Context: an optimization exercise on an open-source flow, tuned for small area, a short achievable clock period and few clock cycles per item. The choices shown serve that exercise and are no tape-out recipe.
Where RTL was checked, it was by simulation tests only, not by an equivalence proof against the original.
Not every run is shown, and edits may drop behaviour that the tests do not exercise.
Function not checked in runs 3 to 7: the RTL went through the layout flow alone.
Power and IR drop assume default switching activity.

==> flow/design.v <==
module conv_128_8_16_1(clk, reset, x_data, x_valid, x_ready, y_data, y_valid, y_ready);
  input clk, reset, x_valid, y_ready;
  input signed [15:0] x_data;
  output logic x_ready, y_valid;
  output logic signed [15:0] y_data;
  localparam int F0 = 95, F1 = 191, F2 = 158, F3 = -47, F4 = -234, F5 = -41, F6 = 10, F7 = 82;
  logic signed [15:0] xr;         
  logic               vr;
  logic [6:0]         idx;        
  logic signed [15:0] acc0, acc1, acc2, acc3, acc4, acc5, acc6;
  logic signed [15:0] y1;         
  logic               v1;
  function automatic logic signed [15:0] satmul(input logic signed [15:0] x,
                                                input logic signed [15:0] lo16,
                                                input int f);
    logic hi, lo;
    if (f > 0) begin
      hi = x > (32767 / f);
      lo = x < -(32768 / f);
    end else begin
      hi = x < -(32767 / -f);
      lo = x > (32768 / -f);
    end
    if (hi)      satmul = 16'sh7fff;
    else if (lo) satmul = 16'sh8000;
    else         satmul = lo16;
  endfunction
  function automatic logic signed [15:0] satadd(input logic signed [15:0] a,
                                                input logic signed [15:0] b);
    logic signed [16:0] s;
    s = {a[15], a} + {b[15], b};
    if (s[16] != s[15]) satadd = s[16] ? 16'sh8000 : 16'sh7fff;
    else                satadd = s[15:0];
  endfunction
  wire signed [15:0] m0 = (xr <<< 7) - (xr <<< 5) - xr;                  
  wire signed [15:0] m1 = (xr <<< 8) - (xr <<< 6) - xr;                  
  wire signed [15:0] m2 = (xr <<< 7) + (xr <<< 5) - (xr <<< 1);          
  wire signed [15:0] m3 = xr + (xr <<< 4) - (xr <<< 6);                  
  wire signed [15:0] m4 = (xr <<< 5) - (xr <<< 8) - (xr <<< 3) - (xr <<< 1);  
  wire signed [15:0] m5 = -(xr <<< 5) - (xr <<< 3) - xr;                 
  wire signed [15:0] m6 = (xr <<< 3) + (xr <<< 1);                       
  wire signed [15:0] m7 = (xr <<< 6) + (xr <<< 4) + (xr <<< 1);          
  wire signed [15:0] p0 = satmul(xr, m0, F0);
  wire signed [15:0] p1 = satmul(xr, m1, F1);
  wire signed [15:0] p2 = satmul(xr, m2, F2);
  wire signed [15:0] p3 = satmul(xr, m3, F3);
  wire signed [15:0] p4 = satmul(xr, m4, F4);
  wire signed [15:0] p5 = satmul(xr, m5, F5);
  wire signed [15:0] p6 = satmul(xr, m6, F6);
  wire signed [15:0] p7 = satmul(xr, m7, F7);
  wire signed [15:0] s7 = satadd(acc6, p7);
  wire signed [15:0] res = s7[15] ? 16'sd0 : s7;    
  wire adv  = vr & (~v1 | (idx < 7));    
  wire push = adv & (idx >= 7);          
  wire y0_free = ~y_valid | y_ready;
  always_ff @(posedge clk) begin
    if (x_ready) xr <= x_data;
    if (adv) begin
      acc0 <= p0;
      acc1 <= satadd(acc0, p1);
      acc2 <= satadd(acc1, p2);
      acc3 <= satadd(acc2, p3);
      acc4 <= satadd(acc3, p4);
      acc5 <= satadd(acc4, p5);
      acc6 <= satadd(acc5, p6);
    end
    if (~v1) y1 <= res;
    if (y0_free) y_data <= v1 ? y1 : res;
  end
  logic vr_n, v1_n;
  always_comb begin
    vr_n = x_ready ? x_valid : (vr & ~adv);
    v1_n = y0_free ? 1'b0 : (v1 | push);
  end
  always_ff @(posedge clk) begin
    if (reset) begin
      vr      <= 1'b0;
      v1      <= 1'b0;
      y_valid <= 1'b0;
      idx     <= 7'd0;
      x_ready <= 1'b1;
    end else begin
      vr      <= vr_n;
      v1      <= v1_n;
      y_valid <= y0_free ? (v1 | push) : 1'b1;
      if (adv) idx <= idx + 7'd1;
      x_ready <= ~vr_n | ~v1_n | (idx_n < 7);
    end
  end
  wire [6:0] idx_n = adv ? idx + 7'd1 : idx;
endmodule
==> flow/run.sh <==
#!/bin/bash
# synth_recipe.tcl (not shown) runs the flow's synth.tcl, then flattens the netlist and writes it again
# the make line also repeats each setting of config.mk as NAME=value (left out here)
make -C /OpenROAD-flow-scripts/flow DESIGN_CONFIG=/design/flow/config.mk WORK_HOME=/design/flow/orfs CLKGATE_MAP_FILE= SYNTH_SCRIPT=/design/flow/synth_recipe.tcl finish
==> flow/config.mk <==
export PLATFORM = sky130hd
export DESIGN_NAME = conv_128_8_16_1
export DESIGN_NICKNAME = conv_128_8_16_1
export VERILOG_FILES = /design/flow/design.v
export SDC_FILE = /design/flow/constraint.sdc
export NUM_CORES = 4
export LEC_CHECK = 0
export CAP_MARGIN = 20
export CORE_MARGIN = 2
export CORE_UTILIZATION = 40
export SLEW_MARGIN = 20
==> flow/constraint.sdc <==
create_clock -name core_clock -period 10.0 [get_ports {clk}]
set_input_delay 2.0000 -clock core_clock [delete_from_list [all_inputs] [get_ports {clk}]]
set_output_delay 2.0000 -clock core_clock [all_outputs]
set_load 0.01 [all_outputs]
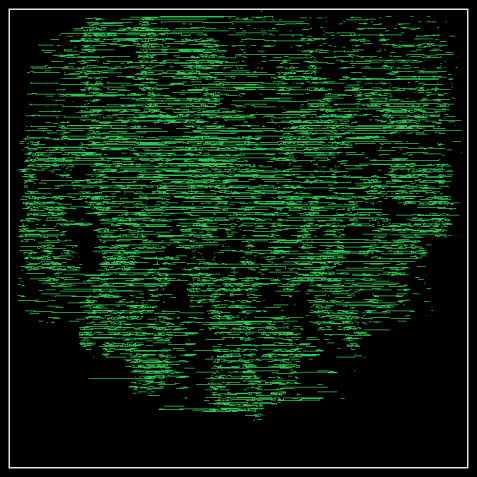
Fig. 1. Metal 1 (run 1).
(2 px per um)
share of all routed wire: 46%
wire length on this layer: 25.6 mm
nets with wire on the layer: 2,516
wire length after detailed routing: 55,400 um
via count: 17.1k
M1 GR Usage: 28.4%

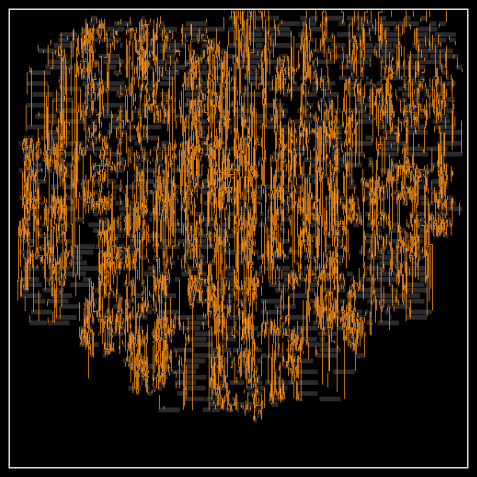
Fig. 2. Metal 2 (run 1).
(2 px per um)
longest straight run: 80.9 um
share of all routed wire: 48%
nets with wire on the layer: 2,204
wire length on this layer: 26.4 mm
main direction: vertical
met2 track demand over resource in global routing: 35.7%

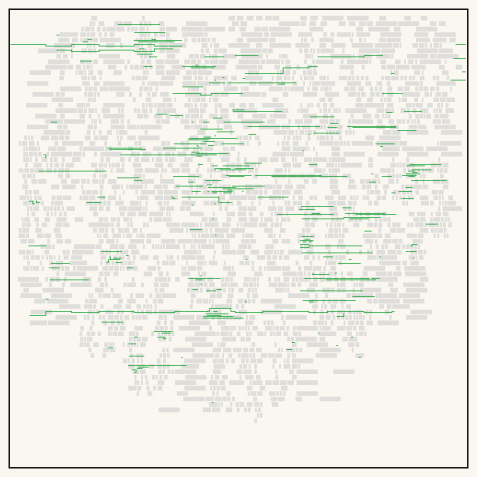
Fig. 3. The metal 3 layer (run 1).
(2 px per um)
nets with wire on the layer: 157
longest straight run: 47.8 um
wire length on this layer: 2,280 um
main direction: horizontal
share of all routed wire: 4.1%

[run 1: per-stage QoR]
stage	utilization [%]	cells
after floorplan	-	2284
after global placement	42.5	2946
after detailed placement	42.5	2946
after CTS	43.8	2978
after global routing	43.8	2979
final	43.8	2979
[run 1: power breakdown]
| part | total, W | switching (W) | internal (W) |
|---|---|---|---|
| logic | 0.00362 | 0.00212 | 0.00150 |
| registers | 0.00122 | 0.0000955 | 0.00113 |
| clock network | 0.000710 | 0.000364 | 0.000345 |
| total | 0.00555 | 0.00258 | 0.00298 |
[run 1: layout by cell type, fill, tap and decap left out, drive strengths merged, types with 20 or more instances in the layout]
cell	n
ha	264
o21ai	234
a21oi	222
inv	194
edfxtp	144
nand2	133
nor2	121
xnor2	107
a21o	70
fa	69
xor2	66
o21a	55
nand3	43
nor3	38
clkdlybuf4s50	37
a211oi	35
a31oi	31
o21bai	31
dfxtp	27
nor2b	24
maj3	24
and3	22
o211ai	20
o31ai	20
[run 1: worst paths after layout]
| check | startpoint | end | slack (ps) | cells after the start |
|---|---|---|---|---|
| setup / recovery | xr[0] | acc5[8] | 2760 | 20 |
| hold / removal | y1[11] | y1[11] | 450 | 2 |
| hold reg to reg | y1[11] | y1[11] | 450 | 2 |
| setup reg to reg | xr[0] | acc5[8] | 2760 | 20 |
[run 1: state kept, by name, summed over array words and instances (netlist names), 7 cells and up]
register,cells
idx,7
y1,16
xr,16
acc5,16
acc3,16
y_data,16
acc2,16
acc4,16
acc6,16
acc0,16
acc1,16
[run 1: routing by layer]
layer	global-route usage [%]	vias to the layer above	routed length [um]
li1	-	8402	-
met5	0	-	0
met2	35.7	398	26400
met1	28.4	8261	25600
met4	6.13	0	1070
met3	3.02	70	2280
[run 1: kinds of logic (layout without fill, tap and decap cells)]
group                    Yosys count  after routing  share of synthesized area (%)
XOR/XNOR                         173            173                           7.52
adder cells (fa/ha/maj)          357            357                           24.4
flip-flops                       171            171                           24.1
buffers and inverters            254            277                           4.87
multiplexers                      16             16                          0.807
AND/OR/NAND/NOR                  481            481                           11.6
AO/OA/AOI/OAI                    832            832                           26.7
[run 1: layout make-up]
type / instances / area (um2) / area share [%]
clock inverters: 15 / 206 / 0.944
inverters: 189 / 709 / 3.24
flip-flops and latches: 171 / 4860 / 22.2
multi-input cells: 1859 / 14300 / 65.4
well taps: 672 / 841 / 3.84
repair buffers: 56 / 517 / 2.36
clock buffers: 17 / 425 / 1.94
==> reports/summary.md, run 1 <==
Clock tree synthesis found a total of 171 sinks. The worst path uses 72.4% of the clock period. The maximum buffer depth of the clock tree is 2. In this run the power density over the cells is 254 nW/um2.

STA classifies the critical path endpoint as a flop. The total overflow left after global routing is 0. Once placement finished, the instance area stood at 21,200 um2. At the pin with the least slew margin, the transition time is 1090 ps. The number of nets in the synthesized netlist is 2,637. Counting every instance in the synthesized netlist gives 2,284.

Derived from the worst setup path, the maximum achievable clock frequency is 138 MHz. Walking the worst path, the cells encountered are clkinv_1 > fa_1 > ha_1 > ha_1 > inv_1 > a21oi_1 > o21a_1 > or2_2 > a21o_1 > a2111o_1 > o211ai_1 > ha_1 > nand2_1 > o21ai_0 > a21oi_1 > o211ai_1 > o221ai_1 > nor2_1 > a21oi_1 > o21a_1. The tools report the type of origin of the critical path as a flop. The global placer's final weighted congestion was 0.946. Global routing consumed, over all layers together, 21.3% of the routing resources. The prevailing post-synth register cell was sky130_fd_sc_hd__edfxtp_1.

The final critical path time including I/O delays and setup was 7240 ps. After clock tree synthesis, the setup repair step added 0 buffers. The tool flagged a number of max-cap violations equal to 0. Critical path's slowest cell: sky130_fd_sc_hd__clkinv_1. In this run the horizontal extent of the chip is 228 um. The detail route stage leaves a number of antenna-violating nets equal to 0. The tools report the worst hold margin as 452 ps. The logs give 21,900 um2 for the final cell area excluding filler cells and 4 for the H-tree depth reported by CTS.

The number of enable-type register cells in the synthesized netlist is 144, and the peak supply drop is 0.124 mV. Sorting the synthesized cells by how often they occur yields sky130_fd_sc_hd__ha_1, sky130_fd_sc_hd__a21oi_1, sky130_fd_sc_hd__o21ai_0. Detailed placement finished with a half-perimeter wire length of 42,200 um.

The critical path in this run is classified as flop to flop. The routed length per placed instance was 18.6 um. The run gives 16.5k as the number of global-route vias before repair. In the routed design, unresolved DRC markers number 0.

The vertical extent of the die is 228 um, and the final worst slack is 2760 ps. Setup violations remaining at the end of the flow were counted as 0. In this run, the number of DRC markers left after iteration 0 of detailed routing was 1,359. Of all nets on the critical path, the largest fanout is 18. The biggest area contributor in the post-synthesis netlist is sky130_fd_sc_hd__edfxtp_1. The final max-slew violation count is 0, and the share of layout cells above drive strength 1 is 4.77%.

Post-CTS repair changed the size of 0 cells. The number of different library cells used by synthesis comes to 87. The final setup skew is 19.5 ps. After synthesis, flip-flops and latches occupy 24.1% of the total area. Counting the buffers created by CTS gives 17. Hold repair after CTS inserted 0 buffers. The number of warnings issued by yosys was 1. The synthesized design contains 171 register bits. The total of buffers placed on input and output ports was 37. The share of synthesized area in the top cell type comes to 21.4%. Fill cells in the final layout number 4,903. The area added between synthesis and finish was 8.53%. The clock insertion delay at the later pin of the skew report is 510 ps, and the worst slew margin relative to its limit is 27.2%.

Initial cell density of the core: 40.3%. Grouping stages by cell kind, the critical path spends the most delay in compound AO/OA/AOI/OAI gates. 38 I/O pins were placed. The analysis attributes to cell leakage a power of 8.96 nW. By instance count, the leading cell after synthesis is sky130_fd_sc_hd__ha_1.

The initialized floorplan defines 82 standard-cell rows. CTS placed an instance of sky130_fd_sc_hd__clkbuf_16 at the clock tree root. The run finished with no timing, DRC or antenna violations.

The run gives 0 as the number of antenna repair diodes. The arrival time of data at the critical path endpoint is 7610 ps, and the area of the core region is 50,000 um2. The sum of internal, switching and leakage power was 0.00555 W.

Post-CTS clock slew at the launch and capture registers of the worst setup and hold paths: 80 ps. The path class of the lowest-slack min-delay path is flop to flop. The tools report the pin count of the biggest net entering global routing as 68. TritonCTS built the clock tree. Setup repair after global routing left no endpoint under its margin.

The worst setup timing slack at the placement stage is 2890 ps, and the average size of a mapped cell is 8.83 um2. Setup total negative slack on the finished layout was measured at 0 ps. For the number of hold-slack violations in the final timing report, the log shows 0. The largest single stage delay on the critical path is 990 ps. Together, buffers and inverters on the worst path number 2. Wire length of the first global-routing pass: 88,700 um. The post-detailed-route via-to-cell ratio is 5.75.

The cell area that synthesis handed to floorplanning was 20,200 um2. Sorting the synthesized cells by area gives the leading types as sky130_fd_sc_hd__edfxtp_1, sky130_fd_sc_hd__ha_1, sky130_fd_sc_hd__fa_1. The final net count was 2,647. For the overall die area, the log shows 52,200 um2.

The initial antenna violation count was 0. For this run, asynchronously set or reset flops after synthesis account for 0%. The critical path data required time was 10,370 ps. The first detailed-routing pass ran for 7 iterations.
Testbench counts for the RTL of run 1, summed over its fixed seeds: cycles 8,208, items 7,744.
## Run 2: what changed since run 1
--- a/flow/config.mk
+++ b/flow/config.mk
@@ -7,2 +7,3 @@
 export LEC_CHECK = 0
+export ABC_CLOCK_PERIOD_IN_PS = 3000
 export CAP_MARGIN = 20
@@ -10,2 +11,3 @@
 export CORE_UTILIZATION = 40
+export SETUP_SLACK_MARGIN = 5
 export SLEW_MARGIN = 20
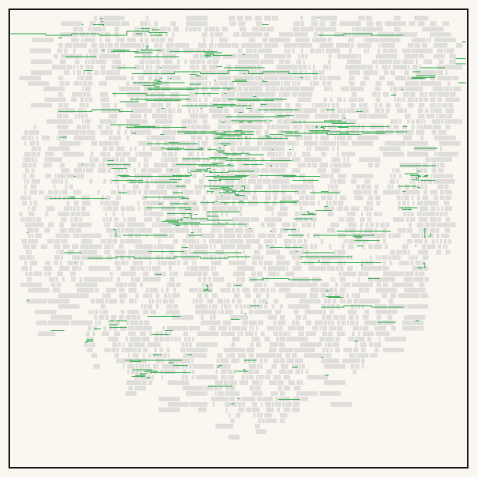
Fig. 4. The metal 3 layer (run 2).
(2 px per um)
via count: 18.5k
global-route track usage on met3: 3.62%
wire length after detailed routing: 62,600 um

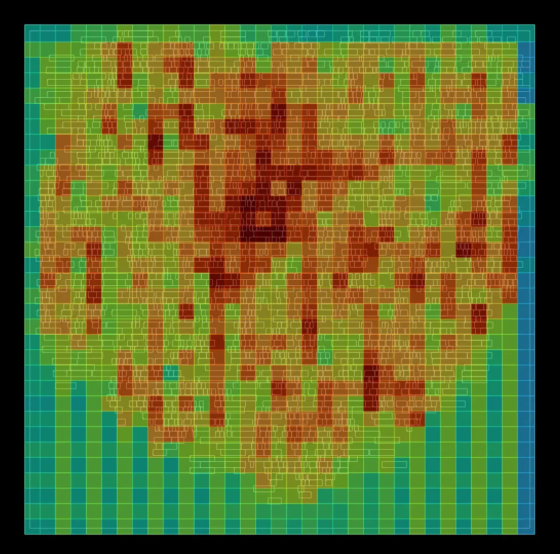
Fig. 5. Routing congestion map (run 2).
busiest grt layer: met2
wire length per cell after detailed routing: 19.7 um

==> reports/summary.md, run 2 <==
The post-synthesis async set-or-reset flop share is 0% (unchanged). The critical setup path kind is flop to flop. The post-route non-filler standard cell count is 3,181 (+6.8%), and the proportion of netlist area held by the largest area contributor is 21.4% (unchanged).

The run gives 1 (unchanged) as the number of warnings issued by yosys. The worst hold path terminates at y1[12]. The adder and majority cell fraction of the synthesized area works out to 24.4% (unchanged). Setup repair after global routing could not meet its margin everywhere. The prevailing post-synth register cell is sky130_fd_sc_hd__edfxtp_1. The post-detailed-route via-to-cell ratio was 5.82 (+1.1%).

The final worst slack was 4930 ps (+2170 ps); the worst reg2reg path depth was 22 (+10%). The highest achievable clock rate was 197 MHz (+43%); the maximum single-stage delay on the critical path was 600 ps (-390 ps). Half-perimeter wire length after detailed placement: 42,500 um (+0.69%). The slowest stage of the critical path is the sky130_fd_sc_hd__fa_2 cell. The most common cell after layout, fill and taps aside is sky130_fd_sc_hd__ha_1.

Final critical path time including I/O delays and setup: 5070 ps (-2170 ps). The worst register-to-register path ends at acc5[12]. The tightest min-delay check is of the flop to flop type.

The tools report the share of the core filled with cells in the final layout as 51.1% (+7.3 points). The tree is rooted in a sky130_fd_sc_hd__clkbuf_16. The final net count was 2,849 (+7.6%); the initial antenna violation count was 0 (unchanged).

The run gives 24.1% (unchanged) as the share of synthesized area occupied by flip-flops and latches. The flow ran to the end and the layout has no timing, DRC or antenna violations. The number of hold-slack violations in the final timing report is 0 (unchanged).

The pin count of the biggest net entering global routing is 68 (unchanged), and the worst setup timing slack at the placement stage is 3140 ps (+252 ps). The logs give 10,260 ps (-110 ps) for the critical path data required time and 20,200 um2 (unchanged) for the mapped cell area. The run gives 1,417 (+4.3%) as the starting DRC count in detailed routing.

Cell count along the critical path: 22 (+10%). For the number of max-cap violations, the log shows 0 (unchanged). TritonCTS built the clock tree. Average size of a mapped cell: 8.83 um2 (unchanged).

The global placer's final weighted congestion came out at 0.938 (-0.84%). The tools report the number of different library cells in the post-synthesis netlist as 87 (unchanged). Cell family contributing the most delay on the critical path: compound AO/OA/AOI/OAI gates. The initial cell density of the core was 40.3% (unchanged); the share of layout cells above drive strength 1 was 23.4% (+19 points). The largest family of logic cells by synthesized area is compound AO/OA/AOI/OAI gates. The post-CTS clock slew at the launch and capture registers of the worst setup and hold paths was 80 ps (about the same); the total grt overflow was 0 (unchanged).

The net switching power of the design came out at 0.00302 W (+17%). Register-to-register setup slack: 4930 ps (+2170 ps). By area the synthesized netlist is led by sky130_fd_sc_hd__edfxtp_1, sky130_fd_sc_hd__ha_1, sky130_fd_sc_hd__fa_1. The final cell area excluding filler cells was 25,500 um2 (+17%).

The maximum buffer depth of the clock tree came out at 2 (unchanged). The power share of the combinational group came out at 71.0% (+5.8 points). The share of the clock period used by the worst path after layout works out to 50.7% (-22 points). The number of top-level pins was 38 (unchanged).

The number of enable-type register cells in the synthesized netlist was 144 (unchanged). Kind of end point of the critical path: a flop. The total of buffers placed on input and output ports is 37 (unchanged).

The number of storage elements in the synthesis netlist came out at 171 (unchanged). The gate count of the mapped netlist was 2,284 (unchanged). The area added between synthesis and finish is 26.7%, and the buffer and inverter count on the worst path is 5 (+3). For the post-cts hold buffer count, the log shows 0 (unchanged). The number of cells in the design after placement is 2,944 (-0.068%), and the combined global-route utilization of all metal layers is 23.1% (+1.8 points). The count of TritonRoute iterations in the first routing pass is 5 (-2).

The area fraction in and, or, nand and nor cells after synthesis works out to 11.6% (unchanged). The residual antenna-violating net count after detailed routing was 0 (unchanged); the largest fanout of any net on the critical path was 7 (-11). The final max-slew violation count came out at 0 (unchanged). Vertical extent of the die: 228 um (unchanged).

The row count came out at 82 (unchanged). The die width was 228 um (unchanged). The logs give 5340 ps (-2270 ps) for the arrival time of data at the critical path endpoint and 17.8k (+7.8%) for the number of global-route vias before repair. The area of the core region was 50,000 um2 (unchanged). Sorting the synthesized cells by how often they occur yields sky130_fd_sc_hd__ha_1, sky130_fd_sc_hd__a21oi_1, sky130_fd_sc_hd__o21ai_0. The run gives 4 (unchanged) as the H-tree depth reported by CTS.

The switching fraction of total power works out to 45.7% (-0.76 points). The final setup skew came out at 21.1 ps (+1.59 ps). The placed standard-cell area is 21,600 um2 (+1.9%), and the final sum of negative setup slack is 0 ps (unchanged). The share of power burned in the clock network is 10.4% (-2.4 points), and the overall die area is 52,200 um2 (unchanged). The slew at the pin closest to its max-slew limit came out at 950 ps (-137 ps). For the number of DRC violations after detailed routing, the log shows 0 (unchanged). Internal power of the cells: 0.00360 W (+21%). STA classifies the critical path startpoint as a flop. The critical path goes through buf_12 > clkinvlp_4 > buf_12 > fa_2 > ha_4 > ha_4 > inv_4 > a21oi_2 > o21a_1 > or2_4 > a21o_1 > a2111o_1 > o211ai_1 > ha_2 > a21oi_2 > o21bai_1 > a21o_1 > a221o_1 > o21ai_4 > buf_12 > nand3_4 > a21o_1. By instance count, the leading cell after synthesis is sky130_fd_sc_hd__ha_1. The cell area power density is 259 nW/um2 (+2.1%). The tools report the wire length of the first global-routing pass as 95,700 um (+7.8%).

Source of the worst hold timing path: y1[12]. The compound-cell area share of the yosys netlist is 26.7% (unchanged), and the final count of negative-setup-slack endpoints is 0 (unchanged). The xor-xnor portion of the synthesized cell area was 7.52% (unchanged). The multiplexer share of the synthesized area was 0.807% (unchanged). The largest total area in the synthesized netlist belongs to sky130_fd_sc_hd__edfxtp_1. The logs give 510 ps (about the same) for the clock insertion delay at the later pin of the skew report and 18.5% (-3.5 points) for the share of power burned in registers. The cell depth of the worst hold path was 2 (unchanged); the worst slew margin relative to its limit was 36.7% (+9.4 points). The number of antenna repair diodes came out at 0 (unchanged). The logs give 0.143 mV (+15%) for the peak supply drop and 10.3 nW (+15%) for the leakage power summed over all cells.
## run 2: cell counts after synthesis
Identical to the previous run, type by type.
## run 2: cell type report
type,instances,area [um2]
Tap cell,672,841
Clock inverter,15,196
Fill cell,4551,24400
Inverter,189,743
Sequential cell,171,4860
Multi-Input combinational cell,1866,16100
Timing Repair Buffer,251,2400
Clock buffer,17,425
## run 2: how the worst max path moves through the flow
stage | start | endpoint | slack, ps
5_1_grt | xr[5] | acc5[7] | 4750
6_report | xr[5] | acc5[12] | 4930
2_1_floorplan | xr[3] | acc4[13] | 4420
3_5_place_dp | xr[0] | acc3[5] | 3140
3_3_place_gp | xr[0] | acc3[10] | 3420
4_1_cts | xr[5] | acc4[13] | 4990
## run 2: repair_timing
item / in CTS / in global routing
pin swaps: 58 / 112
cloned: 9 / 3
gates resized for setup: 156 / 204
setup buffers: 117 / 76
endpoints found under the setup margin: 126 / 120
## run 2: kinds of logic (layout without fill, tap and decap cells)
group / after synthesis / in the layout
buf+inv: 254 / 472
flops: 171 / 171
simple gates: 481 / 483
fa+ha+maj: 357 / 357
mux: 16 / 16
compound gates: 832 / 837
xor+xnor: 173 / 173
## run 2: stage by stage
step / total power (W) / hold slack, ps
after floorplan: 0.00416 / 419
after CTS: 0.00609 / 454
final: 0.00662 / 450
after detailed placement: 0.00495 / 433
after global routing: 0.00710 / 473
after global placement: 0.00488 / 431
## run 2: power groups by stage
stage                     combinational [W]  clock, W  sequential, W
after floorplan                     0.00295         0        0.00122
final                               0.00470  0.000691        0.00123
after global routing                0.00513  0.000728        0.00125
after detailed placement            0.00371         0        0.00124
after CTS                           0.00415  0.000709        0.00123
after global placement              0.00364         0        0.00124
## run 2: tightest hold or removal path, cell delays in order (launching register included)
cell,delay [ps]
sky130_fd_sc_hd__dfxtp_1,310
sky130_fd_sc_hd__nand2_1,60
sky130_fd_sc_hd__o21ai_2,50
## run 2: layer usage
layer / up-vias / share of wire (%) / track usage [%]
met5: - / 0 / 0
met4: 0 / 3.8 / 9.76
met3: 159 / 5.0 / 3.62
met2: 558 / 48 / 38.9
met1: 8952 / 43 / 29.3
li1: 8831 / - / -
## Run 3: what changed since run 2
==> flow/design.v (replaced) <==
module conv_128_8_16_1(clk, reset, x_data, x_valid, x_ready, y_data, y_valid, y_ready);
  input clk, reset, x_valid, y_ready;
  input signed [15:0] x_data;
  output logic x_ready, y_valid;
  output logic signed [15:0] y_data;
  localparam int NT = 8;
  function automatic int th(input int k);
    case (k)
      0: th = 344;  1: th = 171;  2: th = 207;  3: th = 697;
      4: th = 140;  5: th = 799;  6: th = 3276; default: th = 399;
    endcase
  endfunction
  localparam logic [NT-1:0] NEG = 8'b00111000;    
  logic signed [15:0] xr;         
  logic               vr;
  logic signed [15:0] xp;         
  logic signed [16:0] x3p, x5p;
  logic [NT-1:0]      hip, lop;   
  logic               vp;
  logic [6:0]         idx;        
  logic signed [15:0] acc0, acc1, acc2, acc3, acc4, acc5, acc6;
  logic signed [15:0] y1;         
  logic               v1;
  logic               run;        
  wire signed [16:0] x1r = {xr[15], xr};
  logic [NT-1:0] hi_n, lo_n;
  always_comb
    for (int k = 0; k < NT; k++) begin
      hi_n[k] = NEG[k] ? (xr < -th(k)) : (xr > th(k));
      lo_n[k] = NEG[k] ? (xr > th(k)) : (xr < -th(k));
    end
  always_ff @(posedge clk) begin
    if (x_ready) xr <= x_data;
    if (run) begin
      xp  <= xr;
      x3p <= x1r + (x1r <<< 1);
      x5p <= x1r + (x1r <<< 2);
      hip <= hi_n;
      lop <= lo_n;
    end
  end
  wire signed [16:0] x1 = {xp[15], xp};
  function automatic logic signed [15:0] tap(input logic signed [15:0] a,
                                             input logic signed [16:0] u,
                                             input logic signed [16:0] w,
                                             input logic signed [16:0] v,
                                             input logic hi, input logic lo);
    logic signed [16:0] ug, wg, vg, s;
    ug = hi ? 17'sh07fff : lo ? 17'sh18000 : u;
    wg = (hi | lo) ? 17'sh0 : w;
    vg = (hi | lo) ? 17'sh0 : v;
    s = {a[15], a} + ug + wg - vg;
    if (s[16] != s[15]) tap = s[16] ? 16'sh8000 : 16'sh7fff;
    else                tap = s[15:0];
  endfunction
  localparam logic signed [16:0] Z = 17'sh0;
  wire signed [15:0] n0 = tap(16'sh0, x3p <<< 5, Z,        x1,        hip[0], lop[0]);  
  wire signed [15:0] n1 = tap(acc0,  x3p <<< 6, Z,         x1,        hip[1], lop[1]);  
  wire signed [15:0] n2 = tap(acc1,  x5p <<< 5, Z,         x1 <<< 1,  hip[2], lop[2]);  
  wire signed [15:0] n3 = tap(acc2,  x1,        Z,         x3p <<< 4, hip[3], lop[3]);  
  wire signed [15:0] n4 = tap(acc3,  x3p <<< 1, x1 <<< 4,  x1 <<< 8,  hip[4], lop[4]);  
  wire signed [15:0] n5 = tap(acc4,  Z,         -x1,       x5p <<< 3, hip[5], lop[5]);  
  wire signed [15:0] n6 = tap(acc5,  x5p <<< 1, Z,         Z,         hip[6], lop[6]);  
  wire signed [15:0] n7 = tap(acc6,  x5p <<< 4, x1 <<< 1,  Z,         hip[7], lop[7]);  
  wire signed [15:0] res = n7[15] ? 16'sd0 : n7;    
  wire adv  = vp & run;                  
  wire push = adv & (idx >= 7);          
  wire y0_free = ~y_valid | y_ready;
  always_ff @(posedge clk) begin
    if (adv) begin
      acc0 <= n0;
      acc1 <= n1;
      acc2 <= n2;
      acc3 <= n3;
      acc4 <= n4;
      acc5 <= n5;
      acc6 <= n6;
    end
    if (~v1) y1 <= res;
    if (y0_free) y_data <= v1 ? y1 : res;
  end
  logic vr_n, vp_n, v1_n, run_n;
  logic [6:0] idx_n;
  always_comb begin
    vr_n  = run ? x_valid : vr;
    vp_n  = run ? vr : vp;
    v1_n  = y0_free ? 1'b0 : (v1 | push);
    idx_n = adv ? idx + 7'd1 : idx;
    run_n = ~(v1_n & vp_n & (idx_n >= 7));
  end
  always_ff @(posedge clk) begin
    if (reset) begin
      vr      <= 1'b0;
      vp      <= 1'b0;
      v1      <= 1'b0;
      y_valid <= 1'b0;
      idx     <= 7'd0;
      run     <= 1'b1;
      x_ready <= 1'b1;
    end else begin
      vr      <= vr_n;
      vp      <= vp_n;
      v1      <= v1_n;
      y_valid <= y0_free ? (v1 | push) : 1'b1;
      idx     <= idx_n;
      run     <= run_n;
      x_ready <= run_n;
    end
  end
endmodule
--- a/flow/config.mk
+++ b/flow/config.mk
@@ -7,3 +7,2 @@
 export LEC_CHECK = 0
-export ABC_CLOCK_PERIOD_IN_PS = 3000
 export CAP_MARGIN = 20
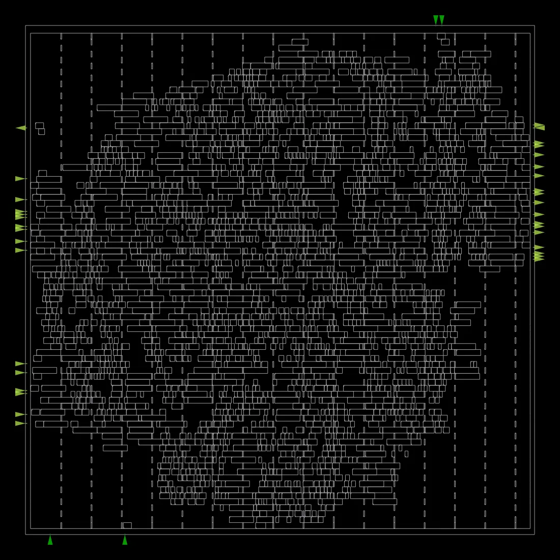
Fig. 6. Placement view (run 3).
Core Util, Final: 44.7%
floorplan core area: 51,400 um2

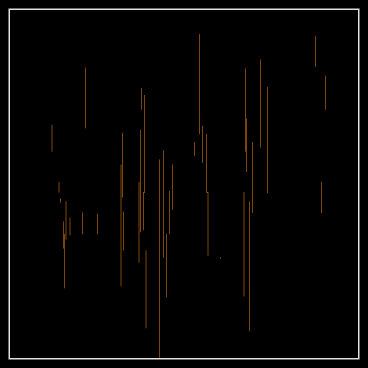
Fig. 7. M4 wires (run 3).
(1.5 px per um)
wire length on this layer: 1,590 um
share of all routed wire: 2.9%
main direction: vertical
longest straight run: 132 um

==> reports/summary.md, run 3 <==
The sequential cell area in the final layout is 6720 um2 (+38%), and the net count after synthesis is 2,559. The global routing stage identified its most utilized layer as met2. The buffer and inverter count on the worst path works out to 2 (-3).

The count of clock tree sinks came out at 233. In the synthesized netlist, the cells that appear most often are sky130_fd_sc_hd__inv_1, sky130_fd_sc_hd__ha_1, sky130_fd_sc_hd__a21oi_1. Initial cell density of the core: 40.5% (+0.10 points). Slew at the pin closest to its max-slew limit: 965 ps (+14.6 ps). The maximum buffer depth of the clock tree came out at 3 (+1). The library cell used most frequently in the layout, excluding fill and tap cells, is sky130_fd_sc_hd__inv_1. The logs give 1,152 (-19%) for the starting DRC count in detailed routing and 27.6% (-1.8 points) for the global routing usage on met1. In the post-synthesis netlist, the cell with the most instances is sky130_fd_sc_hd__inv_1. The worst reg2reg path depth works out to 16 (-27%).

Summed over all instances, the cell type with the most area after synthesis is sky130_fd_sc_hd__edfxtp_1. For the total grt overflow, the log shows 0 (unchanged). For the final net count, the log shows 2,589 (-9.1%).

The tools report the residual antenna-violating net count after detailed routing as 0 (unchanged). The final max-slew violation count was 0 (unchanged); the number of hold-slack violations in the final timing report was 0 (unchanged). The initial antenna violation count was 2 (+2); the register-to-register setup slack was 5250 ps (+320 ps).

The worst setup path is of the flop to flop kind. Proportion of netlist area held by the largest area contributor: 29.6% (+8.2 points). The run gives 4,977 (+9.4%) as the number of filler cells placed in the layout. The share of layout cells above drive strength 1 came out at 5.89% (-18 points).

The number of DRC violations after detailed routing came out at 0 (unchanged). The total wire length was 54,000 um (-14%); the die width was 232 um (+1.5%). The worst slew margin relative to its limit is 35.7% (-0.97 points), and the average size of a mapped cell is 9.35 um2 (+6.0%).

The post-detailed-route via-to-cell ratio is 5.31 (-8.6%), and the number of buffers inserted during clock tree synthesis is 29. The wire length of the first global-routing pass came out at 85,500 um (-11%). For the global placer's final weighted congestion, the log shows 0.873 (-6.9%). The worst register-to-register path ends at acc5[3]. The number of global-route vias before repair was 15.4k (-13%). The critical path's slowest cell is sky130_fd_sc_hd__edfxtp_1. The pin count of the biggest net entering global routing is 74 (+8.8%), and the area added between synthesis and finish is 10.6%.

The run gives 5 (unchanged) as the count of TritonRoute iterations in the first routing pass. Mapped cell area: 20,800 um2 (+3.1%). Grouping stages by cell kind, the critical path spends the most delay in simple AND/OR/NAND/NOR gates.

The row count came out at 83 (+1.2%). The signal on the critical path passes through or2b_2 > or4_4 > or3_2 > nand3_1 > fa_1 > inv_1 > ha_1 > and3_1 > and3_1 > a32oi_1 > a21oi_1 > mux2i_1 > o2111ai_4 > nor2_4 > buf_12 > o21ai_0. Ranked by total cell area, the synthesized netlist is headed by sky130_fd_sc_hd__edfxtp_1, sky130_fd_sc_hd__ha_1, sky130_fd_sc_hd__fa_1. STA classifies the critical path endpoint as a flop. Prevailing post-synth register cell: sky130_fd_sc_hd__edfxtp_1. The library cells used most frequently in the layout, excluding fill and tap cells, are sky130_fd_sc_hd__inv_1, sky130_fd_sc_hd__ha_1, sky130_fd_sc_hd__a21oi_1. The final sum of negative setup slack was 0 ps (unchanged); the largest fanout of any net on the critical path was 12 (+5). Setup repair after global routing left no endpoint under its margin. The leakage power summed over all cells came out at 9.79 nW (-4.7%). The run gives 0 (unchanged) as the number of max-cap violations. The vertical extent of the die was 232 um (+1.5%). The final critical path time including I/O delays and setup came out at 4750 ps (-320 ps). The cell area power density was 308 nW/um2 (+19%); the post-route non-filler standard cell count was 2,958 (-7.0%). Cell chosen for the clock root: sky130_fd_sc_hd__clkbuf_16.

TritonCTS built the clock tree. The number of storage elements in the synthesis netlist is 233 (+36%), and the arrival time of data at the critical path endpoint is 5090 ps (-250 ps). The tools report the type of origin of the critical path as a flop. The cell count along the critical path came out at 16 (-27%). The gate count of the mapped netlist is 2,223 (-2.7%), and the clock insertion delay at the later pin of the skew report is 590 ps (+80 ps). The startpoint identified for the worst register-to-register timing path is xp[2]. The post-CTS clock slew at the launch and capture registers of the worst setup and hold paths was 60 ps (-20 ps); the worst hold margin was 471 ps (+21.0 ps).

For the met2 global-route usage, the log shows 33.5% (-5.4 points). The critical path endpoint is acc5[3]. The combined global-route utilization of all metal layers is 20.3% (-2.8 points). The tools report the number of different library cells in the post-synthesis netlist as 80 (-8.0%). For the routed via count, the log shows 15.7k (-15%).

The number of enable-type register cells in the synthesized netlist works out to 205 (+42%). Maximum single-stage delay on the critical path: 680 ps (+80 ps). Routed length per placed instance: 18.3 um (-7.2%).

The run gives 53,800 um2 (+3.1%) as the overall die area. The footprint of the multi-input gates was 12,600 um2 (-21%); the final count of negative-setup-slack endpoints was 0 (unchanged). The flow ran to the end and the layout has no timing, DRC or antenna violations.

The logs give 40,500 um (-4.7%) for the half-perimeter wire length after detailed placement and 0 (unchanged) for the post-cts hold buffer count. The run gives 36.2 ps (+15.1 ps) as the final setup skew. The tools report the worst setup timing slack at the placement stage as 4390 ps (+1250 ps).

The number of cells in the design after placement was 2,878 (-2.2%). The final worst slack was 5250 ps (+320 ps); the highest achievable clock rate was 210 MHz (+6.7%). The tools report the number of top-level pins as 38 (unchanged). The total of buffers placed on input and output ports came out at 37 (unchanged). For the met3 usage in global routing, the log shows 2.85% (-0.77 points).

The tools report the launching instance or port of the critical path as xp[2]. The logs give 1 (unchanged) for the number of warnings issued by yosys and 1 (-3) for the H-tree depth reported by CTS. Counting stages on the worst path, the most repeated cell is sky130_fd_sc_hd__and3_1.

The tools report the share of synthesized area occupied by flip-flops and latches as 32.3% (+8.2 points). The share of the clock period used by the worst path after layout works out to 47.5% (-3.2 points). The path class of the lowest-slack min-delay path is flop to flop.

For the critical path data required time, the log shows 10,340 ps (+80 ps). The post-synthesis async set-or-reset flop share is 0% (unchanged), and the peak supply drop is 0.199 mV (+40%).
-- run 3: cell count changes after synthesis, moves of 21 or more --
cell,change
sky130_fd_sc_hd__a211oi_1,-24
sky130_fd_sc_hd__and2_1,+24
sky130_fd_sc_hd__edfxtp_1,+61
sky130_fd_sc_hd__fa_1,+21
sky130_fd_sc_hd__ha_1,-38
sky130_fd_sc_hd__inv_1,+122
sky130_fd_sc_hd__o21a_1,-36
sky130_fd_sc_hd__o21ai_0,-92
sky130_fd_sc_hd__xnor2_1,+22
-- run 3: worst min-delay path by stage --
stage                  end  depth (start not counted)    from  slack [ps]
floorplan           y1[14]                          2  y1[14]         430
global placement    y1[15]                          1  y1[15]         440
detailed placement   y1[2]                          2   y1[2]         460
CTS                  y1[1]                          2   y1[1]         480
global route         y1[2]                          2   y1[2]         500
finish              y1[13]                          2  y1[13]         470
-- run 3: cells by family after synthesis --
| logic type | Yosys count | synth area share, % |
|---|---|---|
| flops | 233 | 32.3 |
| xor+xnor | 200 | 8.50 |
| mux | 3 | 0.144 |
| buf+inv | 383 | 7.36 |
| fa+ha+maj | 343 | 23.6 |
| simple gates | 503 | 11.8 |
| compound gates | 558 | 16.3 |
-- run 3: through the flow --
step                      total power [W]  cell area, um2
after floorplan                   0.00494           20800
after global placement            0.00572           21700
after detailed placement          0.00580           21700
after CTS                         0.00701           22800
after global routing              0.00772           23000
final                             0.00708           23000
-- run 3: layout make-up --
type	count	share of cell area, %
antenna	3	0.0327
clock buffer	35	3.34
clock inverter	18	0.718
inverter	313	5.13
multi-input combinational	1607	55.0
sequential	233	29.2
tap	680	3.70
timing repair buffer	69	2.85
-- run 3: routing by layer --
metal  vias up  share of wire (%)
met5         -              0.024
met1      7475                 45
li1       7721                  -
met4         2                2.9
met2       432                 46
met3        87                6.5
-- run 3: report_power, final --
group / internal [W] / total [W] / switching (W) / leakage (nW)
logic: 0.00185 / 0.00425 / 0.00240 / 7.08
registers: 0.00160 / 0.00178 / 0.000185 / 2.25
clock network: 0.000601 / 0.00104 / 0.000439 / 0.460
-- run 3: what timing repair did --
action | in CTS | in global routing
pin swaps | 2 | 3
cloned | 0 | 0
gates resized for setup | 9 | 15
setup buffers | 11 | 13
endpoints found under the setup margin | 51 | 97
## Run 4: what changed since run 3
--- a/flow/design.v
+++ b/flow/design.v
@@ -46,4 +46,5 @@
                                              input logic signed [16:0] v,
+                                             input logic signed [16:0] t,
                                              input logic hi, input logic lo);
-    logic signed [16:0] ug, wg, vg, s;
+    logic signed [16:0] ug, wg, vg, tg, s;
     ug = hi ? 17'sh07fff : lo ? 17'sh18000 : u;
@@ -51,3 +52,4 @@
     vg = (hi | lo) ? 17'sh0 : v;
-    s = {a[15], a} + ug + wg - vg;
+    tg = (hi | lo) ? 17'sh0 : t;
+    s = {a[15], a} + ug + wg - vg - tg;
     if (s[16] != s[15]) tap = s[16] ? 16'sh8000 : 16'sh7fff;
@@ -56,10 +58,10 @@
   localparam logic signed [16:0] Z = 17'sh0;
-  wire signed [15:0] n0 = tap(16'sh0, x3p <<< 5, Z,        x1,        hip[0], lop[0]);  
-  wire signed [15:0] n1 = tap(acc0,  x3p <<< 6, Z,         x1,        hip[1], lop[1]);  
-  wire signed [15:0] n2 = tap(acc1,  x5p <<< 5, Z,         x1 <<< 1,  hip[2], lop[2]);  
-  wire signed [15:0] n3 = tap(acc2,  x1,        Z,         x3p <<< 4, hip[3], lop[3]);  
-  wire signed [15:0] n4 = tap(acc3,  x3p <<< 1, x1 <<< 4,  x1 <<< 8,  hip[4], lop[4]);  
-  wire signed [15:0] n5 = tap(acc4,  Z,         -x1,       x5p <<< 3, hip[5], lop[5]);  
-  wire signed [15:0] n6 = tap(acc5,  x5p <<< 1, Z,         Z,         hip[6], lop[6]);  
-  wire signed [15:0] n7 = tap(acc6,  x5p <<< 4, x1 <<< 1,  Z,         hip[7], lop[7]);  
+  wire signed [15:0] n0 = tap(16'sh0, x3p <<< 5, Z,        x1,        Z,  hip[0], lop[0]);  
+  wire signed [15:0] n1 = tap(acc0,  x3p <<< 6, Z,         x1,        Z,  hip[1], lop[1]);  
+  wire signed [15:0] n2 = tap(acc1,  x5p <<< 5, Z,         x1 <<< 1,  Z,  hip[2], lop[2]);  
+  wire signed [15:0] n3 = tap(acc2,  x1,        Z,         x3p <<< 4, Z,  hip[3], lop[3]);  
+  wire signed [15:0] n4 = tap(acc3,  x3p <<< 1, x1 <<< 4,  x1 <<< 8,  Z,  hip[4], lop[4]);  
+  wire signed [15:0] n5 = tap(acc4,  Z,         Z,         x5p <<< 3, x1, hip[5], lop[5]);  
+  wire signed [15:0] n6 = tap(acc5,  x5p <<< 1, Z,         Z,         Z,  hip[6], lop[6]);  
+  wire signed [15:0] n7 = tap(acc6,  x5p <<< 4, x1 <<< 1,  Z,         Z,  hip[7], lop[7]);  
   wire signed [15:0] res = n7[15] ? 16'sd0 : n7;    
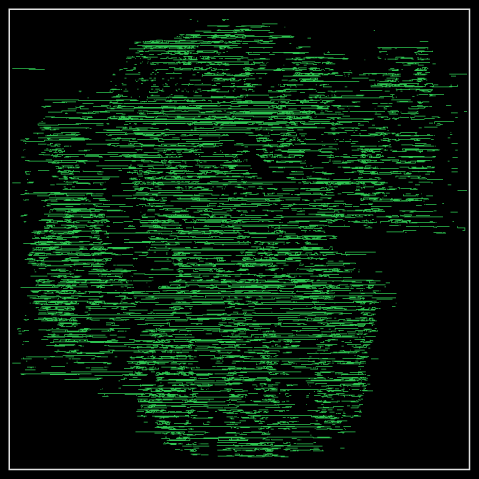
Fig. 8. Metal 1 (run 4).
(2 px per um)
M1 GR Usage: 27.1%
via count: 15.2k
wire length after detailed routing: 51,700 um

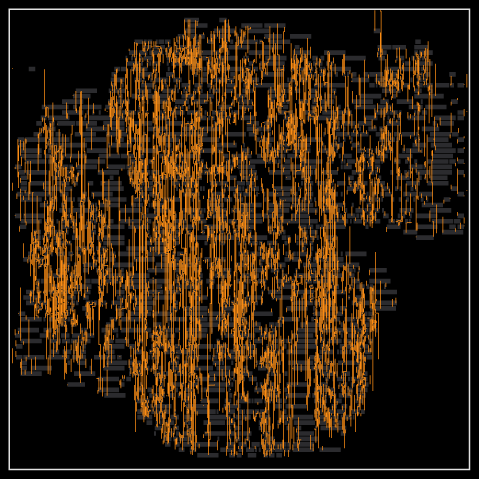
Fig. 9. Metal 2 (run 4).
(2 px per um)
met2 track demand over resource in global routing: 32.1%

==> reports/summary.md, run 4 <==
The flow ran to the end and the layout has no timing, DRC or antenna violations. The clock insertion delay at the later pin of the skew report is 600 ps (about the same), and the number of hold-slack violations in the final timing report is 0 (unchanged). The routed length per placed instance works out to 17.9 um (-1.7%). Routed length on met1: 23,800 um (-1.1%). The number of global-route vias before repair was 14.9k (-3.3%); the overall die area was 52,600 um2 (-2.2%). The worst reg2reg path depth is 17 (+1). For the number of buffers inserted during clock tree synthesis, the log shows 29 (unchanged).

The share of synthesized area occupied by flip-flops and latches was 33.0% (+0.75 points). In the layout the commonest cells are sky130_fd_sc_hd__inv_1, sky130_fd_sc_hd__a21oi_1, sky130_fd_sc_hd__ha_1. The wire length of the first global-routing pass was 81,900 um (-4.2%); the largest fanout of any net on the critical path was 28 (+16).

The final net count is 2,518 (-2.7%). Setup repair after global routing left no endpoint under its margin. The logs give 41.5 ps (+5.38 ps) for the final setup skew and 0 (unchanged) for the final max-slew violation count.

Leaving out fill and tap cells, the most frequent cell in the layout is sky130_fd_sc_hd__inv_1. In the synthesized netlist the dominant register cell turns out to be sky130_fd_sc_hd__edfxtp_1. Global placer's final weighted congestion: 0.888 (+1.7%). The commonest cells after synthesis are sky130_fd_sc_hd__inv_1, sky130_fd_sc_hd__a21oi_1, sky130_fd_sc_hd__ha_1. The slew at the pin closest to its max-slew limit was 927 ps (-37.4 ps); the half-perimeter wire length after detailed placement was 38,800 um (-4.2%). The cell depth of the worst hold path was 2 (unchanged).

The slowest stage of the critical path belongs to the cell sky130_fd_sc_hd__fa_1. For the number of cells in the design after placement, the log shows 2,817 (-2.1%). The post-synthesis async set-or-reset flop share works out to 0% (unchanged). Clock tree synthesis selected as its root buffer the cell sky130_fd_sc_hd__clkbuf_16. The cell area power density was 293 nW/um2 (-4.8%). The post-route non-filler standard cell count came out at 2,880 (-2.6%).

Worst slew margin relative to its limit: 38.2% (+2.5 points). The cell count along the critical path is 17 (+1). The share of layout cells above drive strength 1 is 5.35% (-0.54 points), and the share of the core filled with cells in the final layout is 45.0% (+0.23 points). The post-cts hold buffer count is 0 (unchanged). The arrival time of data at the critical path endpoint came out at 5100 ps (about the same).

The logs give 1 (-1) for the initial antenna violation count and 233 (unchanged) for the count of clock tree sinks. The H-tree depth reported by CTS came out at 1 (unchanged). The run gives 76 (+2.7%) as the pin count of the biggest net entering global routing.

The tools report the final cell area excluding filler cells as 22,600 um2 (-1.9%). The tools report the number of top-level pins as 38 (unchanged). Type of origin of the critical path: a flop. For the number of max-cap violations, the log shows 0 (unchanged). The final sum of negative setup slack is 0 ps (unchanged), and the proportion of netlist area held by the largest area contributor is 30.3% (+0.69 points). The run gives 20,300 um2 (-2.3%) as the mapped cell area. The path class of the lowest-slack min-delay path was flop to flop. The row count came out at 82 (-1.2%). The cell repeated most along the worst path is sky130_fd_sc_hd__inv_1. For the placed standard-cell area, the log shows 21,400 um2 (-1.7%). The run gives 1 (unchanged) as the number of warnings issued by yosys. The total of buffers placed on input and output ports works out to 37 (unchanged).

The buffer and inverter count on the worst path came out at 4 (+2). The average size of a mapped cell was 9.43 um2 (+0.77%). The signal on the critical path passes through nor2_1 > buf_6 > and2_1 > inv_1 > fa_1 > inv_1 > fa_1 > inv_1 > ha_1 > or4_1 > o21ai_0 > nor3_1 > o31ai_2 > o21ai_0 > xor2_2 > nor2_4 > o31ai_1. The die width came out at 229 um (-1.1%). The share of the clock period used by the worst path after layout came out at 46.8% (-0.73 points). Relative to the synthesized area, the layout overhead comes to 11.0%. The tools report the number of DRC violations after detailed routing as 0 (unchanged). The final critical path time including I/O delays and setup works out to 4680 ps (-73.1 ps). The post-detailed-route via-to-cell ratio was 5.28 (-0.60%). The initial cell density of the core is 40.5% (+0.058 points). After synthesis, the cell types taking the most area are sky130_fd_sc_hd__edfxtp_1, sky130_fd_sc_hd__ha_1, sky130_fd_sc_hd__fa_1. For the starting DRC count in detailed routing, the log shows 976 (-15%). The kind of end point of the critical path is a flop. By startpoint and endpoint, the worst setup path is classified as flop to flop.

The tools report the total met2 wirelength after detailed routing as 23,600 um (-4.7%). TritonCTS built the clock tree. Residual antenna-violating net count after detailed routing: 0 (unchanged).

Maximum single-stage delay on the critical path: 500 ps (-180 ps). The run gives 9.73 nW (-0.63%) as the leakage power summed over all cells. Most frequently used cell type in the post-synthesis netlist: sky130_fd_sc_hd__inv_1. The number of enable-type register cells in the synthesized netlist is 205 (unchanged), and the vertical extent of the die is 229 um (-1.1%). The post-CTS clock slew at the launch and capture registers of the worst setup and hold paths came out at 60 ps (about the same). Signal routing reaches up to met4. The maximum buffer depth of the clock tree was 3 (unchanged).

For the area of the core region, the log shows 50,200 um2 (-2.4%). Cell family contributing the most delay on the critical path: adder cells. The footprint of the multi-input gates is 12,300 um2 (-2.8%).

The number of different library cells in the post-synthesis netlist was 74 (-7.5%). The net count after synthesis is 2,491 (-2.7%), and the met3 wire length is 3050 um (-13%). The sum of internal, switching and leakage power is 0.00661 W (-6.6%), and the number of filler cells placed in the layout is 4,811 (-3.3%).

The combined global-route utilization of all metal layers came out at 19.6% (-0.68 points). Critical path data required time: 10,420 ps (+80 ps). The total grt overflow was 0 (unchanged). The tools report the final count of negative-setup-slack endpoints as 0 (unchanged). The gate count of the mapped netlist is 2,156 (-3.0%). The cell taking the most area after synthesis is sky130_fd_sc_hd__edfxtp_1. The tools report the highest achievable clock rate as 214 MHz (+1.6%). The peak supply drop was 0.196 mV (-1.5%); the number of storage elements in the synthesis netlist was 233 (unchanged). For the sequential cell area in the final layout, the log shows 6720 um2 (unchanged). The count of TritonRoute iterations in the first routing pass is 5 (unchanged).
[run 4: path summary, 6_finish.rpt]
path                                 to    from  slack [ps]
worst max-delay path            acc5[3]  hip[5]        5320
worst min-delay path             y1[10]  y1[10]         460
worst max register to register  acc5[3]  hip[5]        5320
worst min register to register   y1[10]  y1[10]         460
[run 4: timing repair]
| action | in CTS | in global routing |
|---|---|---|
| setup endpoints to repair | 38 | 93 |
| buffers inserted | 0 | 7 |
| pin swaps | 0 | 2 |
| gates resized for setup | 4 | 24 |
| cloned | 0 | 0 |
[run 4: metrics by stage]
stage,setup slack [ps],hold WS [ps]
after floorplan,5020,427
after global placement,4990,444
after detailed placement,4840,449
after CTS,5070,469
after global routing,5000,506
final,5320,465
[run 4: routing by layer]
metal	vias to the layer above	global-route usage, %
li1	7460	-
met1	7278	27.1
met2	398	32.1
met3	74	2.96
met4	0	5.07
met5	-	0
[run 4: worst register-to-register path: cells and delay by family (launching register included)]
kind / cells / cell delay [ps]
compound gates: 4 / 890
xor+xnor: 1 / 420
fa+ha+maj: 3 / 1320
buf+inv: 4 / 400
flops: 1 / 450
simple gates: 5 / 1010
[run 4: cell type report]
cell class	count	area share [%]
clock inverters	22	0.888
flip-flops and latches	233	29.8
multi-input cells	1549	54.5
well taps	672	3.73
clock buffers	32	3.55
repair buffers	55	2.26
diodes	2	0.0222
inverters	315	5.28
[run 4: cells by family (layout without fill, tap and decap cells)]
kind of cell	count (synthesis)	after routing	share of synthesized area (%)
flip-flops	233	233	33.0
XOR/XNOR	173	173	7.46
multiplexers	4	4	0.197
buffers and inverters	374	424	7.13
adder cells (fa/ha/maj)	327	327	23.8
AND/OR/NAND/NOR	479	479	11.2
AO/OA/AOI/OAI	566	566	17.2
other	0	2	0
[run 4: report_power, final]
part	total (W)	internal [W]	switching (W)	leakage, nW
Clock	0.00108	0.000618	0.000464	0.489
Sequential	0.00176	0.00157	0.000184	2.25
Combinational	0.00377	0.00157	0.00221	6.99
## Run 5: what changed since run 4
==> flow/design.v (replaced) <==
module conv_128_8_16_1(clk, reset, x_data, x_valid, x_ready, y_data, y_valid, y_ready);
  input clk, reset, x_valid, y_ready;
  input signed [15:0] x_data;
  output logic x_ready, y_valid;
  output logic signed [15:0] y_data;
  function automatic int th(input int k);
    case (k)
      0: th = 344;  1: th = 171;  2: th = 207;  3: th = 697;
      4: th = 140;  5: th = 799;  6: th = 3276; default: th = 399;
    endcase
  endfunction
  localparam logic [7:0] NEG = 8'b00111000;    
  logic signed [15:0] xp;         
  logic signed [16:0] x3p, x5p;
  logic [7:0]         satp;       
  logic               vp;
  logic [6:0]         idx;        
  logic signed [15:0] acc0, acc1, acc2, acc3, acc4, acc5, acc6;
  wire run = ~(y_valid & ~y_ready & vp & (idx >= 7));
  assign x_ready = run;
  wire signed [16:0] x1i = {x_data[15], x_data};
  logic [7:0] sat_n;
  always_comb
    for (int k = 0; k < 8; k++)
      sat_n[k] = (x_data > th(k)) | (x_data < -th(k));
  always_ff @(posedge clk)
    if (run) begin
      xp   <= x_data;
      x3p  <= x1i + (x1i <<< 1);
      x5p  <= x1i + (x1i <<< 2);
      satp <= sat_n;
    end
  wire signed [16:0] x1 = {xp[15], xp};
  function automatic logic signed [15:0] tap(input logic signed [15:0] a,
                                             input logic signed [16:0] u,
                                             input logic signed [16:0] w,
                                             input logic signed [16:0] v,
                                             input logic signed [16:0] t,
                                             input logic sat, input logic neg);
    logic signed [16:0] ug, wg, vg, tg, s;
    ug = !sat ? u : (xp[15] ^ neg) ? 17'sh18000 : 17'sh07fff;
    wg = sat ? 17'sh0 : w;
    vg = sat ? 17'sh0 : v;
    tg = sat ? 17'sh0 : t;
    s = {a[15], a} + ug + wg - vg - tg;
    if (s[16] != s[15]) tap = s[16] ? 16'sh8000 : 16'sh7fff;
    else                tap = s[15:0];
  endfunction
  localparam logic signed [16:0] Z = 17'sh0;
  wire signed [15:0] n0 = tap(16'sh0, x3p <<< 5, Z,        x1,        Z,  satp[0], NEG[0]);  
  wire signed [15:0] n1 = tap(acc0,  x3p <<< 6, Z,         x1,        Z,  satp[1], NEG[1]);  
  wire signed [15:0] n2 = tap(acc1,  x5p <<< 5, Z,         x1 <<< 1,  Z,  satp[2], NEG[2]);  
  wire signed [15:0] n3 = tap(acc2,  x1,        Z,         x3p <<< 4, Z,  satp[3], NEG[3]);  
  wire signed [15:0] n4 = tap(acc3,  x3p <<< 1, x1 <<< 4,  x1 <<< 8,  Z,  satp[4], NEG[4]);  
  wire signed [15:0] n5 = tap(acc4,  Z,         Z,         x5p <<< 3, x1, satp[5], NEG[5]);  
  wire signed [15:0] n6 = tap(acc5,  x5p <<< 1, Z,         Z,         Z,  satp[6], NEG[6]);  
  wire signed [15:0] n7 = tap(acc6,  x5p <<< 4, x1 <<< 1,  Z,         Z,  satp[7], NEG[7]);  
  wire adv  = vp & run;                  
  wire push = adv & (idx >= 7);          
  always_ff @(posedge clk) begin
    if (adv) begin
      acc0 <= n0;
      acc1 <= n1;
      acc2 <= n2;
      acc3 <= n3;
      acc4 <= n4;
      acc5 <= n5;
      acc6 <= n6;
    end
    if (push) y_data <= n7[15] ? 16'sd0 : n7;    
  end
  always_ff @(posedge clk) begin
    if (reset) begin
      vp      <= 1'b0;
      y_valid <= 1'b0;
      idx     <= 7'd0;
    end else begin
      if (run) vp <= x_valid;
      if (push) y_valid <= 1'b1;
      else if (y_ready) y_valid <= 1'b0;
      if (adv) idx <= idx + 7'd1;
    end
  end
endmodule
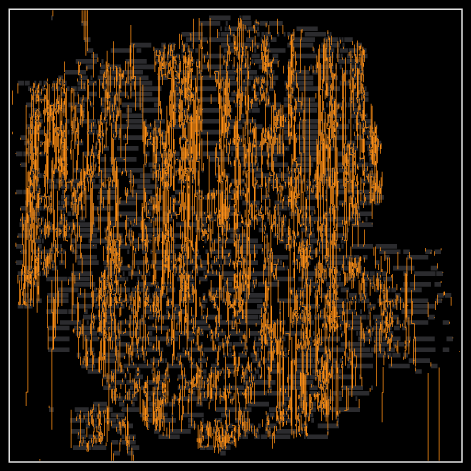
Fig. 10. Metal 2 (run 5).
(2 px per um)
via count: 15.2k
met2 track demand over resource in global routing: 32.7%
wire length after detailed routing: 51,000 um

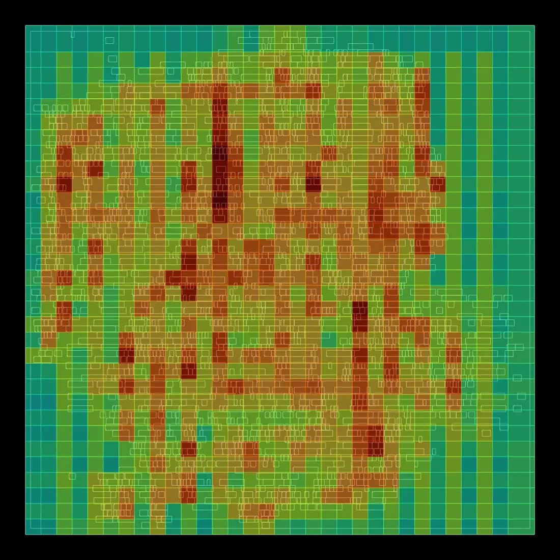
Fig. 11. Routing congestion map (run 5).
M1 GR Usage: 28.5%
global-route track usage on met3: 2.71%
Core Util, Final: 44.0%
wire length per cell after detailed routing: 17.8 um

==> reports/summary.md, run 5 <==
The final worst slack was 5270 ps (-52.2 ps). Most common cell after layout, fill and taps aside: sky130_fd_sc_hd__inv_1. In the layout the commonest cells are sky130_fd_sc_hd__inv_1, sky130_fd_sc_hd__ha_1, sky130_fd_sc_hd__edfxtp_1. Share of power burned in the clock network: 10.4% (-6.0 points). The tools report the wire length of the first global-routing pass as 80,200 um (-2.1%). The worst slew margin relative to its limit is 31.2% (-7.0 points), and the slew at the pin closest to its max-slew limit is 1030 ps (+105 ps). Half-perimeter wire length after detailed placement: 39,300 um (+1.4%).

The xor-xnor portion of the synthesized cell area came out at 6.59% (-0.86 points). The signal on the critical path passes through inv_1 > nor2_1 > inv_1 > fa_1 > inv_1 > fa_1 > inv_1 > ha_1 > a21o_1 > a21oi_1 > a21oi_1 > o31ai_1 > a211oi_2 > nor3_4 > nand2_1 > a21oi_1. The number of antenna repair diodes came out at 0 (-2). Setup repair after global routing left no endpoint under its margin.

The maximum single-stage delay on the critical path was 500 ps (about the same); the post-route non-filler standard cell count was 2,867 (-0.45%). The switching fraction of total power came out at 45.9% (+2.7 points). The tools report the number of top-level pins as 38 (unchanged). The number of filler cells placed in the layout came out at 4,727 (-1.7%). The setup path with the least slack is of type flop to flop.

The critical path's slowest cell was sky130_fd_sc_hd__fa_1. The share of the clock period used by the worst path after layout is 47.3% (+0.52 points). CTS placed an instance of sky130_fd_sc_hd__clkbuf_16 at the clock tree root.

The maximum buffer depth of the clock tree is 2 (-1), and the power drawn by the sequential cells is 0.00154 W (-13%). Worst setup timing slack at the placement stage: 4440 ps (-400 ps). In this run the critical register-to-register path is captured at acc5[6]. For the number of max-cap violations, the log shows 0 (unchanged).

The run gives 0.885 (-0.37%) as the global placer's final weighted congestion. The worst reg2reg path depth is 16 (-1), and the compound-cell area share of the yosys netlist is 17.9% (+0.74 points). The run gives 79 (+3.9%) as the pin count of the biggest net entering global routing. For the leakage power summed over all cells, the log shows 9.22 nW (-5.2%). By count the netlist is led by sky130_fd_sc_hd__inv_1, sky130_fd_sc_hd__ha_1, sky130_fd_sc_hd__edfxtp_1. The number of global-route vias before repair is 14.7k (-1.8%). The logs give 0.000674 W (-38%) for the clock network power consumption and 2,490 (-0.040%) for the net count after synthesis.

The count of instances resized after the clock tree is built was 10 (+6). The multiplexer share of the synthesized area came out at 0.484% (+0.29 points). The worst hold path belongs to the class flop to flop.

The final critical path time including I/O delays and setup was 4730 ps (+52.2 ps). The area of the core region is 48,700 um2 (-2.8%). The number of hold-slack violations in the final timing report was 0 (unchanged).

For the final sum of negative setup slack, the log shows 0 ps (unchanged). The number of cells in the design after placement is 2,820 (+0.11%). For the net switching power of the design, the log shows 0.00296 W (+3.7%). The vertical extent of the die works out to 226 um (-1.6%).

The adder and majority cell fraction of the synthesized area is 25.5% (+1.7 points). The overall die area came out at 50,900 um2 (-3.3%). The run gives 81 (-1.2%) as the row count. The worst register-to-register path begins at x5p[1]. The internal power of the cells was 0.00349 W (-7.1%); the die width was 226 um (-1.6%). The run finished with no timing, DRC or antenna violations. The post-detailed-route via-to-cell ratio was 5.31 (+0.64%). Kind of end point of the critical path: a flop.

The share of layout cells above drive strength 1 was 6.08% (+0.73 points). The cell taking the most area after synthesis was sky130_fd_sc_hd__edfxtp_1. The run gives 10,320 ps (-100 ps) as the critical path data required time. For the peak supply drop, the log shows 0.170 mV (-14%). The tools report the final count of negative-setup-slack endpoints as 0 (unchanged).

The cell repeated most along the worst path was sky130_fd_sc_hd__inv_1. From synthesis to final layout, the design area changed by 9.22%. The buffer and inverter count on the worst path is 4 (unchanged), and the count of TritonRoute iterations in the first routing pass is 5 (unchanged). The most critical setup path has its startpoint at x5p[1]. The number of enable-type register cells in the synthesized netlist came out at 180 (-12%).

The number of storage elements in the synthesis netlist is 189 (-19%). The run gives 4 (+3) as the H-tree depth reported by CTS. The proportion of netlist area held by the largest area contributor is 27.5% (-2.8 points), and the post-cts hold buffer count is 0 (unchanged). For the final max-slew violation count, the log shows 0 (unchanged). The buffer count from post-CTS setup fixing is 0 (unchanged).

The prevailing post-synth register cell was sky130_fd_sc_hd__edfxtp_1. The total of buffers placed on input and output ports is 36 (-2.7%). The number of warnings issued by yosys came out at 1 (unchanged). Type of origin of the critical path: a flop. The cell depth of the worst hold path is 2 (unchanged). In this run the worst setup path terminates at acc5[6].

Number of different library cells in the post-synthesis netlist: 93 (+26%). Arrival time of data at the critical path endpoint: 5050 ps (-50 ps). The cell count along the critical path is 16 (-1), and the share of power burned in registers is 23.8% (-2.8 points). The cell area power density was 301 nW/um2 (+2.6%).

In the post-synthesis netlist, the cell with the most instances is sky130_fd_sc_hd__inv_1. By area, the combinational part of the netlist is dominated by adder cells. The logs give 211 MHz (-1.1%) for the highest achievable clock rate and 28.4% (-4.6 points) for the share of synthesized area occupied by flip-flops and latches. The tools report the worst hold margin as 501 ps (+36.6 ps). The post-CTS clock slew at the launch and capture registers of the worst setup and hold paths is 80 ps (+20 ps). For the count of clock tree sinks, the log shows 189 (-19%).

The run gives 20.5% (+0.90 points) as the combined global-route utilization of all metal layers. The register-to-register setup slack is 5270 ps (-50 ps), and the residual antenna-violating net count after detailed routing is 0 (unchanged). The total grt overflow is 0 (unchanged), and the post-synthesis async set-or-reset flop share is 0% (unchanged).

The biggest power consumer among the groups was combinational cells. For the number of buffers inserted during clock tree synthesis, the log shows 17 (-41%). The largest fanout of any net on the critical path works out to 10 (-64%). For the gate count of the mapped netlist, the log shows 2,162 (+0.28%). The initial cell density of the core is 40.3% (-0.21 points). Initial antenna violation count: 1 (unchanged). TritonCTS built the clock tree. On the critical path the largest part of the delay comes from compound AO/OA/AOI/OAI gates. For the power of the combinational group, the log shows 0.00424 W (+12%). The clock insertion delay at the later pin of the skew report was 470 ps (-130 ps); the starting DRC count in detailed routing was 1,112 (+14%).

The area fraction in and, or, nand and nor cells after synthesis is 13.0% (+1.8 points). The tools report the final net count as 2,518 (unchanged). Sorting the synthesized cells by area gives the leading types as sky130_fd_sc_hd__edfxtp_1, sky130_fd_sc_hd__ha_1, sky130_fd_sc_hd__fa_1. The power share of the combinational group is 65.7% (+8.6 points), and the average size of a mapped cell is 9.09 um2 (-3.6%). For the final setup skew, the log shows 12.0 ps (-29.6 ps). For the number of DRC violations after detailed routing, the log shows 0 (unchanged).

The run gives 19,600 um2 (-3.3%) as the mapped cell area.
[run 5: logic make-up (layout without fill, tap and decap cells)]
| group | after synthesis | count (layout) |
|---|---|---|
| other | 1 | 1 |
| muxes | 9 | 9 |
| buffers and inverters | 408 | 449 |
| and+or+nand+nor | 520 | 520 |
| adders and majority gates | 339 | 339 |
| AOI/OAI and AO/OA | 554 | 554 |
| DFF | 189 | 189 |
| xor gates and xnor gates | 142 | 142 |
[run 5: worst min-delay path by stage]
| stage | start | end | slack, ps |
|---|---|---|---|
| after floorplan | idx[6] | idx[6] | 460 |
| after global placement | idx[6] | idx[6] | 470 |
| after detailed placement | y_valid | y_valid | 490 |
| after CTS | y_valid | y_valid | 500 |
| after global routing | y_valid | y_valid | 530 |
| final | y_valid | y_valid | 500 |
[run 5: layout make-up]
class | instances | area (um2) | share of cell area (%)
Clock buffer | 17 | 425 | 1.98
Tap cell | 664 | 831 | 3.87
Timing Repair Buffer | 62 | 567 | 2.64
Sequential cell | 189 | 5590 | 26.0
Clock inverter | 15 | 136 | 0.636
Multi-Input combinational cell | 1565 | 12600 | 58.6
Inverter | 355 | 1340 | 6.24
[run 5: worst reg2reg max path: stages (launching register included)]
cell and delay [ps]:
sky130_fd_sc_hd__edfxtp_1 460, sky130_fd_sc_hd__inv_1 250, sky130_fd_sc_hd__nor2_1 270, sky130_fd_sc_hd__inv_1 90, sky130_fd_sc_hd__fa_1 500, sky130_fd_sc_hd__inv_1 50, sky130_fd_sc_hd__fa_1 490, sky130_fd_sc_hd__inv_1 40
sky130_fd_sc_hd__ha_1 350, sky130_fd_sc_hd__a21o_1 210, sky130_fd_sc_hd__a21oi_1 190, sky130_fd_sc_hd__a21oi_1 120, sky130_fd_sc_hd__o31ai_1 430, sky130_fd_sc_hd__a211oi_2 180, sky130_fd_sc_hd__nor3_4 400, sky130_fd_sc_hd__nand2_1 300
sky130_fd_sc_hd__a21oi_1 240
[run 5: routing by layer]
layer	track usage [%]	routed length, um
met5	0	0
met4	7.41	1380
met3	2.71	2330
met2	32.7	23300
met1	28.5	24000
[run 5: per-stage QoR]
step                      power, W  area [um2]  util, %
final                      0.00645       21500     44.0
after global routing       0.00704       21500     44.0
after CTS                  0.00641       21300     43.7
after detailed placement   0.00568       20700     42.5
after global placement     0.00562       20700     42.5
after floorplan            0.00478       19700        -
## Run 6: what changed since run 5
--- a/flow/config.mk
+++ b/flow/config.mk
@@ -9,3 +9,6 @@
 export CORE_MARGIN = 2
-export CORE_UTILIZATION = 40
+export CORE_UTILIZATION = 70
+export CTS_BUF_LIST = sky130_fd_sc_hd__clkbuf_8
+export CTS_CLUSTER_DIAMETER = 100
+export CTS_CLUSTER_SIZE = 30
 export SETUP_SLACK_MARGIN = 5
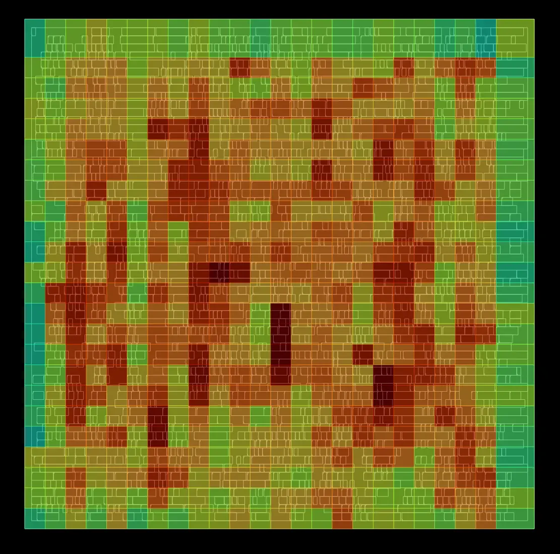
Fig. 12. Routing congestion map (run 6).
M1 GR Usage: 47.0%
overall track demand over capacity in global routing: 34.7%
wire length per cell after detailed routing: 19.6 um
met2 track demand over resource in global routing: 54.1%
Core Util, Final: 75.5%

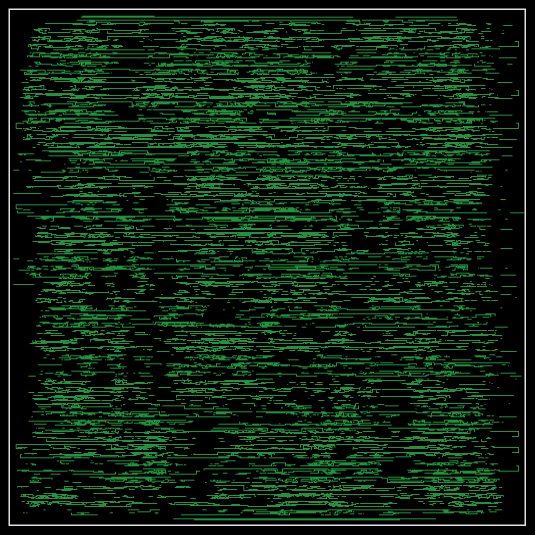
Fig. 13. Metal 1 (run 6).
(3 px per um)
via count: 15.8k
wire length after detailed routing: 50,500 um

==> reports/summary.md, run 6 <==
The total grt overflow is 0 (unchanged), and the leakage power summed over all cells is 9.13 nW (-0.97%). Cell taking the most area after synthesis: sky130_fd_sc_hd__edfxtp_1. The number of enable-type register cells in the synthesized netlist was 180 (unchanged).

The total of buffers placed on input and output ports was 36 (unchanged). The net switching power of the design is 0.00299 W (+1.1%). For the pin count of the biggest net entering global routing, the log shows 66 (-16%).

Prevailing post-synth register cell: sky130_fd_sc_hd__edfxtp_1. Xor-xnor portion of the synthesized cell area: 6.59% (unchanged). The share of power burned in the clock network was 7.7% (-2.7 points). The worst setup path is launched from an input port. The post-route non-filler standard cell count is 2,583 (-9.9%), and the area added between synthesis and finish is 6.47%.

Proportion of netlist area held by the largest area contributor: 27.5% (unchanged). Net count after synthesis: 2,490 (unchanged). The number of cells in the design after placement is 2,532 (-10%), and the number of hold-slack violations in the final timing report is 0 (unchanged).

The tools report the peak supply drop as 0.196 mV (+16%). The most common cell after layout, fill and taps aside was sky130_fd_sc_hd__inv_1. Post-synthesis async set-or-reset flop share: 0% (unchanged). Slew at the pin closest to its max-slew limit: 879 ps (-153 ps).

The logs give 0.948 (+7.1%) for the global placer's final weighted congestion and 38,200 um (-2.9%) for the half-perimeter wire length after detailed placement. STA classifies the critical path endpoint as a primary output. In the post-synthesis netlist, the biggest area contributors are sky130_fd_sc_hd__edfxtp_1, sky130_fd_sc_hd__ha_1, sky130_fd_sc_hd__fa_1. Critical setup path kind: input port to primary output.

Post-cts hold buffer count: 0 (unchanged). The overall die area was 29,400 um2 (-42%). The number of warnings issued by yosys was 1 (unchanged); the worst reg2reg path depth was 16 (unchanged).

The worst min-delay path endpoint is idx[6]. The number of filler cells placed in the layout was 2,026 (-57%); the number of top-level pins was 38 (unchanged). The worst slew margin relative to its limit came out at 41.4% (+10 points).

For the final setup skew, the log shows 21.9 ps (+9.93 ps). The area fraction in and, or, nand and nor cells after synthesis is 13.0% (unchanged), and the cell depth of the worst hold path is 2 (unchanged). The tools report the final sum of negative setup slack as 0 ps (unchanged).

The maximum buffer depth of the clock tree is 2 (unchanged), and the number of different library cells in the post-synthesis netlist is 93 (unchanged). TritonCTS built the clock tree. The share of synthesized area occupied by flip-flops and latches was 28.4% (unchanged); the share of layout cells above drive strength 1 was 5.95% (-0.13 points).

The initial antenna violation count is 0 (-1). The number of storage elements in the synthesis netlist came out at 189 (unchanged). The tools report the terminus of the critical flop-to-flop path as acc5[6]. The number of global-route vias before repair is 14.6k (-0.38%). The internal power of the cells is 0.00339 W (-3.0%), and the row count is 61 (-25%).

The run gives 27,700 um2 (-43%) as the area of the core region. Path class of the lowest-slack min-delay path: flop to flop. The tools report the count of clock tree sinks as 189 (unchanged). The run gives 8000 ps (-2320 ps) as the critical path data required time. The multiplexer share of the synthesized area was 0.484% (unchanged).

The most frequently used cell type in the post-synthesis netlist was sky130_fd_sc_hd__inv_1. The tools report the wire length of the first global-routing pass as 77,200 um (-3.8%). The average size of a mapped cell is 9.09 um2 (unchanged). Walking the worst path, the cells encountered are clkdlybuf4s50_1 > nor2b_4 > nand3_4 > dlymetal6s2s_1. The run finished with no timing, DRC or antenna violations.

The vertical extent of the die is 172 um (-24%), and the final max-slew violation count is 0 (unchanged). For the register-to-register setup slack, the log shows 5180 ps (-90 ps). The switching fraction of total power was 46.9% (+1.0 points). The cell area power density was 305 nW/um2 (+1.4%); the gate count of the mapped netlist was 2,162 (unchanged).

The tools report the arrival time of data at the critical path endpoint as 2960 ps (-2090 ps). Leaving out fill and tap cells, the most frequent cells in the layout are sky130_fd_sc_hd__inv_1, sky130_fd_sc_hd__ha_1, sky130_fd_sc_hd__edfxtp_1. The share of the clock period used by the worst path after layout was 49.6% (+2.3 points). For this design, the slowest cell found on the critical path is sky130_fd_sc_hd__clkdlybuf4s50_1. The tools report the number of buffers inserted during clock tree synthesis as 17 (unchanged). The highest achievable clock rate is 202 MHz (-4.6%). The worst hold path begins at idx[6].

The tools report the mapped cell area as 19,600 um2 (unchanged). The final critical path time including I/O delays and setup came out at 4960 ps (+227 ps). The count of TritonRoute iterations in the first routing pass was 5 (unchanged); the adder and majority cell fraction of the synthesized area was 25.5% (unchanged).

Setup repair after global routing could not meet its margin everywhere. The number of max-cap violations came out at 0 (unchanged). The largest fanout of any net on the critical path was 2 (-8). The post-detailed-route via-to-cell ratio came out at 6.11 (+15%). The number of DRC violations after detailed routing was 0 (unchanged); the initial cell density of the core was 70.9% (+31 points). The maximum single-stage delay on the critical path works out to 460 ps (-40 ps).

Starting DRC count in detailed routing: 1,433 (+29%). The final count of negative-setup-slack endpoints is 0 (unchanged). The H-tree depth reported by CTS is 4 (unchanged), and the die width is 172 um (-24%). The share of power burned in registers came out at 24.1% (+0.3 points). The power share of the combinational group is 68.2% (+2.5 points), and the clock insertion delay at the later pin of the skew report is 510 ps (+40 ps). The tools report the residual antenna-violating net count after detailed routing as 0 (unchanged). Post-CTS clock slew at the launch and capture registers of the worst setup and hold paths: 100 ps (+20 ps).

By count the netlist is led by sky130_fd_sc_hd__inv_1, sky130_fd_sc_hd__ha_1, sky130_fd_sc_hd__edfxtp_1. Compound-cell area share of the yosys netlist: 17.9% (unchanged). The tools report the cell chosen for the clock root as sky130_fd_sc_hd__clkbuf_8.

The startpoint identified for the worst register-to-register timing path is x5p[1]. The run gives 2,517 (-0.040%) as the final net count. The largest family of logic cells by synthesized area is adder cells.
-- run 6: cell types whose count changed in the layout (fill, tap and decap cells not counted), sizes merged --
cell           change
clkdlybuf4s50      +1
inv                +2
diode              +3
nand2              +1
buf                -3
clkinv             +1
clkinvlp           -3
bufinv             -1
clkbuf             +1
-- run 6: cell families after synthesis --
logic type	after synthesis
fa+ha+maj	339
other cells	1
compound gates	554
buf+inv	408
mux	9
flops	189
simple gates	520
xor+xnor	142
-- run 6: power by group through the flow --
stage	Clock (W)	Combinational, W	Sequential (W)
after floorplan	0	0.00331	0.00147
after global placement	0	0.00395	0.00155
after detailed placement	0	0.00409	0.00155
after CTS	0.000491	0.00414	0.00154
after global routing	0.000518	0.00482	0.00156
final	0.000491	0.00435	0.00154
-- run 6: through the flow --
stage                     hold slack (ps)  power (W)  setup slack, ps  cell area [um2]
after floorplan                       458    0.00478             4970            19700
after global placement                469    0.00550             4500            20300
after detailed placement              476    0.00564             4490            20300
after CTS                             493    0.00617             4660            20700
after global routing                  551    0.00689             4900            20900
final                                 491    0.00638             5040            20900
-- run 6: worst max-delay path: cells and delay by family --
kind / cells / cell delay, ps
buffers and inverters: 2 / 680
and+or+nand+nor: 2 / 280
-- run 6: metal layers --
layer  track usage [%]  share of wire (%)  wire (um)
met5                 0                  0          0
met4              16.0                4.1       2050
met3              7.04                8.5       4310
met2              54.1                 45      22900
met1              47.0                 42      21300
-- run 6: worst max-delay path by stage --
| stage | startpoint | end | slack [ps] | cells after the start |
|---|---|---|---|---|
| after floorplan | y_ready | idx[5] | 4970 | 5 |
| after global placement | y_ready | x_ready | 4500 | 4 |
| after detailed placement | y_ready | x_ready | 4490 | 4 |
| after global routing | x5p[1] | acc5[6] | 4900 | 16 |
| final | y_ready | x_ready | 5040 | 4 |
| after CTS | y_ready | x_ready | 4660 | 4 |
-- run 6: repair_timing --
action | CTS | global route
resized for setup | 7 | 14
endpoints found under the hold margin | 0 | 0
setup endpoints to repair | 68 | 81
cloned | 0 | 1
buffers inserted | 1 | 14
pin swaps | 0 | 4
-- run 6: area by class of cell --
cell class              instances  area, um2  area share (%)
inverters                     355       1340            6.41
repair buffers                 60        559            2.67
diodes                          3       7.51          0.0359
flip-flops and latches        189       5590            26.7
well taps                     378        473            2.26
clock inverters                14        114           0.544
multi-input cells            1566      12600            60.2
clock buffers                  18        248            1.18
## Run 7: what changed since run 6
==> flow/flow/run.sh (new file) <==
#!/bin/bash
set -euo pipefail
bash standard.sh SETUP_SLACK_MARGIN=5.5 finish > standard_flow.log 2>&1
==> flow/standard.sh (new file) <==
#!/bin/bash
# synth_recipe.tcl (not shown) runs the flow's synth.tcl, then flattens the netlist and writes it again
# the make line also repeats each setting of config.mk as NAME=value (left out here)
make -C /OpenROAD-flow-scripts/flow DESIGN_CONFIG=/design/flow/config.mk WORK_HOME=/design/flow/orfs CLKGATE_MAP_FILE= SYNTH_SCRIPT=/design/flow/synth_recipe.tcl "${@:-finish}"
--- a/flow/config.mk
+++ b/flow/config.mk
@@ -9,7 +9,3 @@
 export CORE_MARGIN = 2
-export CORE_UTILIZATION = 70
-export CTS_BUF_LIST = sky130_fd_sc_hd__clkbuf_8
-export CTS_CLUSTER_DIAMETER = 100
-export CTS_CLUSTER_SIZE = 30
-export SETUP_SLACK_MARGIN = 5
+export CORE_UTILIZATION = 40
 export SLEW_MARGIN = 20
removed: flow/run.sh
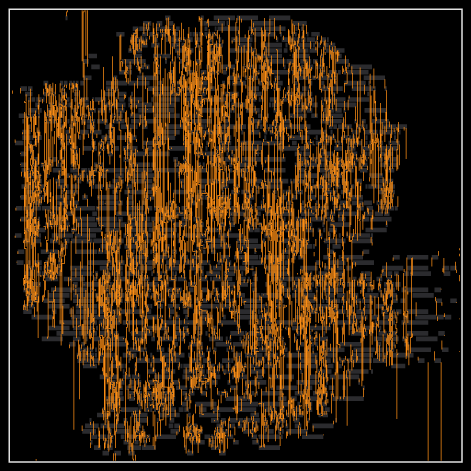
Fig. 14. Metal 2 (run 7).
(2 px per um)
met2 track demand over resource in global routing: 33.8%
via count: 15.8k
wire length after detailed routing: 54,600 um

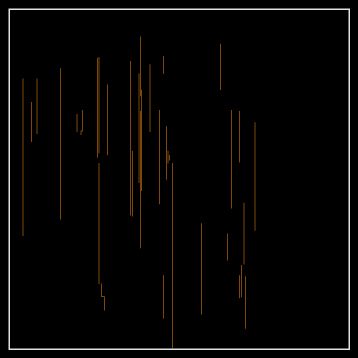
Fig. 15. M4 wires (run 7).
(1.5 px per um)
longest straight run: 123 um
share of all routed wire: 3.1%

==> reports/summary.md, run 7 <==
The critical path data required time was 8000 ps (about the same). The worst setup path is captured at a primary output. The vertical extent of the die came out at 226 um (+32%).

For the met3 usage in global routing, the log shows 3.02% (-4.0 points). The flow ran to the end and the layout has no timing, DRC or antenna violations. The global placer's final weighted congestion was 0.923 (-2.6%). Cell depth of the worst hold path: 2 (unchanged). The endpoint identified for the worst register-to-register timing path is acc5[11]. The tools report the arrival time of data at the critical path endpoint as 2610 ps (-350 ps). The initial antenna violation count is 0 (unchanged), and the half-perimeter wire length after detailed placement is 40,300 um (+5.7%). The number of buffers inserted during clock tree synthesis is 17 (unchanged). The number of cells in the design after placement was 2,818 (+11%); the highest achievable clock rate was 217 MHz (+7.5%). The number of different library cells in the post-synthesis netlist is 93 (unchanged).

The final cell area excluding filler cells came out at 22,100 um2 (+5.8%). The cell area power density works out to 306 nW/um2 (+0.41%). The tools report the type of origin of the critical path as an input port. The leakage power summed over all cells came out at 9.51 nW (+4.1%). The path class of the lowest-slack min-delay path was flop to flop.

The total of buffers placed on input and output ports is 36 (unchanged). The residual antenna-violating net count after detailed routing came out at 0 (unchanged). The net switching power of the design is 0.00311 W (+3.8%). Register-to-register setup slack: 5630 ps (+450 ps). Relative to the synthesized area, the layout overhead comes to 12.7%.

The global routing usage on met1 came out at 30.1% (-17 points). The share of the clock period used by the worst path after layout came out at 46.1% (-3.5 points). The run gives 24,500 um (+15%) as the routed length on met1.

The number of top-level pins was 38 (unchanged); the share of layout cells above drive strength 1 was 9.83% (+3.9 points). The total grt overflow was 0 (unchanged). The most frequently used cell type in the post-synthesis netlist is sky130_fd_sc_hd__inv_1. The initial cell density of the core is 40.3% (-31 points), and the post-synthesis async set-or-reset flop share is 0% (unchanged). The cell family contributing the most delay on the critical path was buffers and inverters. The gate count of the mapped netlist is 2,162 (unchanged), and the number of warnings issued by yosys is 1 (unchanged). Sorting the synthesized cells by how often they occur yields sky130_fd_sc_hd__inv_1, sky130_fd_sc_hd__ha_1, sky130_fd_sc_hd__edfxtp_1. The run gives 67.5% (-0.7 points) as the power share of the combinational group. Setup repair after global routing could not meet its margin everywhere. The share of power burned in registers was 22.5% (-1.6 points). The run gives 5 (unchanged) as the count of TritonRoute iterations in the first routing pass.

The run gives 20,700 um2 (+1.8%) as the placed standard-cell area. For hold timing, the worst endpoint is y_valid. The worst reg2reg path depth is 15 (-1), and the routed length per placed instance is 18.8 um (-4.1%).

The run gives 29.8% (-12 points) as the worst slew margin relative to its limit. Die width: 226 um (+32%). The final critical path time including I/O delays and setup came out at 4610 ps (-347 ps).

The row count is 81 (+33%), and the worst hold margin is 502 ps (+11.2 ps). The slew at the pin closest to its max-slew limit is 1040 ps (+163 ps). The tools report the cell chosen for the clock root as sky130_fd_sc_hd__clkbuf_16.

For the combined global-route utilization of all metal layers, the log shows 21.6% (-13 points). The final sum of negative setup slack was 0 ps (unchanged); the cell count along the critical path was 4 (unchanged). Top routing layer in use: met4. Final count of negative-setup-slack endpoints: 0 (unchanged).

The final worst slack came out at 5390 ps (+347 ps). Cell repeated most along the worst path: sky130_fd_sc_hd__buf_6. The post-route non-filler standard cell count was 2,913 (+13%); the number of DRC violations after detailed routing was 0 (unchanged).

The share of power burned in the clock network was 10.0% (+2.3 points). The proportion of netlist area held by the largest area contributor came out at 27.5% (unchanged). The run gives 0.00367 W (+8.4%) as the internal power of the cells.

The number of filler cells placed in the layout was 4,764 (+140%); the met3 wire length was 3360 um (-22%). Area of the core region: 48,700 um2 (+76%). The buffer and inverter count on the worst path is 2 (unchanged). The most common cell after layout, fill and taps aside is sky130_fd_sc_hd__inv_1.

The run gives 25,100 um (+9.8%) as the total met2 wirelength after detailed routing. The largest fanout of any net on the critical path is 2 (unchanged), and the number of global-route vias before repair is 14.8k (+1.6%). Post-cts hold buffer count: 0 (unchanged). For the share of the core filled with cells in the final layout, the log shows 45.4% (-30 points).

In this run the most critical hold path is launched from y_valid. The critical path goes through buf_6 > nor2b_4 > nand3_4 > buf_6. The slowest stage of the critical path belongs to the cell sky130_fd_sc_hd__buf_6.

Mapped cell area: 19,600 um2 (unchanged). The starting DRC count in detailed routing was 1,127 (-21%). Sum of internal, switching and leakage power: 0.00678 W (+6.3%). The number of storage elements in the synthesis netlist works out to 189 (unchanged).

Beginning of the worst register-to-register path: satp[5]. The run gives 0 (unchanged) as the number of max-cap violations. The final max-slew violation count is 0 (unchanged), and the peak supply drop is 0.150 mV (-23%). The tools report the net count after synthesis as 2,490 (unchanged).

The final net count is 2,564 (+1.9%). The prevailing post-synth register cell is sky130_fd_sc_hd__edfxtp_1. The post-CTS clock slew at the launch and capture registers of the worst setup and hold paths is 70 ps (-30 ps), and the H-tree depth reported by CTS is 4 (unchanged).

The switching fraction of total power works out to 45.8% (-1.1 points). Peak-usage layer in the global routing report: met2. The critical setup path kind is input port to primary output.

The post-detailed-route via-to-cell ratio was 5.41 (-12%). TritonCTS built the clock tree. The maximum buffer depth of the clock tree was 2 (unchanged). The maximum single-stage delay on the critical path came out at 220 ps (-240 ps). The pin count of the biggest net entering global routing came out at 73 (+11%).

Ranked by total cell area, the synthesized netlist is headed by sky130_fd_sc_hd__edfxtp_1, sky130_fd_sc_hd__ha_1, sky130_fd_sc_hd__fa_1. Number of hold-slack violations in the final timing report: 0 (unchanged). For the share of synthesized area occupied by flip-flops and latches, the log shows 28.4% (unchanged). The tools report the worst setup timing slack at the placement stage as 4380 ps (-116 ps).

For the final setup skew, the log shows 11.4 ps (-10.5 ps). The synthesized design spends more area on one cell type than any other, namely sky130_fd_sc_hd__edfxtp_1. For the overall die area, the log shows 50,900 um2 (+73%). For the count of clock tree sinks, the log shows 189 (unchanged).

The wire length of the first global-routing pass came out at 83,300 um (+7.9%). The number of enable-type register cells in the synthesized netlist was 180 (unchanged). In the layout the commonest cells are sky130_fd_sc_hd__inv_1, sky130_fd_sc_hd__ha_1, sky130_fd_sc_hd__edfxtp_1. The clock insertion delay at the later pin of the skew report was 470 ps (-40 ps); the average size of a mapped cell was 9.09 um2 (unchanged).
-- run 7: cell counts after synthesis --
No cell type changed its count.
-- run 7: worst max path at each step --
stage | from | to | slack [ps]
final | y_ready | x_ready | 5390
after global routing | y_ready | x_ready | 5400
after CTS | y_ready | x_ready | 5390
after detailed placement | y_ready | x_ready | 4380
after global placement | y_ready | x_ready | 4370
after floorplan | y_ready | idx[5] | 5040
-- run 7: final cells by class --
type	count	area [um2]	area share, %
diodes	1	2.50	0.0113
clock buffers	17	425	1.92
clock inverters	14	135	0.610
inverters	355	1360	6.12
multi-input cells	1566	12800	58.0
flip-flops and latches	189	5590	25.2
well taps	664	831	3.75
repair buffers	104	952	4.30
repair inverters	3	20.0	0.0904
-- run 7: kinds of logic after synthesis --
group                      after synthesis  synth area share [%]
buffers and inverters                  408                  8.01
adders and majority gates              339                  25.5
DFF                                    189                  28.4
muxes                                    9                 0.484
xor gates and xnor gates               142                  6.59
AOI/OAI and AO/OA                      554                  17.9
and+or+nand+nor                        520                  13.0
other                                    1                0.0191
-- run 7: power groups by stage --
| stage | clock network (W) | logic [W] | registers (W) |
|---|---|---|---|
| after floorplan | 0 | 0.00331 | 0.00147 |
| after global placement | 0 | 0.00405 | 0.00155 |
| after detailed placement | 0 | 0.00414 | 0.00156 |
| after CTS | 0.000691 | 0.00433 | 0.00154 |
| after global routing | 0.000721 | 0.00509 | 0.00155 |
| final | 0.000678 | 0.00457 | 0.00153 |
-- run 7: worst reg2reg max path: stages (launching register included) --
cell and delay, ps:
sky130_fd_sc_hd__edfxtp_1 430, sky130_fd_sc_hd__buf_12 180, sky130_fd_sc_hd__nand2b_1 160, sky130_fd_sc_hd__fa_1 520, sky130_fd_sc_hd__inv_1 60, sky130_fd_sc_hd__fa_1 490, sky130_fd_sc_hd__inv_1 40, sky130_fd_sc_hd__ha_1 350
sky130_fd_sc_hd__a21o_1 210, sky130_fd_sc_hd__a21o_1 190, sky130_fd_sc_hd__or4_1 480, sky130_fd_sc_hd__o311ai_1 210, sky130_fd_sc_hd__nor3_4 140, sky130_fd_sc_hd__buf_4 190, sky130_fd_sc_hd__a2111oi_1 380, sky130_fd_sc_hd__nand2_1 80
-- run 7: what timing repair did --
action / 4_1_cts / 5_1_grt
gates cloned: 3 / 2
endpoints found under the setup margin: 102 / 100
resized for setup: 46 / 54
buffers inserted: 27 / 31
endpoints found under the hold margin: 0 / 0
pin swaps: 6 / 15
==> run 8: a larger rewrite; changed files in full <==
removed: flow/flow/run.sh
removed: flow/standard.sh
==> flow/design.v <==
module conv_128_8_16_1(clk, reset, x_data, x_valid, x_ready, y_data, y_valid, y_ready);
  input clk, reset, x_valid, y_ready;
  input signed [15:0] x_data;
  output logic x_ready, y_valid;
  output logic signed [15:0] y_data;
  function automatic int th(input int k);
    case (k)
      0: th = 344;  1: th = 171;  2: th = 207;  3: th = 697;
      4: th = 140;  5: th = 799;  6: th = 3276; default: th = 399;
    endcase
  endfunction
  function automatic logic [16:0] add17(input logic [16:0] a, input logic [16:0] b, input logic ci);
    logic [16:0] p, g, gg, pp, c;
    p = a ^ b;
    g = a & b;
    g[0] = g[0] | (p[0] & ci);
    gg = g; pp = p;
    for (int l = 1; l <= 4; l++)
      for (int i = (1 << l) - 1; i < 17; i += (1 << l)) begin
        gg[i] = gg[i] | (pp[i] & gg[i - (1 << (l - 1))]);
        pp[i] = pp[i] & pp[i - (1 << (l - 1))];
      end
    for (int l = 3; l >= 1; l--)
      for (int i = (1 << l) + (1 << (l - 1)) - 1; i < 17; i += (1 << l)) begin
        gg[i] = gg[i] | (pp[i] & gg[i - (1 << (l - 1))]);
        pp[i] = pp[i] & pp[i - (1 << (l - 1))];
      end
    c = {gg[15:0], ci};
    add17 = p ^ c;
  endfunction
  function automatic logic [33:0] csa(input logic [16:0] a, input logic [16:0] b, input logic [16:0] c);
    csa = {(a & b) | (a & c) | (b & c), a ^ b ^ c};
  endfunction
  function automatic logic signed [15:0] sat17(input logic [16:0] s);
    if (s[16] != s[15]) sat17 = s[16] ? 16'sh8000 : 16'sh7fff;
    else                sat17 = s[15:0];
  endfunction
  logic signed [15:0] xp;         
  logic signed [16:0] x3p, x5p;
  logic [7:0]         satp;       
  logic               vp;
  logic [6:0]         idx;        
  logic signed [15:0] acc0, acc1, acc2, acc3, acc4, acc5, acc6;
  wire run = ~(y_valid & ~y_ready & vp & (idx >= 7));
  assign x_ready = run;
  wire [16:0] x1i = {x_data[15], x_data};
  logic [7:0] sat_n;
  always_comb
    for (int k = 0; k < 8; k++)
      sat_n[k] = (x_data > th(k)) | (x_data < -th(k));
  always_ff @(posedge clk)
    if (run) begin
      xp   <= x_data;
      x3p  <= add17(x1i, x1i << 1, 1'b0);
      x5p  <= add17(x1i, x1i << 2, 1'b0);
      satp <= sat_n;
    end
  wire [16:0] x1 = {xp[15], xp};
  wire        xs = xp[15];
  localparam logic [16:0] PHI = 17'h07fff, PLO = 17'h18000;
  function automatic logic [16:0] satv(input logic s, input logic neg, input logic [16:0] u);
    satv = !s ? u : (xs ^ neg) ? PLO : PHI;
  endfunction
  function automatic logic [16:0] keep(input logic s, input logic [16:0] w);
    keep = s ? 17'h0 : w;
  endfunction
  function automatic logic [16:0] keepn(input logic s, input logic [16:0] v);
    keepn = s ? 17'h1ffff : ~v;
  endfunction
  wire [16:0] a0 = {acc0[15], acc0}, a1 = {acc1[15], acc1}, a2 = {acc2[15], acc2},
              a3 = {acc3[15], acc3}, a4 = {acc4[15], acc4}, a5 = {acc5[15], acc5},
              a6 = {acc6[15], acc6};
  wire [16:0] s0 = add17(satv(satp[0], 1'b0, x3p << 5), keepn(satp[0], x1), 1'b1);
  wire [33:0] c1 = csa(a0, satv(satp[1], 1'b0, x3p << 6), keepn(satp[1], x1));
  wire [16:0] s1 = add17(c1[16:0], {c1[32:17], 1'b1}, 1'b0);
  wire [33:0] c2 = csa(a1, satv(satp[2], 1'b0, x5p << 5), keepn(satp[2], x1 << 1));
  wire [16:0] s2 = add17(c2[16:0], {c2[32:17], 1'b1}, 1'b0);
  wire [33:0] c3 = csa(a2, satv(satp[3], 1'b1, x1), keepn(satp[3], x3p << 4));
  wire [16:0] s3 = add17(c3[16:0], {c3[32:17], 1'b1}, 1'b0);
  wire [33:0] c4a = csa(a3, satv(satp[4], 1'b1, x3p << 1), keep(satp[4], x1 << 4));
  wire [33:0] c4 = csa(c4a[16:0], {c4a[32:17], 1'b1}, keepn(satp[4], x1 << 8));
  wire [16:0] s4 = add17(c4[16:0], {c4[32:17], 1'b0}, 1'b0);
  wire [33:0] c5 = csa(a4, keepn(satp[5], x5p << 3), satv(satp[5], 1'b1, ~x1));
  wire [16:0] s5 = add17(c5[16:0], {c5[32:17], 1'b1}, ~satp[5]);
  wire [16:0] s6 = add17(a5, satv(satp[6], 1'b0, x5p << 1), 1'b0);
  wire [33:0] c7 = csa(a6, satv(satp[7], 1'b0, x5p << 4), keep(satp[7], x1 << 1));
  wire [16:0] s7 = add17(c7[16:0], {c7[32:17], 1'b0}, 1'b0);
  wire signed [15:0] n7 = sat17(s7);
  wire adv  = vp & run;                  
  wire push = adv & (idx >= 7);          
  always_ff @(posedge clk) begin
    if (adv) begin
      acc0 <= sat17(s0);
      acc1 <= sat17(s1);
      acc2 <= sat17(s2);
      acc3 <= sat17(s3);
      acc4 <= sat17(s4);
      acc5 <= sat17(s5);
      acc6 <= sat17(s6);
    end
    if (push) y_data <= n7[15] ? 16'sd0 : n7;    
  end
  always_ff @(posedge clk) begin
    if (reset) begin
      vp      <= 1'b0;
      y_valid <= 1'b0;
      idx     <= 7'd0;
    end else begin
      if (run) vp <= x_valid;
      if (push) y_valid <= 1'b1;
      else if (y_ready) y_valid <= 1'b0;
      if (adv) idx <= idx + 7'd1;
    end
  end
endmodule
==> flow/run.sh <==
#!/bin/bash
# synth_recipe.tcl (not shown) runs the flow's synth.tcl, then flattens the netlist and writes it again
# the make line also repeats each setting of config.mk as NAME=value (left out here)
make -C /OpenROAD-flow-scripts/flow DESIGN_CONFIG=/design/flow/config.mk WORK_HOME=/design/flow/orfs CLKGATE_MAP_FILE= SYNTH_SCRIPT=/design/flow/synth_recipe.tcl finish
==> flow/config.mk <==
export PLATFORM = sky130hd
export DESIGN_NAME = conv_128_8_16_1
export DESIGN_NICKNAME = conv_128_8_16_1
export VERILOG_FILES = /design/flow/design.v
export SDC_FILE = /design/flow/constraint.sdc
export NUM_CORES = 4
export LEC_CHECK = 0
export CAP_MARGIN = 20
export CORE_MARGIN = 2
export CORE_UTILIZATION = 40
export CTS_BUF_LIST = sky130_fd_sc_hd__clkbuf_8
export CTS_CLUSTER_DIAMETER = 100
export CTS_CLUSTER_SIZE = 30
export SETUP_SLACK_MARGIN = 5
export SLEW_MARGIN = 20
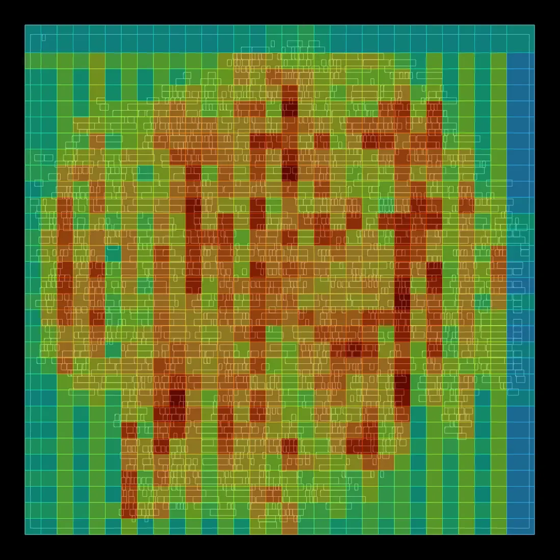
Fig. 16. Routing congestion map (run 8).
M1 GR Usage: 28.7%
wire length per cell after detailed routing: 19.3 um
global-route track usage on met3: 3.23%

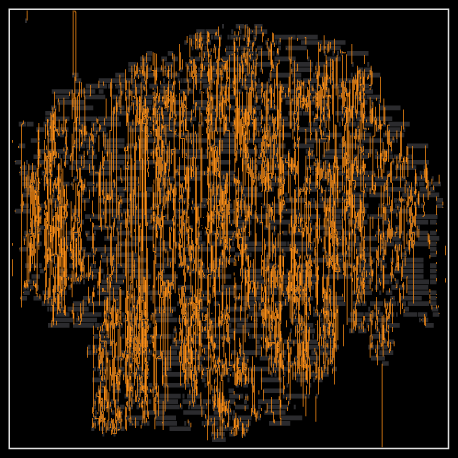
Fig. 17. Metal 2 (run 8).
(2 px per um)
main direction: vertical
longest straight run: 91.5 um
wire length on this layer: 23.6 mm
wire length after detailed routing: 49,600 um
met2 track demand over resource in global routing: 35.2%

==> reports/summary.md, run 8 <==
The run gives 40.6% (+0.32 points) as the initial cell density of the core. The run gives 0.883 (-4.4%) as the global placer's final weighted congestion. The share of the clock period used by the worst path after layout is 48.2% (+2.1 points). Tracing the worst setup path back leads to its startpoint at xp[5]. The wire length of the first global-routing pass is 76,700 um (-7.9%), and the count of clock tree sinks is 189 (unchanged).

The final max-slew violation count is 0 (unchanged), and the count of TritonRoute iterations in the first routing pass is 5 (unchanged). The initial antenna violation count was 4 (+4); the clock insertion delay at the later pin of the skew report was 520 ps (+50 ps). The vertical extent of the die came out at 219 um (-3.0%). Prevailing post-synth register cell: sky130_fd_sc_hd__edfxtp_1. The final cell area excluding filler cells is 20,400 um2 (-8.0%), and the post-detailed-route via-to-cell ratio is 5.29 (-2.2%).

In the layout the commonest cells are sky130_fd_sc_hd__inv_1, sky130_fd_sc_hd__a21oi_1, sky130_fd_sc_hd__ha_1. TritonCTS built the clock tree. The tools report the area of the core region as 45,500 um2 (-6.7%). The die width is 219 um (-3.0%), and the area added between synthesis and finish is 10.2%. The endpoint identified for the worst register-to-register timing path is acc4[3]. The post-CTS clock slew at the launch and capture registers of the worst setup and hold paths was 100 ps (+30 ps). The library cell used most frequently in the layout, excluding fill and tap cells, is sky130_fd_sc_hd__inv_1.

The number of max-cap violations is 0 (unchanged), and the routed via count is 13.6k (-14%). The maximum buffer depth of the clock tree is 2 (unchanged). The leakage power summed over all cells is 8.98 nW (-5.6%). The half-perimeter wire length after detailed placement was 37,700 um (-6.7%); the post-cts hold buffer count was 0 (unchanged). The synthesized design spends more area on one cell type than any other, namely sky130_fd_sc_hd__edfxtp_1. The cell chosen for the clock root was sky130_fd_sc_hd__clkbuf_8. The cell area power density is 274 nW/um2 (-11%), and the net count after synthesis is 2,285 (-8.2%). The number of hold-slack violations in the final timing report is 0 (unchanged). The logs give 5180 ps (-450 ps) for the register-to-register setup slack and 4180 ps (-196 ps) for the worst setup timing slack at the placement stage. The mapped cell area was 18,500 um2 (-6.0%). Yosys instantiated no cell more often than sky130_fd_sc_hd__inv_1. The overall die area is 47,900 um2 (-5.9%). The highest achievable clock rate is 207 MHz (-4.3%), and the adder and majority cell fraction of the synthesized area is 30.4% (+4.9 points).

The H-tree depth reported by CTS was 4 (unchanged). Setup repair after global routing left no endpoint under its margin. After synthesis, the largest family of logic cells by area is adder cells. The number of warnings issued by yosys is 1 (unchanged).

The critical path data required time came out at 10,250 ps (+2250 ps). The slew at the pin closest to its max-slew limit is 965 ps (-76.3 ps), and the starting DRC count in detailed routing is 1,100 (-2.4%). The commonest cells after synthesis are sky130_fd_sc_hd__inv_1, sky130_fd_sc_hd__a21oi_1, sky130_fd_sc_hd__ha_1.

The number of top-level pins was 38 (unchanged). The run gives 44.8% (-0.65 points) as the share of the core filled with cells in the final layout. For the number of different library cells in the post-synthesis netlist, the log shows 67 (-28%). For the peak supply drop, the log shows 0.141 mV (-6.2%). The startpoint identified for the worst register-to-register timing path is xp[5]. The final setup skew was 16.0 ps (+4.61 ps). The multiplexer share of the synthesized area is 0.528% (+0.044 points), and the residual antenna-violating net count after detailed routing is 0 (unchanged). The flow ran to the end and the layout has no timing, DRC or antenna violations. The number of storage elements in the synthesis netlist was 189 (unchanged); the final count of negative-setup-slack endpoints was 0 (unchanged).

Ranked by total cell area, the synthesized netlist is headed by sky130_fd_sc_hd__edfxtp_1, sky130_fd_sc_hd__fa_1, sky130_fd_sc_hd__ha_1. The number of buffers inserted during clock tree synthesis is 17 (unchanged). The average size of a mapped cell is 9.65 um2 (+6.2%). The proportion of netlist area held by the largest area contributor was 29.3% (+1.7 points). The area fraction in and, or, nand and nor cells after synthesis was 10.4% (-2.6 points). The final worst slack was 5180 ps (-207 ps); the total grt overflow was 0 (unchanged).

The tools report the arrival time of data at the critical path endpoint as 5070 ps (+2460 ps). The share of layout cells above drive strength 1 works out to 6.84% (-3.0 points). The row count was 78 (-3.7%).

The compound-cell area share of the yosys netlist is 15.0% (-2.9 points), and the largest fanout of any net on the critical path is 8 (+6). The total of buffers placed on input and output ports is 36 (unchanged). The pin count of the biggest net entering global routing is 70 (-4.1%), and the number of DRC violations after detailed routing is 0 (unchanged). The run gives 21.4% (-0.20 points) as the combined global-route utilization of all metal layers. The signal on the critical path passes through nand2_1 > fa_1 > fa_1 > inv_1 > ha_1 > a21oi_2 > o21ai_0 > nand2b_1 > a21o_1 > a21o_1 > fa_1 > xnor2_2 > and2_4 > o21ai_0.

STA classifies the critical path endpoint as a flop. The number of global-route vias before repair came out at 13.6k (-8.2%). Critical path endpoint: acc4[3].

The final net count was 2,331 (-9.1%). The type of origin of the critical path was a flop. The worst hold margin is 527 ps (+24.5 ps). The path class of the lowest-slack min-delay path is flop to flop. The final critical path time including I/O delays and setup is 4820 ps (+207 ps). The logs give 19,500 um2 (-6.0%) for the placed standard-cell area and 1,914 (-11%) for the gate count of the mapped netlist. Cell repeated most along the worst path: sky130_fd_sc_hd__fa_1. The share of synthesized area occupied by flip-flops and latches was 30.2% (+1.8 points).

The maximum single-stage delay on the critical path came out at 950 ps (+730 ps). The critical path's slowest cell is sky130_fd_sc_hd__edfxtp_1. The tools report the worst slew margin relative to its limit as 35.2% (+5.4 points). The post-synthesis async set-or-reset flop share works out to 0% (unchanged).

The xor-xnor portion of the synthesized cell area is 5.31% (-1.3 points), and the number of enable-type register cells in the synthesized netlist is 180 (unchanged). The setup path with the least slack is of type flop to flop. The final sum of negative setup slack came out at 0 ps (unchanged).

The worst reg2reg path depth is 14 (-1).
Testbench counts for the RTL of run 8, summed over its fixed seeds: cycles 8,208, items 7,744.
## run 8: changes by cell type in the layout (fill, tap and decap cells not counted), sizes merged, moves of 21 or more
cell    delta
nor2      -51
maj3      -30
a21oi     +21
buf       -31
fa        +50
xnor2     -38
nand2b    -21
o21ai     -27
o21a      -25
## run 8: critical path: cells and delay by family (launching register included)
kind	cells	cell delay (ps)
buf+inv	1	40
xor+xnor	1	260
compound gates	5	870
flops	1	950
simple gates	3	610
fa+ha+maj	4	1820
## run 8: stage by stage
stage	cells	power (W)
global placement	2508	0.00475
CTS	2553	0.00545
global route	2574	0.00612
detailed placement	2508	0.00483
floorplan	1914	0.00397
finish	2574	0.00557
## run 8: kinds of logic (layout without fill, tap and decap cells)
logic type / Yosys count / after routing
AO/OA/AOI/OAI: 464 / 464
AND/OR/NAND/NOR: 394 / 396
buffers and inverters: 393 / 450
adder cells (fa/ha/maj): 352 / 352
flip-flops: 189 / 189
XOR/XNOR: 112 / 112
multiplexers: 9 / 9
other: 1 / 2
## run 8: power breakdown
part	internal, W	switching, W
sequential	0.00134	0.000143
clock	0.000244	0.000307
combinational	0.00148	0.00206
total	0.00307	0.00251
## run 8: how the worst min path moves through the flow
stage,start,to,cells after the start
2_1_floorplan,idx[6],idx[6],2
4_1_cts,idx[6],idx[6],2
5_1_grt,idx[6],idx[6],2
6_report,idx[6],idx[6],2
3_3_place_gp,idx[6],idx[6],2
3_5_place_dp,idx[6],idx[6],2
## run 8: area by class of cell
class                      instances  area [um2]
multi-input combinational       1334       11600
timing repair buffer              73         708
inverter                         344        1310
antenna                            1        2.50
clock inverter                    12         135
timing repair inverter             1        5.00
tap                              600         751
clock buffer                      20         275
fill                            4412       25100
sequential                       189        5590
## run 8: repair_timing
action	in CTS	in global routing
setup endpoints to repair	104	112
pin swaps	2	3
cloned	0	3
setup buffers	13	17
gates resized for setup	27	28
## run 8: routing by layer
metal	wire, um	vias up	track usage [%]	share of wire [%]
li1	-	6511	-	-
met1	21600	6666	28.7	44
met2	23600	373	35.2	48
met3	3100	63	3.23	6.3
met4	1260	0	7.32	2.5
met5	0	-	0	0
## Run 9: what changed since run 8
--- a/flow/config.mk
+++ b/flow/config.mk
@@ -10,5 +10,2 @@
 export CORE_UTILIZATION = 40
-export CTS_BUF_LIST = sky130_fd_sc_hd__clkbuf_8
-export CTS_CLUSTER_DIAMETER = 100
-export CTS_CLUSTER_SIZE = 30
 export SETUP_SLACK_MARGIN = 5
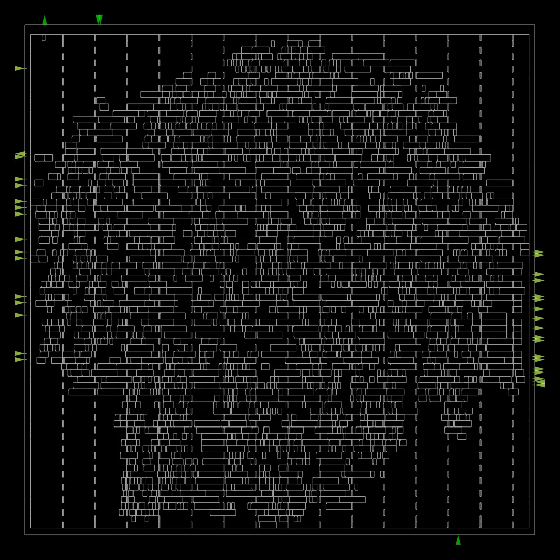
Fig. 18. Placement view (run 9).
Final Non-Filler Cells: 2,577
fraction of area in registers: 27.2%
Filler Cells Inserted: 4,385
number of sequential cells in the layout: 189

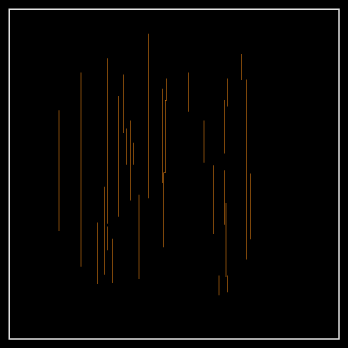
Fig. 19. M4 wires (run 9).
(1.5 px per um)
wire length after detailed routing: 49,900 um
via count: 13.7k

==> reports/summary.md, run 9 <==
The total of buffers placed on input and output ports came out at 36 (unchanged). The logs give 18,500 um2 (unchanged) for the mapped cell area and 1,082 (-1.6%) for the starting DRC count in detailed routing. The maximum single-stage delay on the critical path was 910 ps (-40 ps). The run gives 0.138 mV (-1.9%) as the peak supply drop. The total grt overflow came out at 0 (unchanged).

The signal on the critical path passes through nand2_1 > fa_1 > fa_1 > inv_1 > ha_1 > a21oi_2 > o21ai_0 > nand2b_1 > a21o_1 > a21o_1 > fa_1 > xnor2_2 > and2_4 > o21ai_0. The half-perimeter wire length after detailed placement came out at 37,700 um (unchanged). Number of top-level pins: 38 (unchanged).

The final cell area excluding filler cells was 20,600 um2 (+1.0%); the average size of a mapped cell was 9.65 um2 (unchanged). The run gives 1 (unchanged) as the number of warnings issued by yosys. The share of the clock period used by the worst path after layout was 47.7% (-0.51 points); the final net count was 2,335 (+0.17%). The worst setup path is launched from a flop. The combined global-route utilization of all metal layers is 21.5% (+0.094 points). The tools report the final count of negative-setup-slack endpoints as 0 (unchanged). By count the netlist is led by sky130_fd_sc_hd__inv_1, sky130_fd_sc_hd__a21oi_1, sky130_fd_sc_hd__ha_1. Global placer's final weighted congestion: 0.883 (unchanged).

For the area of the core region, the log shows 45,500 um2 (unchanged). The tools report the number of different library cells in the post-synthesis netlist as 67 (unchanged). The tools report the arrival time of data at the critical path endpoint as 4980 ps (-90 ps). Setup repair after global routing left no endpoint under its margin. The number of enable-type register cells in the synthesized netlist is 180 (unchanged). In this run the critical register-to-register path is captured at acc4[7].

Post-detailed-route via-to-cell ratio: 5.30 (+0.18%). The post-cts hold buffer count is 0 (unchanged), and the slew at the pin closest to its max-slew limit is 996 ps (+30.9 ps). For the overall die area, the log shows 47,900 um2 (unchanged). The number of storage elements in the synthesis netlist was 189 (unchanged); the register-to-register setup slack was 5230 ps (+50 ps). The number of cells in the design after placement is 2,508 (unchanged).

The post-CTS clock slew at the launch and capture registers of the worst setup and hold paths is 80 ps (-20 ps). Final sum of negative setup slack: 0 ps (unchanged). In the layout the commonest cells are sky130_fd_sc_hd__inv_1, sky130_fd_sc_hd__a21oi_1, sky130_fd_sc_hd__ha_1. The placed standard-cell area is 19,500 um2 (unchanged).

The final critical path time including I/O delays and setup is 4770 ps (-51.0 ps), and the highest achievable clock rate is 210 MHz (+1.1%). The area growth from synthesis to layout is 11.3%. Post-synthesis async set-or-reset flop share: 0% (unchanged). The critical path's slowest cell is sky130_fd_sc_hd__edfxtp_1. The run gives 40.6% (unchanged) as the initial cell density of the core. The number of hold-slack violations in the final timing report was 0 (unchanged); the number of DRC violations after detailed routing was 0 (unchanged).

The share of layout cells above drive strength 1 came out at 7.08% (+0.24 points). TritonCTS built the clock tree. The largest fanout of any net on the critical path is 8 (unchanged). The worst setup path is captured at a flop. The die width is 219 um (unchanged), and the row count is 78 (unchanged). Proportion of netlist area held by the largest area contributor: 29.3% (unchanged).

Critical path data required time: 10,210 ps (-40 ps). The count of TritonRoute iterations in the first routing pass is 5 (unchanged). The routed length per placed instance was 19.3 um (+0.45%). The source of the worst hold timing path is idx[6]. The critical setup path kind was flop to flop.

The sum of internal, switching and leakage power is 0.00575 W (+3.2%). The final setup skew was 12.5 ps (-3.55 ps). The run gives 2 (unchanged) as the maximum buffer depth of the clock tree. The cell area power density came out at 280 nW/um2 (+2.2%). The number of global-route vias before repair came out at 13.6k (unchanged).

The H-tree depth reported by CTS was 4 (unchanged). The worst hold margin is 521 ps (-5.81 ps). Path class of the lowest-slack min-delay path: flop to flop. The tools report the worst min-delay path endpoint as idx[6]. Number of antenna repair diodes: 0 (-1). Cell taking the most area after synthesis: sky130_fd_sc_hd__edfxtp_1. The final max-slew violation count is 0 (unchanged), and the worst setup timing slack at the placement stage is 4180 ps (unchanged). The number of buffers inserted during clock tree synthesis was 17 (unchanged).

By area the synthesized netlist is led by sky130_fd_sc_hd__edfxtp_1, sky130_fd_sc_hd__fa_1, sky130_fd_sc_hd__ha_1. The worst reg2reg path depth works out to 14 (unchanged). The count of clock tree sinks was 189 (unchanged).

The net count after synthesis is 2,285 (unchanged). The residual antenna-violating net count after detailed routing is 0 (unchanged). The most common cell after layout, fill and taps aside is sky130_fd_sc_hd__inv_1.

For the number of max-cap violations, the log shows 0 (unchanged). The run finished with no timing, DRC or antenna violations. The clock insertion delay at the later pin of the skew report came out at 480 ps (-40 ps).

In the post-synthesis netlist, the cell with the most instances is sky130_fd_sc_hd__inv_1. The pin count of the biggest net entering global routing came out at 70 (unchanged). Cell chosen for the clock root: sky130_fd_sc_hd__clkbuf_16.
## run 9: cell type report
| class | instances | area (um2) |
|---|---|---|
| inverter | 344 | 1310 |
| timing repair inverter | 1 | 5.00 |
| sequential | 189 | 5590 |
| timing repair buffer | 77 | 723 |
| tap | 600 | 751 |
| fill | 4385 | 24900 |
| clock inverter | 11 | 131 |
| clock buffer | 21 | 470 |
| multi-input combinational | 1334 | 11600 |
## run 9: repair_timing
| action | in CTS | in global routing |
|---|---|---|
| pin swaps | 2 | 3 |
| buffers inserted | 13 | 21 |
| gates resized for setup | 30 | 30 |
| endpoints found under the setup margin | 105 | 109 |
| gates cloned | 0 | 3 |
## run 9: critical path: cells and delay by family (launching register included)
| family | cells | cell delay (ps) |
|---|---|---|
| AOI/OAI and AO/OA | 5 | 860 |
| adders and majority gates | 4 | 1820 |
| xor gates and xnor gates | 1 | 260 |
| DFF | 1 | 910 |
| and+or+nand+nor | 3 | 620 |
| buffers and inverters | 1 | 40 |
## run 9: layer usage
| metal | GRT usage, % | up-vias | share of wire (%) |
|---|---|---|---|
| li1 | - | 6524 | - |
| met5 | 0 | - | 0 |
| met2 | 35.3 | 364 | 47 |
| met1 | 28.5 | 6696 | 44 |
| met3 | 3.48 | 69 | 6.3 |
| met4 | 7.91 | 0 | 2.9 |
## run 9: report_power, final
| group | total [W] | switching (W) | internal (W) |
|---|---|---|---|
| sequential | 0.00149 | 0.000144 | 0.00135 |
| clock | 0.000723 | 0.000332 | 0.000391 |
| combinational | 0.00354 | 0.00206 | 0.00148 |
## run 9: cell families (layout without fill, tap and decap cells)
| family | after synthesis | count (layout) | share of synthesized area, % |
|---|---|---|---|
| adders and majority gates | 352 | 352 | 30.4 |
| AOI/OAI and AO/OA | 464 | 464 | 15.0 |
| DFF | 189 | 189 | 30.2 |
| muxes | 9 | 9 | 0.528 |
| buffers and inverters | 393 | 454 | 8.13 |
| and+or+nand+nor | 394 | 396 | 10.4 |
| xor gates and xnor gates | 112 | 112 | 5.31 |
| other | 1 | 1 | 0.0203 |
## run 9: worst max-delay path by stage
stage	from	endpoint	slack (ps)	cells past startpoint
detailed placement	satp[1]	acc1[4]	4180	17
CTS	y_ready	x_ready	5010	4
finish	xp[5]	acc4[7]	5230	14
floorplan	y_ready	idx[6]	4960	6
global route	satp[4]	acc4[7]	4960	15
global placement	satp[1]	acc1[0]	4270	17
## Run 10: what changed since run 9
--- a/flow/config.mk
+++ b/flow/config.mk
@@ -9,3 +9,3 @@
 export CORE_MARGIN = 2
-export CORE_UTILIZATION = 40
+export CORE_UTILIZATION = 60
 export SETUP_SLACK_MARGIN = 5
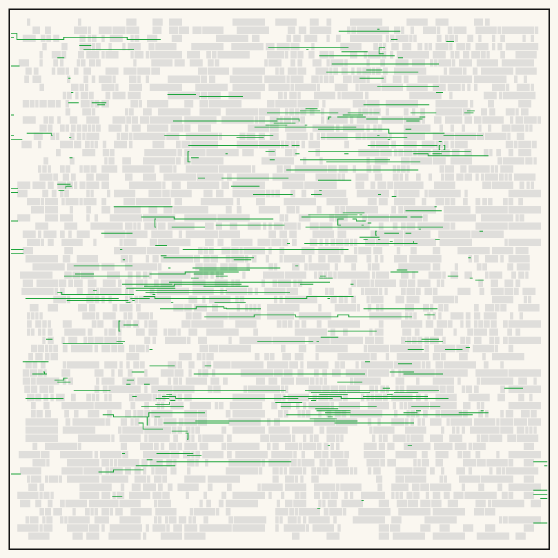
Fig. 20. The metal 3 layer (run 10).
(3 px per um)
main direction: horizontal
share of all routed wire: 6.4%
wire length on this layer: 3,090 um
nets with wire on the layer: 157
longest straight run: 61.9 um
global-route track usage on met3: 4.01%
via count: 13.9k
wire length after detailed routing: 48,000 um

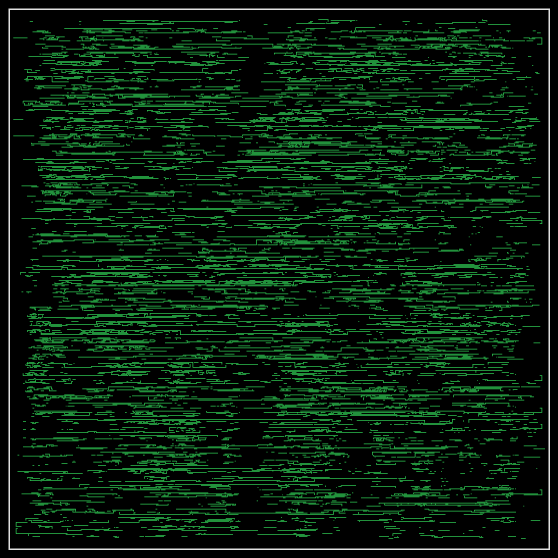
Fig. 21. Metal 1 (run 10).
(3 px per um)
nets with wire on the layer: 2,197
share of all routed wire: 40%

==> reports/summary.md, run 10 <==
The worst hold path terminates at idx[1]. The worst reg2reg path depth was 16 (+2); the placed standard-cell area was 19,200 um2 (-1.2%). The post-CTS clock slew at the launch and capture registers of the worst setup and hold paths was 80 ps (about the same). The tools report the cell chosen for the clock root as sky130_fd_sc_hd__clkbuf_16. The number of enable-type register cells in the synthesized netlist came out at 180 (unchanged). Headroom to the max-slew limit came out at 27.5%. The total grt overflow came out at 0 (unchanged).

Post-synthesis async set-or-reset flop share: 0% (unchanged). The die width works out to 179 um (-18%). For the share of power burned in the clock network, the log shows 12.7% (about the same). The commonest cells after synthesis are sky130_fd_sc_hd__inv_1, sky130_fd_sc_hd__a21oi_1, sky130_fd_sc_hd__ha_1.

The final critical path time including I/O delays and setup came out at 4840 ps (+71.6 ps). Top routing layer in use: met4. For the residual antenna-violating net count after detailed routing, the log shows 0 (unchanged).

The run gives 1,144 (+5.7%) as the starting DRC count in detailed routing. The tools report the number of buffers inserted during clock tree synthesis as 17 (unchanged). Global placer's final weighted congestion: 0.959 (+8.6%). The tools report the kind of end point of the critical path as a flop.

Post-detailed-route via-to-cell ratio: 5.86 (+11%). The logs give 2,328 (-0.30%) for the final net count and 2,367 (-8.1%) for the post-route non-filler standard cell count. The beginning of the worst register-to-register path was satp[4]. TritonCTS built the clock tree.

Initial cell density of the core: 60.7% (+20 points). The tools report the highest achievable clock rate as 207 MHz (-1.5%). The terminus of the critical flop-to-flop path was acc4[10]. The total met2 wirelength after detailed routing is 23,600 um (+0.54%).

The count of clock tree sinks is 189 (unchanged). The switching fraction of total power works out to 44.2% (+0.11 points). The number of DRC violations after detailed routing is 0 (unchanged).

In this run the vertical extent of the chip is 179 um. The logs give 0 (unchanged) for the number of max-cap violations and 3090 um (-1.2%) for the met3 wire length. The number of top-level pins was 38 (unchanged); the leakage power summed over all cells was 9.10 nW. The number of storage elements in the synthesis netlist works out to 189 (unchanged). For this run, the leading register cell type out of synthesis is sky130_fd_sc_hd__edfxtp_1. Sequential cells were found to cover 30.2% of the synthesized design area. In the post-synthesis netlist, the biggest area contributors are sky130_fd_sc_hd__edfxtp_1, sky130_fd_sc_hd__fa_1, sky130_fd_sc_hd__ha_1. The sum of internal, switching and leakage power was 0.00570 W (-1.0%). The internal power of the cells was 0.00318 W (-1.2%); the mapped cell area was 18,500 um2 (unchanged).

The number of filler cells placed in the layout is 2,511 (-43%), and the H-tree depth reported by CTS is 4 (unchanged). The area of the core region is 30,400 um2 (-33%). The worst hold path begins at idx[1].

The power share of the combinational group came out at 60.9% (-0.6 points). The maximum buffer depth of the clock tree is 2 (unchanged), and the area added between synthesis and finish is 10.1%. The logs give 1,914 for the gate count of the mapped netlist and 75,800 um for the wire length of the first global-routing pass. The number of cells in the design after placement is 2,306 (-8.1%). The proportion of netlist area held by the largest area contributor was 29.3% (unchanged). Leaving out fill and tap cells, the most frequent cell in the layout is sky130_fd_sc_hd__inv_1. The cell area power density was 280 nW/um2 (+0.11%).

The routed length on met1 is 19,300 um (-11%). The routed length per placed instance was 20.3 um (+4.7%); the peak supply drop was 0.183 mV (+33%). The logs give 20,300 um2 (-1.1%) for the final cell area excluding filler cells and 5 (unchanged) for the count of TritonRoute iterations in the first routing pass. The final max-slew violation count came out at 0 (unchanged).

The final worst slack was 5160 ps. The flow ran to the end and the layout has no timing, DRC or antenna violations. Share of the clock period used by the worst path after layout: 48.4% (+0.72 points). The share of the core filled with cells in the final layout was 66.8%.

The critical path starts at x_data[9]. Setup repair after global routing could not meet its margin everywhere. The tools report the critical path data required time as 10,200 ps (about the same). For the combined global-route utilization of all metal layers, the log shows 30.5% (+9.1 points). Arrival time of data at the critical path endpoint: 5050 ps (+70 ps). For the net count after synthesis, the log shows 2,285 (unchanged). The share of layout cells above drive strength 1 is 6.60% (-0.48 points). The worst setup path is launched from an input port. The overall die area came out at 32,200 um2 (-33%). The net switching power of the design was 0.00252 W (-0.78%).

The average size of a mapped cell is 9.65 um2 (unchanged). Cell taking the most area after synthesis: sky130_fd_sc_hd__edfxtp_1. The half-perimeter wire length after detailed placement came out at 36,200 um (-3.9%). The worst setup timing slack at the placement stage came out at 3990 ps (-197 ps). The critical path is of the input port to flop type.

The cell depth of the worst hold path is 2, and the register-to-register setup slack is 5210 ps (-20 ps). The number of different library cells in the post-synthesis netlist was 67 (unchanged); the number of hold-slack violations in the final timing report was 0 (unchanged). The logs give 26.3% (+0.4 points) for the share of power burned in registers and 529 ps (+8.48 ps) for the worst hold margin.

The number of global-route vias before repair was 14.0k (+2.8%); the row count was 64 (-18%). The tools report the final setup skew as 13.5 ps (+0.967 ps). The library cells used most frequently in the layout, excluding fill and tap cells, are sky130_fd_sc_hd__inv_1, sky130_fd_sc_hd__a21oi_1, sky130_fd_sc_hd__ha_1.

The largest fanout of any net on the critical path is 9 (+1), and the final sum of negative setup slack is 0 ps (unchanged). The initial antenna violation count was 0. sky130_fd_sc_hd__inv_1 is the most common cell in the netlist. The slew at the pin closest to its max-slew limit was 1090 ps (+91.6 ps); the number of warnings issued by yosys was 1 (unchanged). The tightest min-delay check is of the flop to flop type.

The total of buffers placed on input and output ports came out at 36 (unchanged). The final count of negative-setup-slack endpoints came out at 0 (unchanged). Pin count of the biggest net entering global routing: 83 (+19%). The clock insertion delay at the later pin of the skew report is 460 ps (-20 ps).
## run 10: kinds of logic (layout without fill, tap and decap cells)
logic type	Yosys count	in the layout	synth area share [%]
other	1	2	0.0203
buffers and inverters	393	447	8.13
xor gates and xnor gates	112	112	5.31
adders and majority gates	352	352	30.4
muxes	9	9	0.528
and+or+nand+nor	394	396	10.4
AOI/OAI and AO/OA	464	464	15.0
DFF	189	189	30.2
## run 10: worst max path at each step
| stage | end | slack, ps |
|---|---|---|
| global placement | x_ready | 4040 |
| finish | x3p[14] | 5160 |
| detailed placement | x_ready | 3990 |
| global route | acc4[7] | 4950 |
| floorplan | idx[6] | 4960 |
| CTS | x_ready | 4530 |
## run 10: critical path, cell delays in order
cell                              delay [ps]
sky130_fd_sc_hd__clkdlybuf4s50_1         760
sky130_fd_sc_hd__inv_1                   200
sky130_fd_sc_hd__ha_1                    370
sky130_fd_sc_hd__o21ai_0                 120
sky130_fd_sc_hd__or3b_2                  450
sky130_fd_sc_hd__a31oi_1                 230
sky130_fd_sc_hd__nor2_1                   80
sky130_fd_sc_hd__a221oi_1                350
sky130_fd_sc_hd__fa_1                    490
## run 10: what timing repair did
| item | in CTS | in global routing |
|---|---|---|
| setup endpoints to repair | 90 | 123 |
| pin swaps | 2 | 3 |
| buffers inserted | 8 | 14 |
| gates resized for setup | 24 | 31 |
| hold buffers | 0 | 0 |
| cloned | 2 | 4 |
## run 10: power by group through the flow
stage                     clock, W  combinational, W  sequential [W]
final                     0.000725           0.00347         0.00150
after floorplan                  0           0.00254         0.00143
after global routing      0.000760           0.00399         0.00151
after CTS                 0.000733           0.00332         0.00150
after detailed placement         0           0.00325         0.00152
after global placement           0           0.00316         0.00152
## run 10: per-layer routing
metal | track usage [%] | vias up
met5 | 0 | -
met4 | 11.2 | 0
met3 | 4.01 | 105
met2 | 52.8 | 453
met1 | 39.4 | 6819
li1 | - | 6503
## run 10: layout make-up
cell class	instances	area, um2	share of cell area, %
multi-input combinational	1334	11600	56.9
clock buffer	17	425	2.09
antenna	1	2.50	0.0123
inverter	344	1310	6.45
timing repair inverter	2	10.0	0.0492
timing repair buffer	69	746	3.67
clock inverter	15	193	0.948
tap	396	495	2.44
sequential	189	5590	27.5
## Run 11: what changed since run 10
==> flow/flow/run.sh (new file) <==
#!/bin/bash
set -euo pipefail
bash standard.sh SETUP_SLACK_MARGIN=5.75 finish > standard_flow.log 2>&1
==> flow/standard.sh (new file) <==
#!/bin/bash
# synth_recipe.tcl (not shown) runs the flow's synth.tcl, then flattens the netlist and writes it again
# the make line also repeats each setting of config.mk as NAME=value (left out here)
make -C /OpenROAD-flow-scripts/flow DESIGN_CONFIG=/design/flow/config.mk WORK_HOME=/design/flow/orfs CLKGATE_MAP_FILE= SYNTH_SCRIPT=/design/flow/synth_recipe.tcl "${@:-finish}"
--- a/flow/config.mk
+++ b/flow/config.mk
@@ -9,4 +9,3 @@
 export CORE_MARGIN = 2
-export CORE_UTILIZATION = 60
-export SETUP_SLACK_MARGIN = 5
+export CORE_UTILIZATION = 40
 export SLEW_MARGIN = 20
removed: flow/run.sh
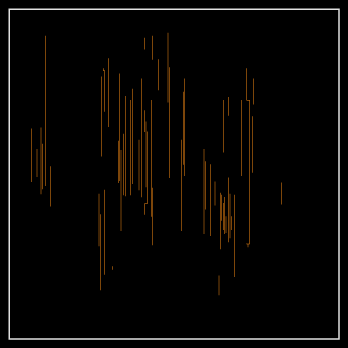
Fig. 22. M4 wires (run 11).
(1.5 px per um)
via count: 14.4k
wire length after detailed routing: 53,700 um

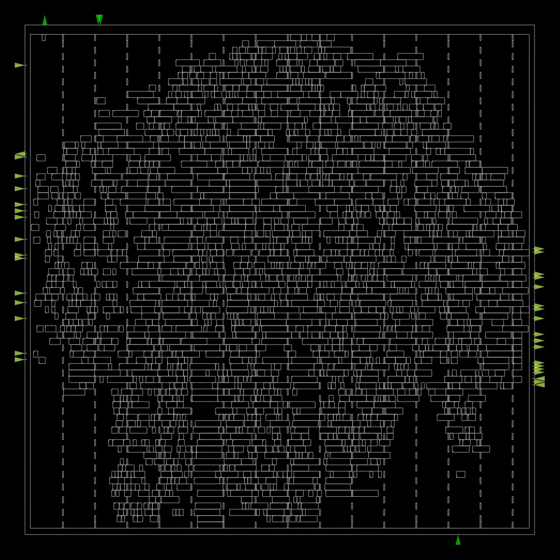
Fig. 23. Placement view (run 11).
Filler Cells Inserted: 4,224
n_taps: 600

==> reports/summary.md, run 11 <==
The tools report the number of DRC violations after detailed routing as 0 (unchanged). Setup repair after global routing could not meet its margin everywhere. The final count of negative-setup-slack endpoints was 0 (unchanged).

The H-tree depth reported by CTS was 4 (unchanged); the switching fraction of total power was 43.9% (-0.35 points). The sequential cell area in the final layout is 5590 um2 (unchanged). The tools report the placed standard-cell area as 19,500 um2 (+1.7%). The run gives 189 (unchanged) as the count of clock tree sinks.

The type of origin of the critical path was an input port. TritonCTS built the clock tree. Yosys attributes the largest share of cell area to sky130_fd_sc_hd__edfxtp_1, sky130_fd_sc_hd__fa_1, sky130_fd_sc_hd__ha_1. The run gives 12.6 ps (-0.879 ps) as the final setup skew. The routed length per placed instance is 20.0 um (-1.0%), and the clock insertion delay at the later pin of the skew report is 470 ps (about the same). The power share of the combinational group is 68.4% (+7.5 points). For the number of buffers inserted during clock tree synthesis, the log shows 17 (unchanged). In the layout the commonest cells are sky130_fd_sc_hd__inv_1, sky130_fd_sc_hd__edfxtp_1, sky130_fd_sc_hd__ha_1. The run gives 217 MHz (+5.3%) as the highest achievable clock rate. The number of warnings issued by yosys was 1 (unchanged); the final net count was 2,437 (+4.7%).

For the area of the core region, the log shows 45,500 um2 (+49%). For the starting DRC count in detailed routing, the log shows 1,073 (-6.2%). After synthesis, the most frequently instantiated cells are sky130_fd_sc_hd__inv_1, sky130_fd_sc_hd__a21oi_1, sky130_fd_sc_hd__ha_1.

Worst slew margin relative to its limit: 35.1% (+7.6 points). The kind of end point of the critical path is a primary output. The run gives 0 (-1) as the number of antenna repair diodes.

In this run the clock root is driven by a sky130_fd_sc_hd__clkbuf_16. Number of enable-type register cells in the synthesized netlist: 180 (unchanged). The peak supply drop is 0.252 mV (+38%), and the final critical path time including I/O delays and setup is 4600 ps (-242 ps).

The pin count of the biggest net entering global routing is 69 (-17%), and the share of the core filled with cells in the final layout is 50.2% (-17 points). The post-route non-filler standard cell count was 2,679 (+13%). Maximum buffer depth of the clock tree: 2 (unchanged).

The tools report the wire length of the first global-routing pass as 79,000 um (+4.2%). The vertical extent of the die was 219 um (+22%); the post-synthesis async set-or-reset flop share was 0% (unchanged). The global placer's final weighted congestion was 0.903 (-5.8%); the combined global-route utilization of all metal layers was 22.1% (-8.5 points). The post-detailed-route via-to-cell ratio works out to 5.39 (-8.1%). The overall die area was 47,900 um2 (+49%); the number of top-level pins was 38 (unchanged). The most common cell in the synthesized netlist is sky130_fd_sc_hd__inv_1.

Number of hold-slack violations in the final timing report: 0 (unchanged). The run gives 37,900 um (+4.6%) as the half-perimeter wire length after detailed placement. The share of layout cells above drive strength 1 is 21.9% (+15 points).

The number of cells in the design after placement came out at 2,508 (+8.8%). The final max-slew violation count was 0 (unchanged). The final cell area excluding filler cells was 22,800 um2 (+12%). The net switching power of the design was 0.00309 W (+23%). The run gives 21.1% (-5.2 points) as the share of power burned in registers. Count of TritonRoute iterations in the first routing pass: 5 (unchanged).

The logs give 0.00396 W (+25%) for the internal power of the cells and 2600 ps (-2450 ps) for the arrival time of data at the critical path endpoint. The die width is 219 um (+22%), and the total of buffers placed on input and output ports is 36 (unchanged). The number of storage elements in the synthesis netlist came out at 189 (unchanged). Leaving out fill and tap cells, the most frequent cell in the layout is sky130_fd_sc_hd__inv_1. The final sum of negative setup slack was 0 ps (unchanged). From synthesis to final layout, the design area changed by 23.7%. The share of synthesized area occupied by flip-flops and latches is 30.2% (unchanged), and the sum of internal, switching and leakage power is 0.00705 W (+24%). The total grt overflow was 0 (unchanged). The logs give 67 (unchanged) for the number of different library cells in the post-synthesis netlist and 40.6% (-20 points) for the initial cell density of the core. The tools report the number of global-route vias before repair as 14.1k (+0.67%). The average size of a mapped cell was 9.65 um2 (unchanged); the share of power burned in the clock network was 10.4% (-2.3 points). Post-CTS clock slew at the launch and capture registers of the worst setup and hold paths: 70 ps (about the same).

For the row count, the log shows 78 (+22%). For this run, the leading register cell type out of synthesis is sky130_fd_sc_hd__edfxtp_1. The tightest min-delay check is of the flop to flop type. Gate count of the mapped netlist: 1,914 (unchanged). The share of the clock period used by the worst path after layout is 46.0% (-2.4 points), and the critical path data required time is 8000 ps (-2200 ps). The mapped cell area came out at 18,500 um2 (unchanged).

Proportion of netlist area held by the largest area contributor: 29.3% (unchanged). The tools report the residual antenna-violating net count after detailed routing as 0 (unchanged). The cell area power density was 308 nW/um2 (+10%); the footprint of the multi-input gates was 12,800 um2 (+11%). The number of max-cap violations is 0 (unchanged). The largest total area in the synthesized netlist belongs to sky130_fd_sc_hd__edfxtp_1. For the net count after synthesis, the log shows 2,285 (unchanged). The critical path is of the input port to primary output type. The flow ran to the end and the layout has no timing, DRC or antenna violations. The largest fanout of any net on the critical path is 2 (-7).

The initial antenna violation count was 1 (+1). The slew at the pin closest to its max-slew limit is 966 ps (-121 ps), and the leakage power summed over all cells is 9.85 nW (+8.2%).
-- run 11: power groups by stage --
stage	registers, W	clock network, W	logic (W)
after floorplan	0.00143	0	0.00258
after global placement	0.00151	0	0.00324
after detailed placement	0.00151	0	0.00332
after CTS	0.00149	0.000748	0.00367
after global routing	0.00151	0.000770	0.00530
final	0.00149	0.000736	0.00482
-- run 11: routing by layer --
layer  vias to the layer above  wire, um  part of all wire, %  GRT usage (%)
met1                      7126     21900                   41           27.4
met2                       462     25800                   48           37.4
met3                       122      3630                  6.8           4.30
met5                         -         0                    0              0
met4                         0      2290                  4.3           9.19
li1                       6730         -                    -              -
-- run 11: metrics by stage --
stage / worst slack (ps) / hold slack [ps]
2_1_floorplan: 5030 / 479
3_3_place_gp: 4590 / 498
3_5_place_dp: 4550 / 515
4_1_cts: 5390 / 533
5_1_grt: 5350 / 573
6_report: 5400 / 520
-- run 11: logic make-up (layout without fill, tap and decap cells) --
kind of cell    after synthesis  in the layout  share of synthesized area (%)
flops                       189            189                           30.2
fa+ha+maj                   352            352                           30.4
other cells                   1              1                         0.0203
simple gates                394            397                           10.4
buf+inv                     393            553                           8.13
xor+xnor                    112            113                           5.31
compound gates              464            465                           15.0
mux                           9              9                          0.528
-- run 11: final cells by class --
cell class | count | area share, %
clock buffer | 17 | 1.86
timing repair inverter | 1 | 0.0219
tap | 600 | 3.29
inverter | 344 | 5.97
sequential | 189 | 24.4
timing repair buffer | 176 | 7.47
clock inverter | 15 | 0.805
multi-input combinational | 1337 | 56.1
-- run 11: timing repair --
action / CTS / global route
setup buffers: 52 / 74
resized for setup: 134 / 290
pin swaps: 14 / 114
endpoints found under the setup margin: 140 / 134
hold buffers: 0 / 0
gates cloned: 4 / 9
-- run 11: worst max-delay path, cell delays in order --
cell,delay (ps)
sky130_fd_sc_hd__buf_6,90
sky130_fd_sc_hd__nor2b_4,130
sky130_fd_sc_hd__nand3_4,180
sky130_fd_sc_hd__buf_6,180
-- run 11: path summary, 6_finish.rpt --
check / startpoint / to / slack, ps / cells past startpoint
worst min register to register: idx[6] / idx[6] / 520 / 2
worst max-delay path: y_ready / x_ready / 5400 / 4
worst min-delay path: idx[6] / idx[6] / 520 / 2
worst max register to register: xp[15] / acc4[14] / 5650 / 18

-- port drivers added, routing unchanged --
How much do the figures lean on ideal ports? The routed layouts below were timed once more, with nothing changed but the port constraints. Step 1 sets driving cells, clkbuf_16 on the clock port and buf_2 on the other inputs (assumed; they add their load-dependent delay and slew). Step 2 also shifts input and output timing later by t, the mid clock arrival at the registers, as if the neighbouring blocks saw the same clock. a / b / c = ideal ports / drivers / drivers and shift; a / b = the first two.
| run | shift t [ns] | setup slack, ns |
|---|---|---|
| run 1 | 0.556 | 2.757 / 2.757 / 2.757 |
| run 2 | 0.565 | 4.926 / 4.926 / 4.926 |
| run 3 | 0.627 | 5.246 / 5.246 / 5.246 |
| run 4 | 0.629 | 5.319 / 5.319 / 5.319 |
| run 5 | 0.522 | 5.267 / 5.267 / 4.834 |
| run 6 | 0.544 | 5.040 / 5.019 / 4.792 |
| run 7 | 0.518 | 5.387 / 5.352 / 5.161 |
| run 8 | 0.565 | 5.180 / 5.180 / 4.675 |
| run 9 | 0.528 | 5.231 / 5.231 / 4.762 |
| run 10 | 0.511 | 5.159 / 5.188 / 4.677 |
| run 11 | 0.522 | 5.401 / 5.365 / 5.365 |
After both steps every run listed still meets setup and hold.
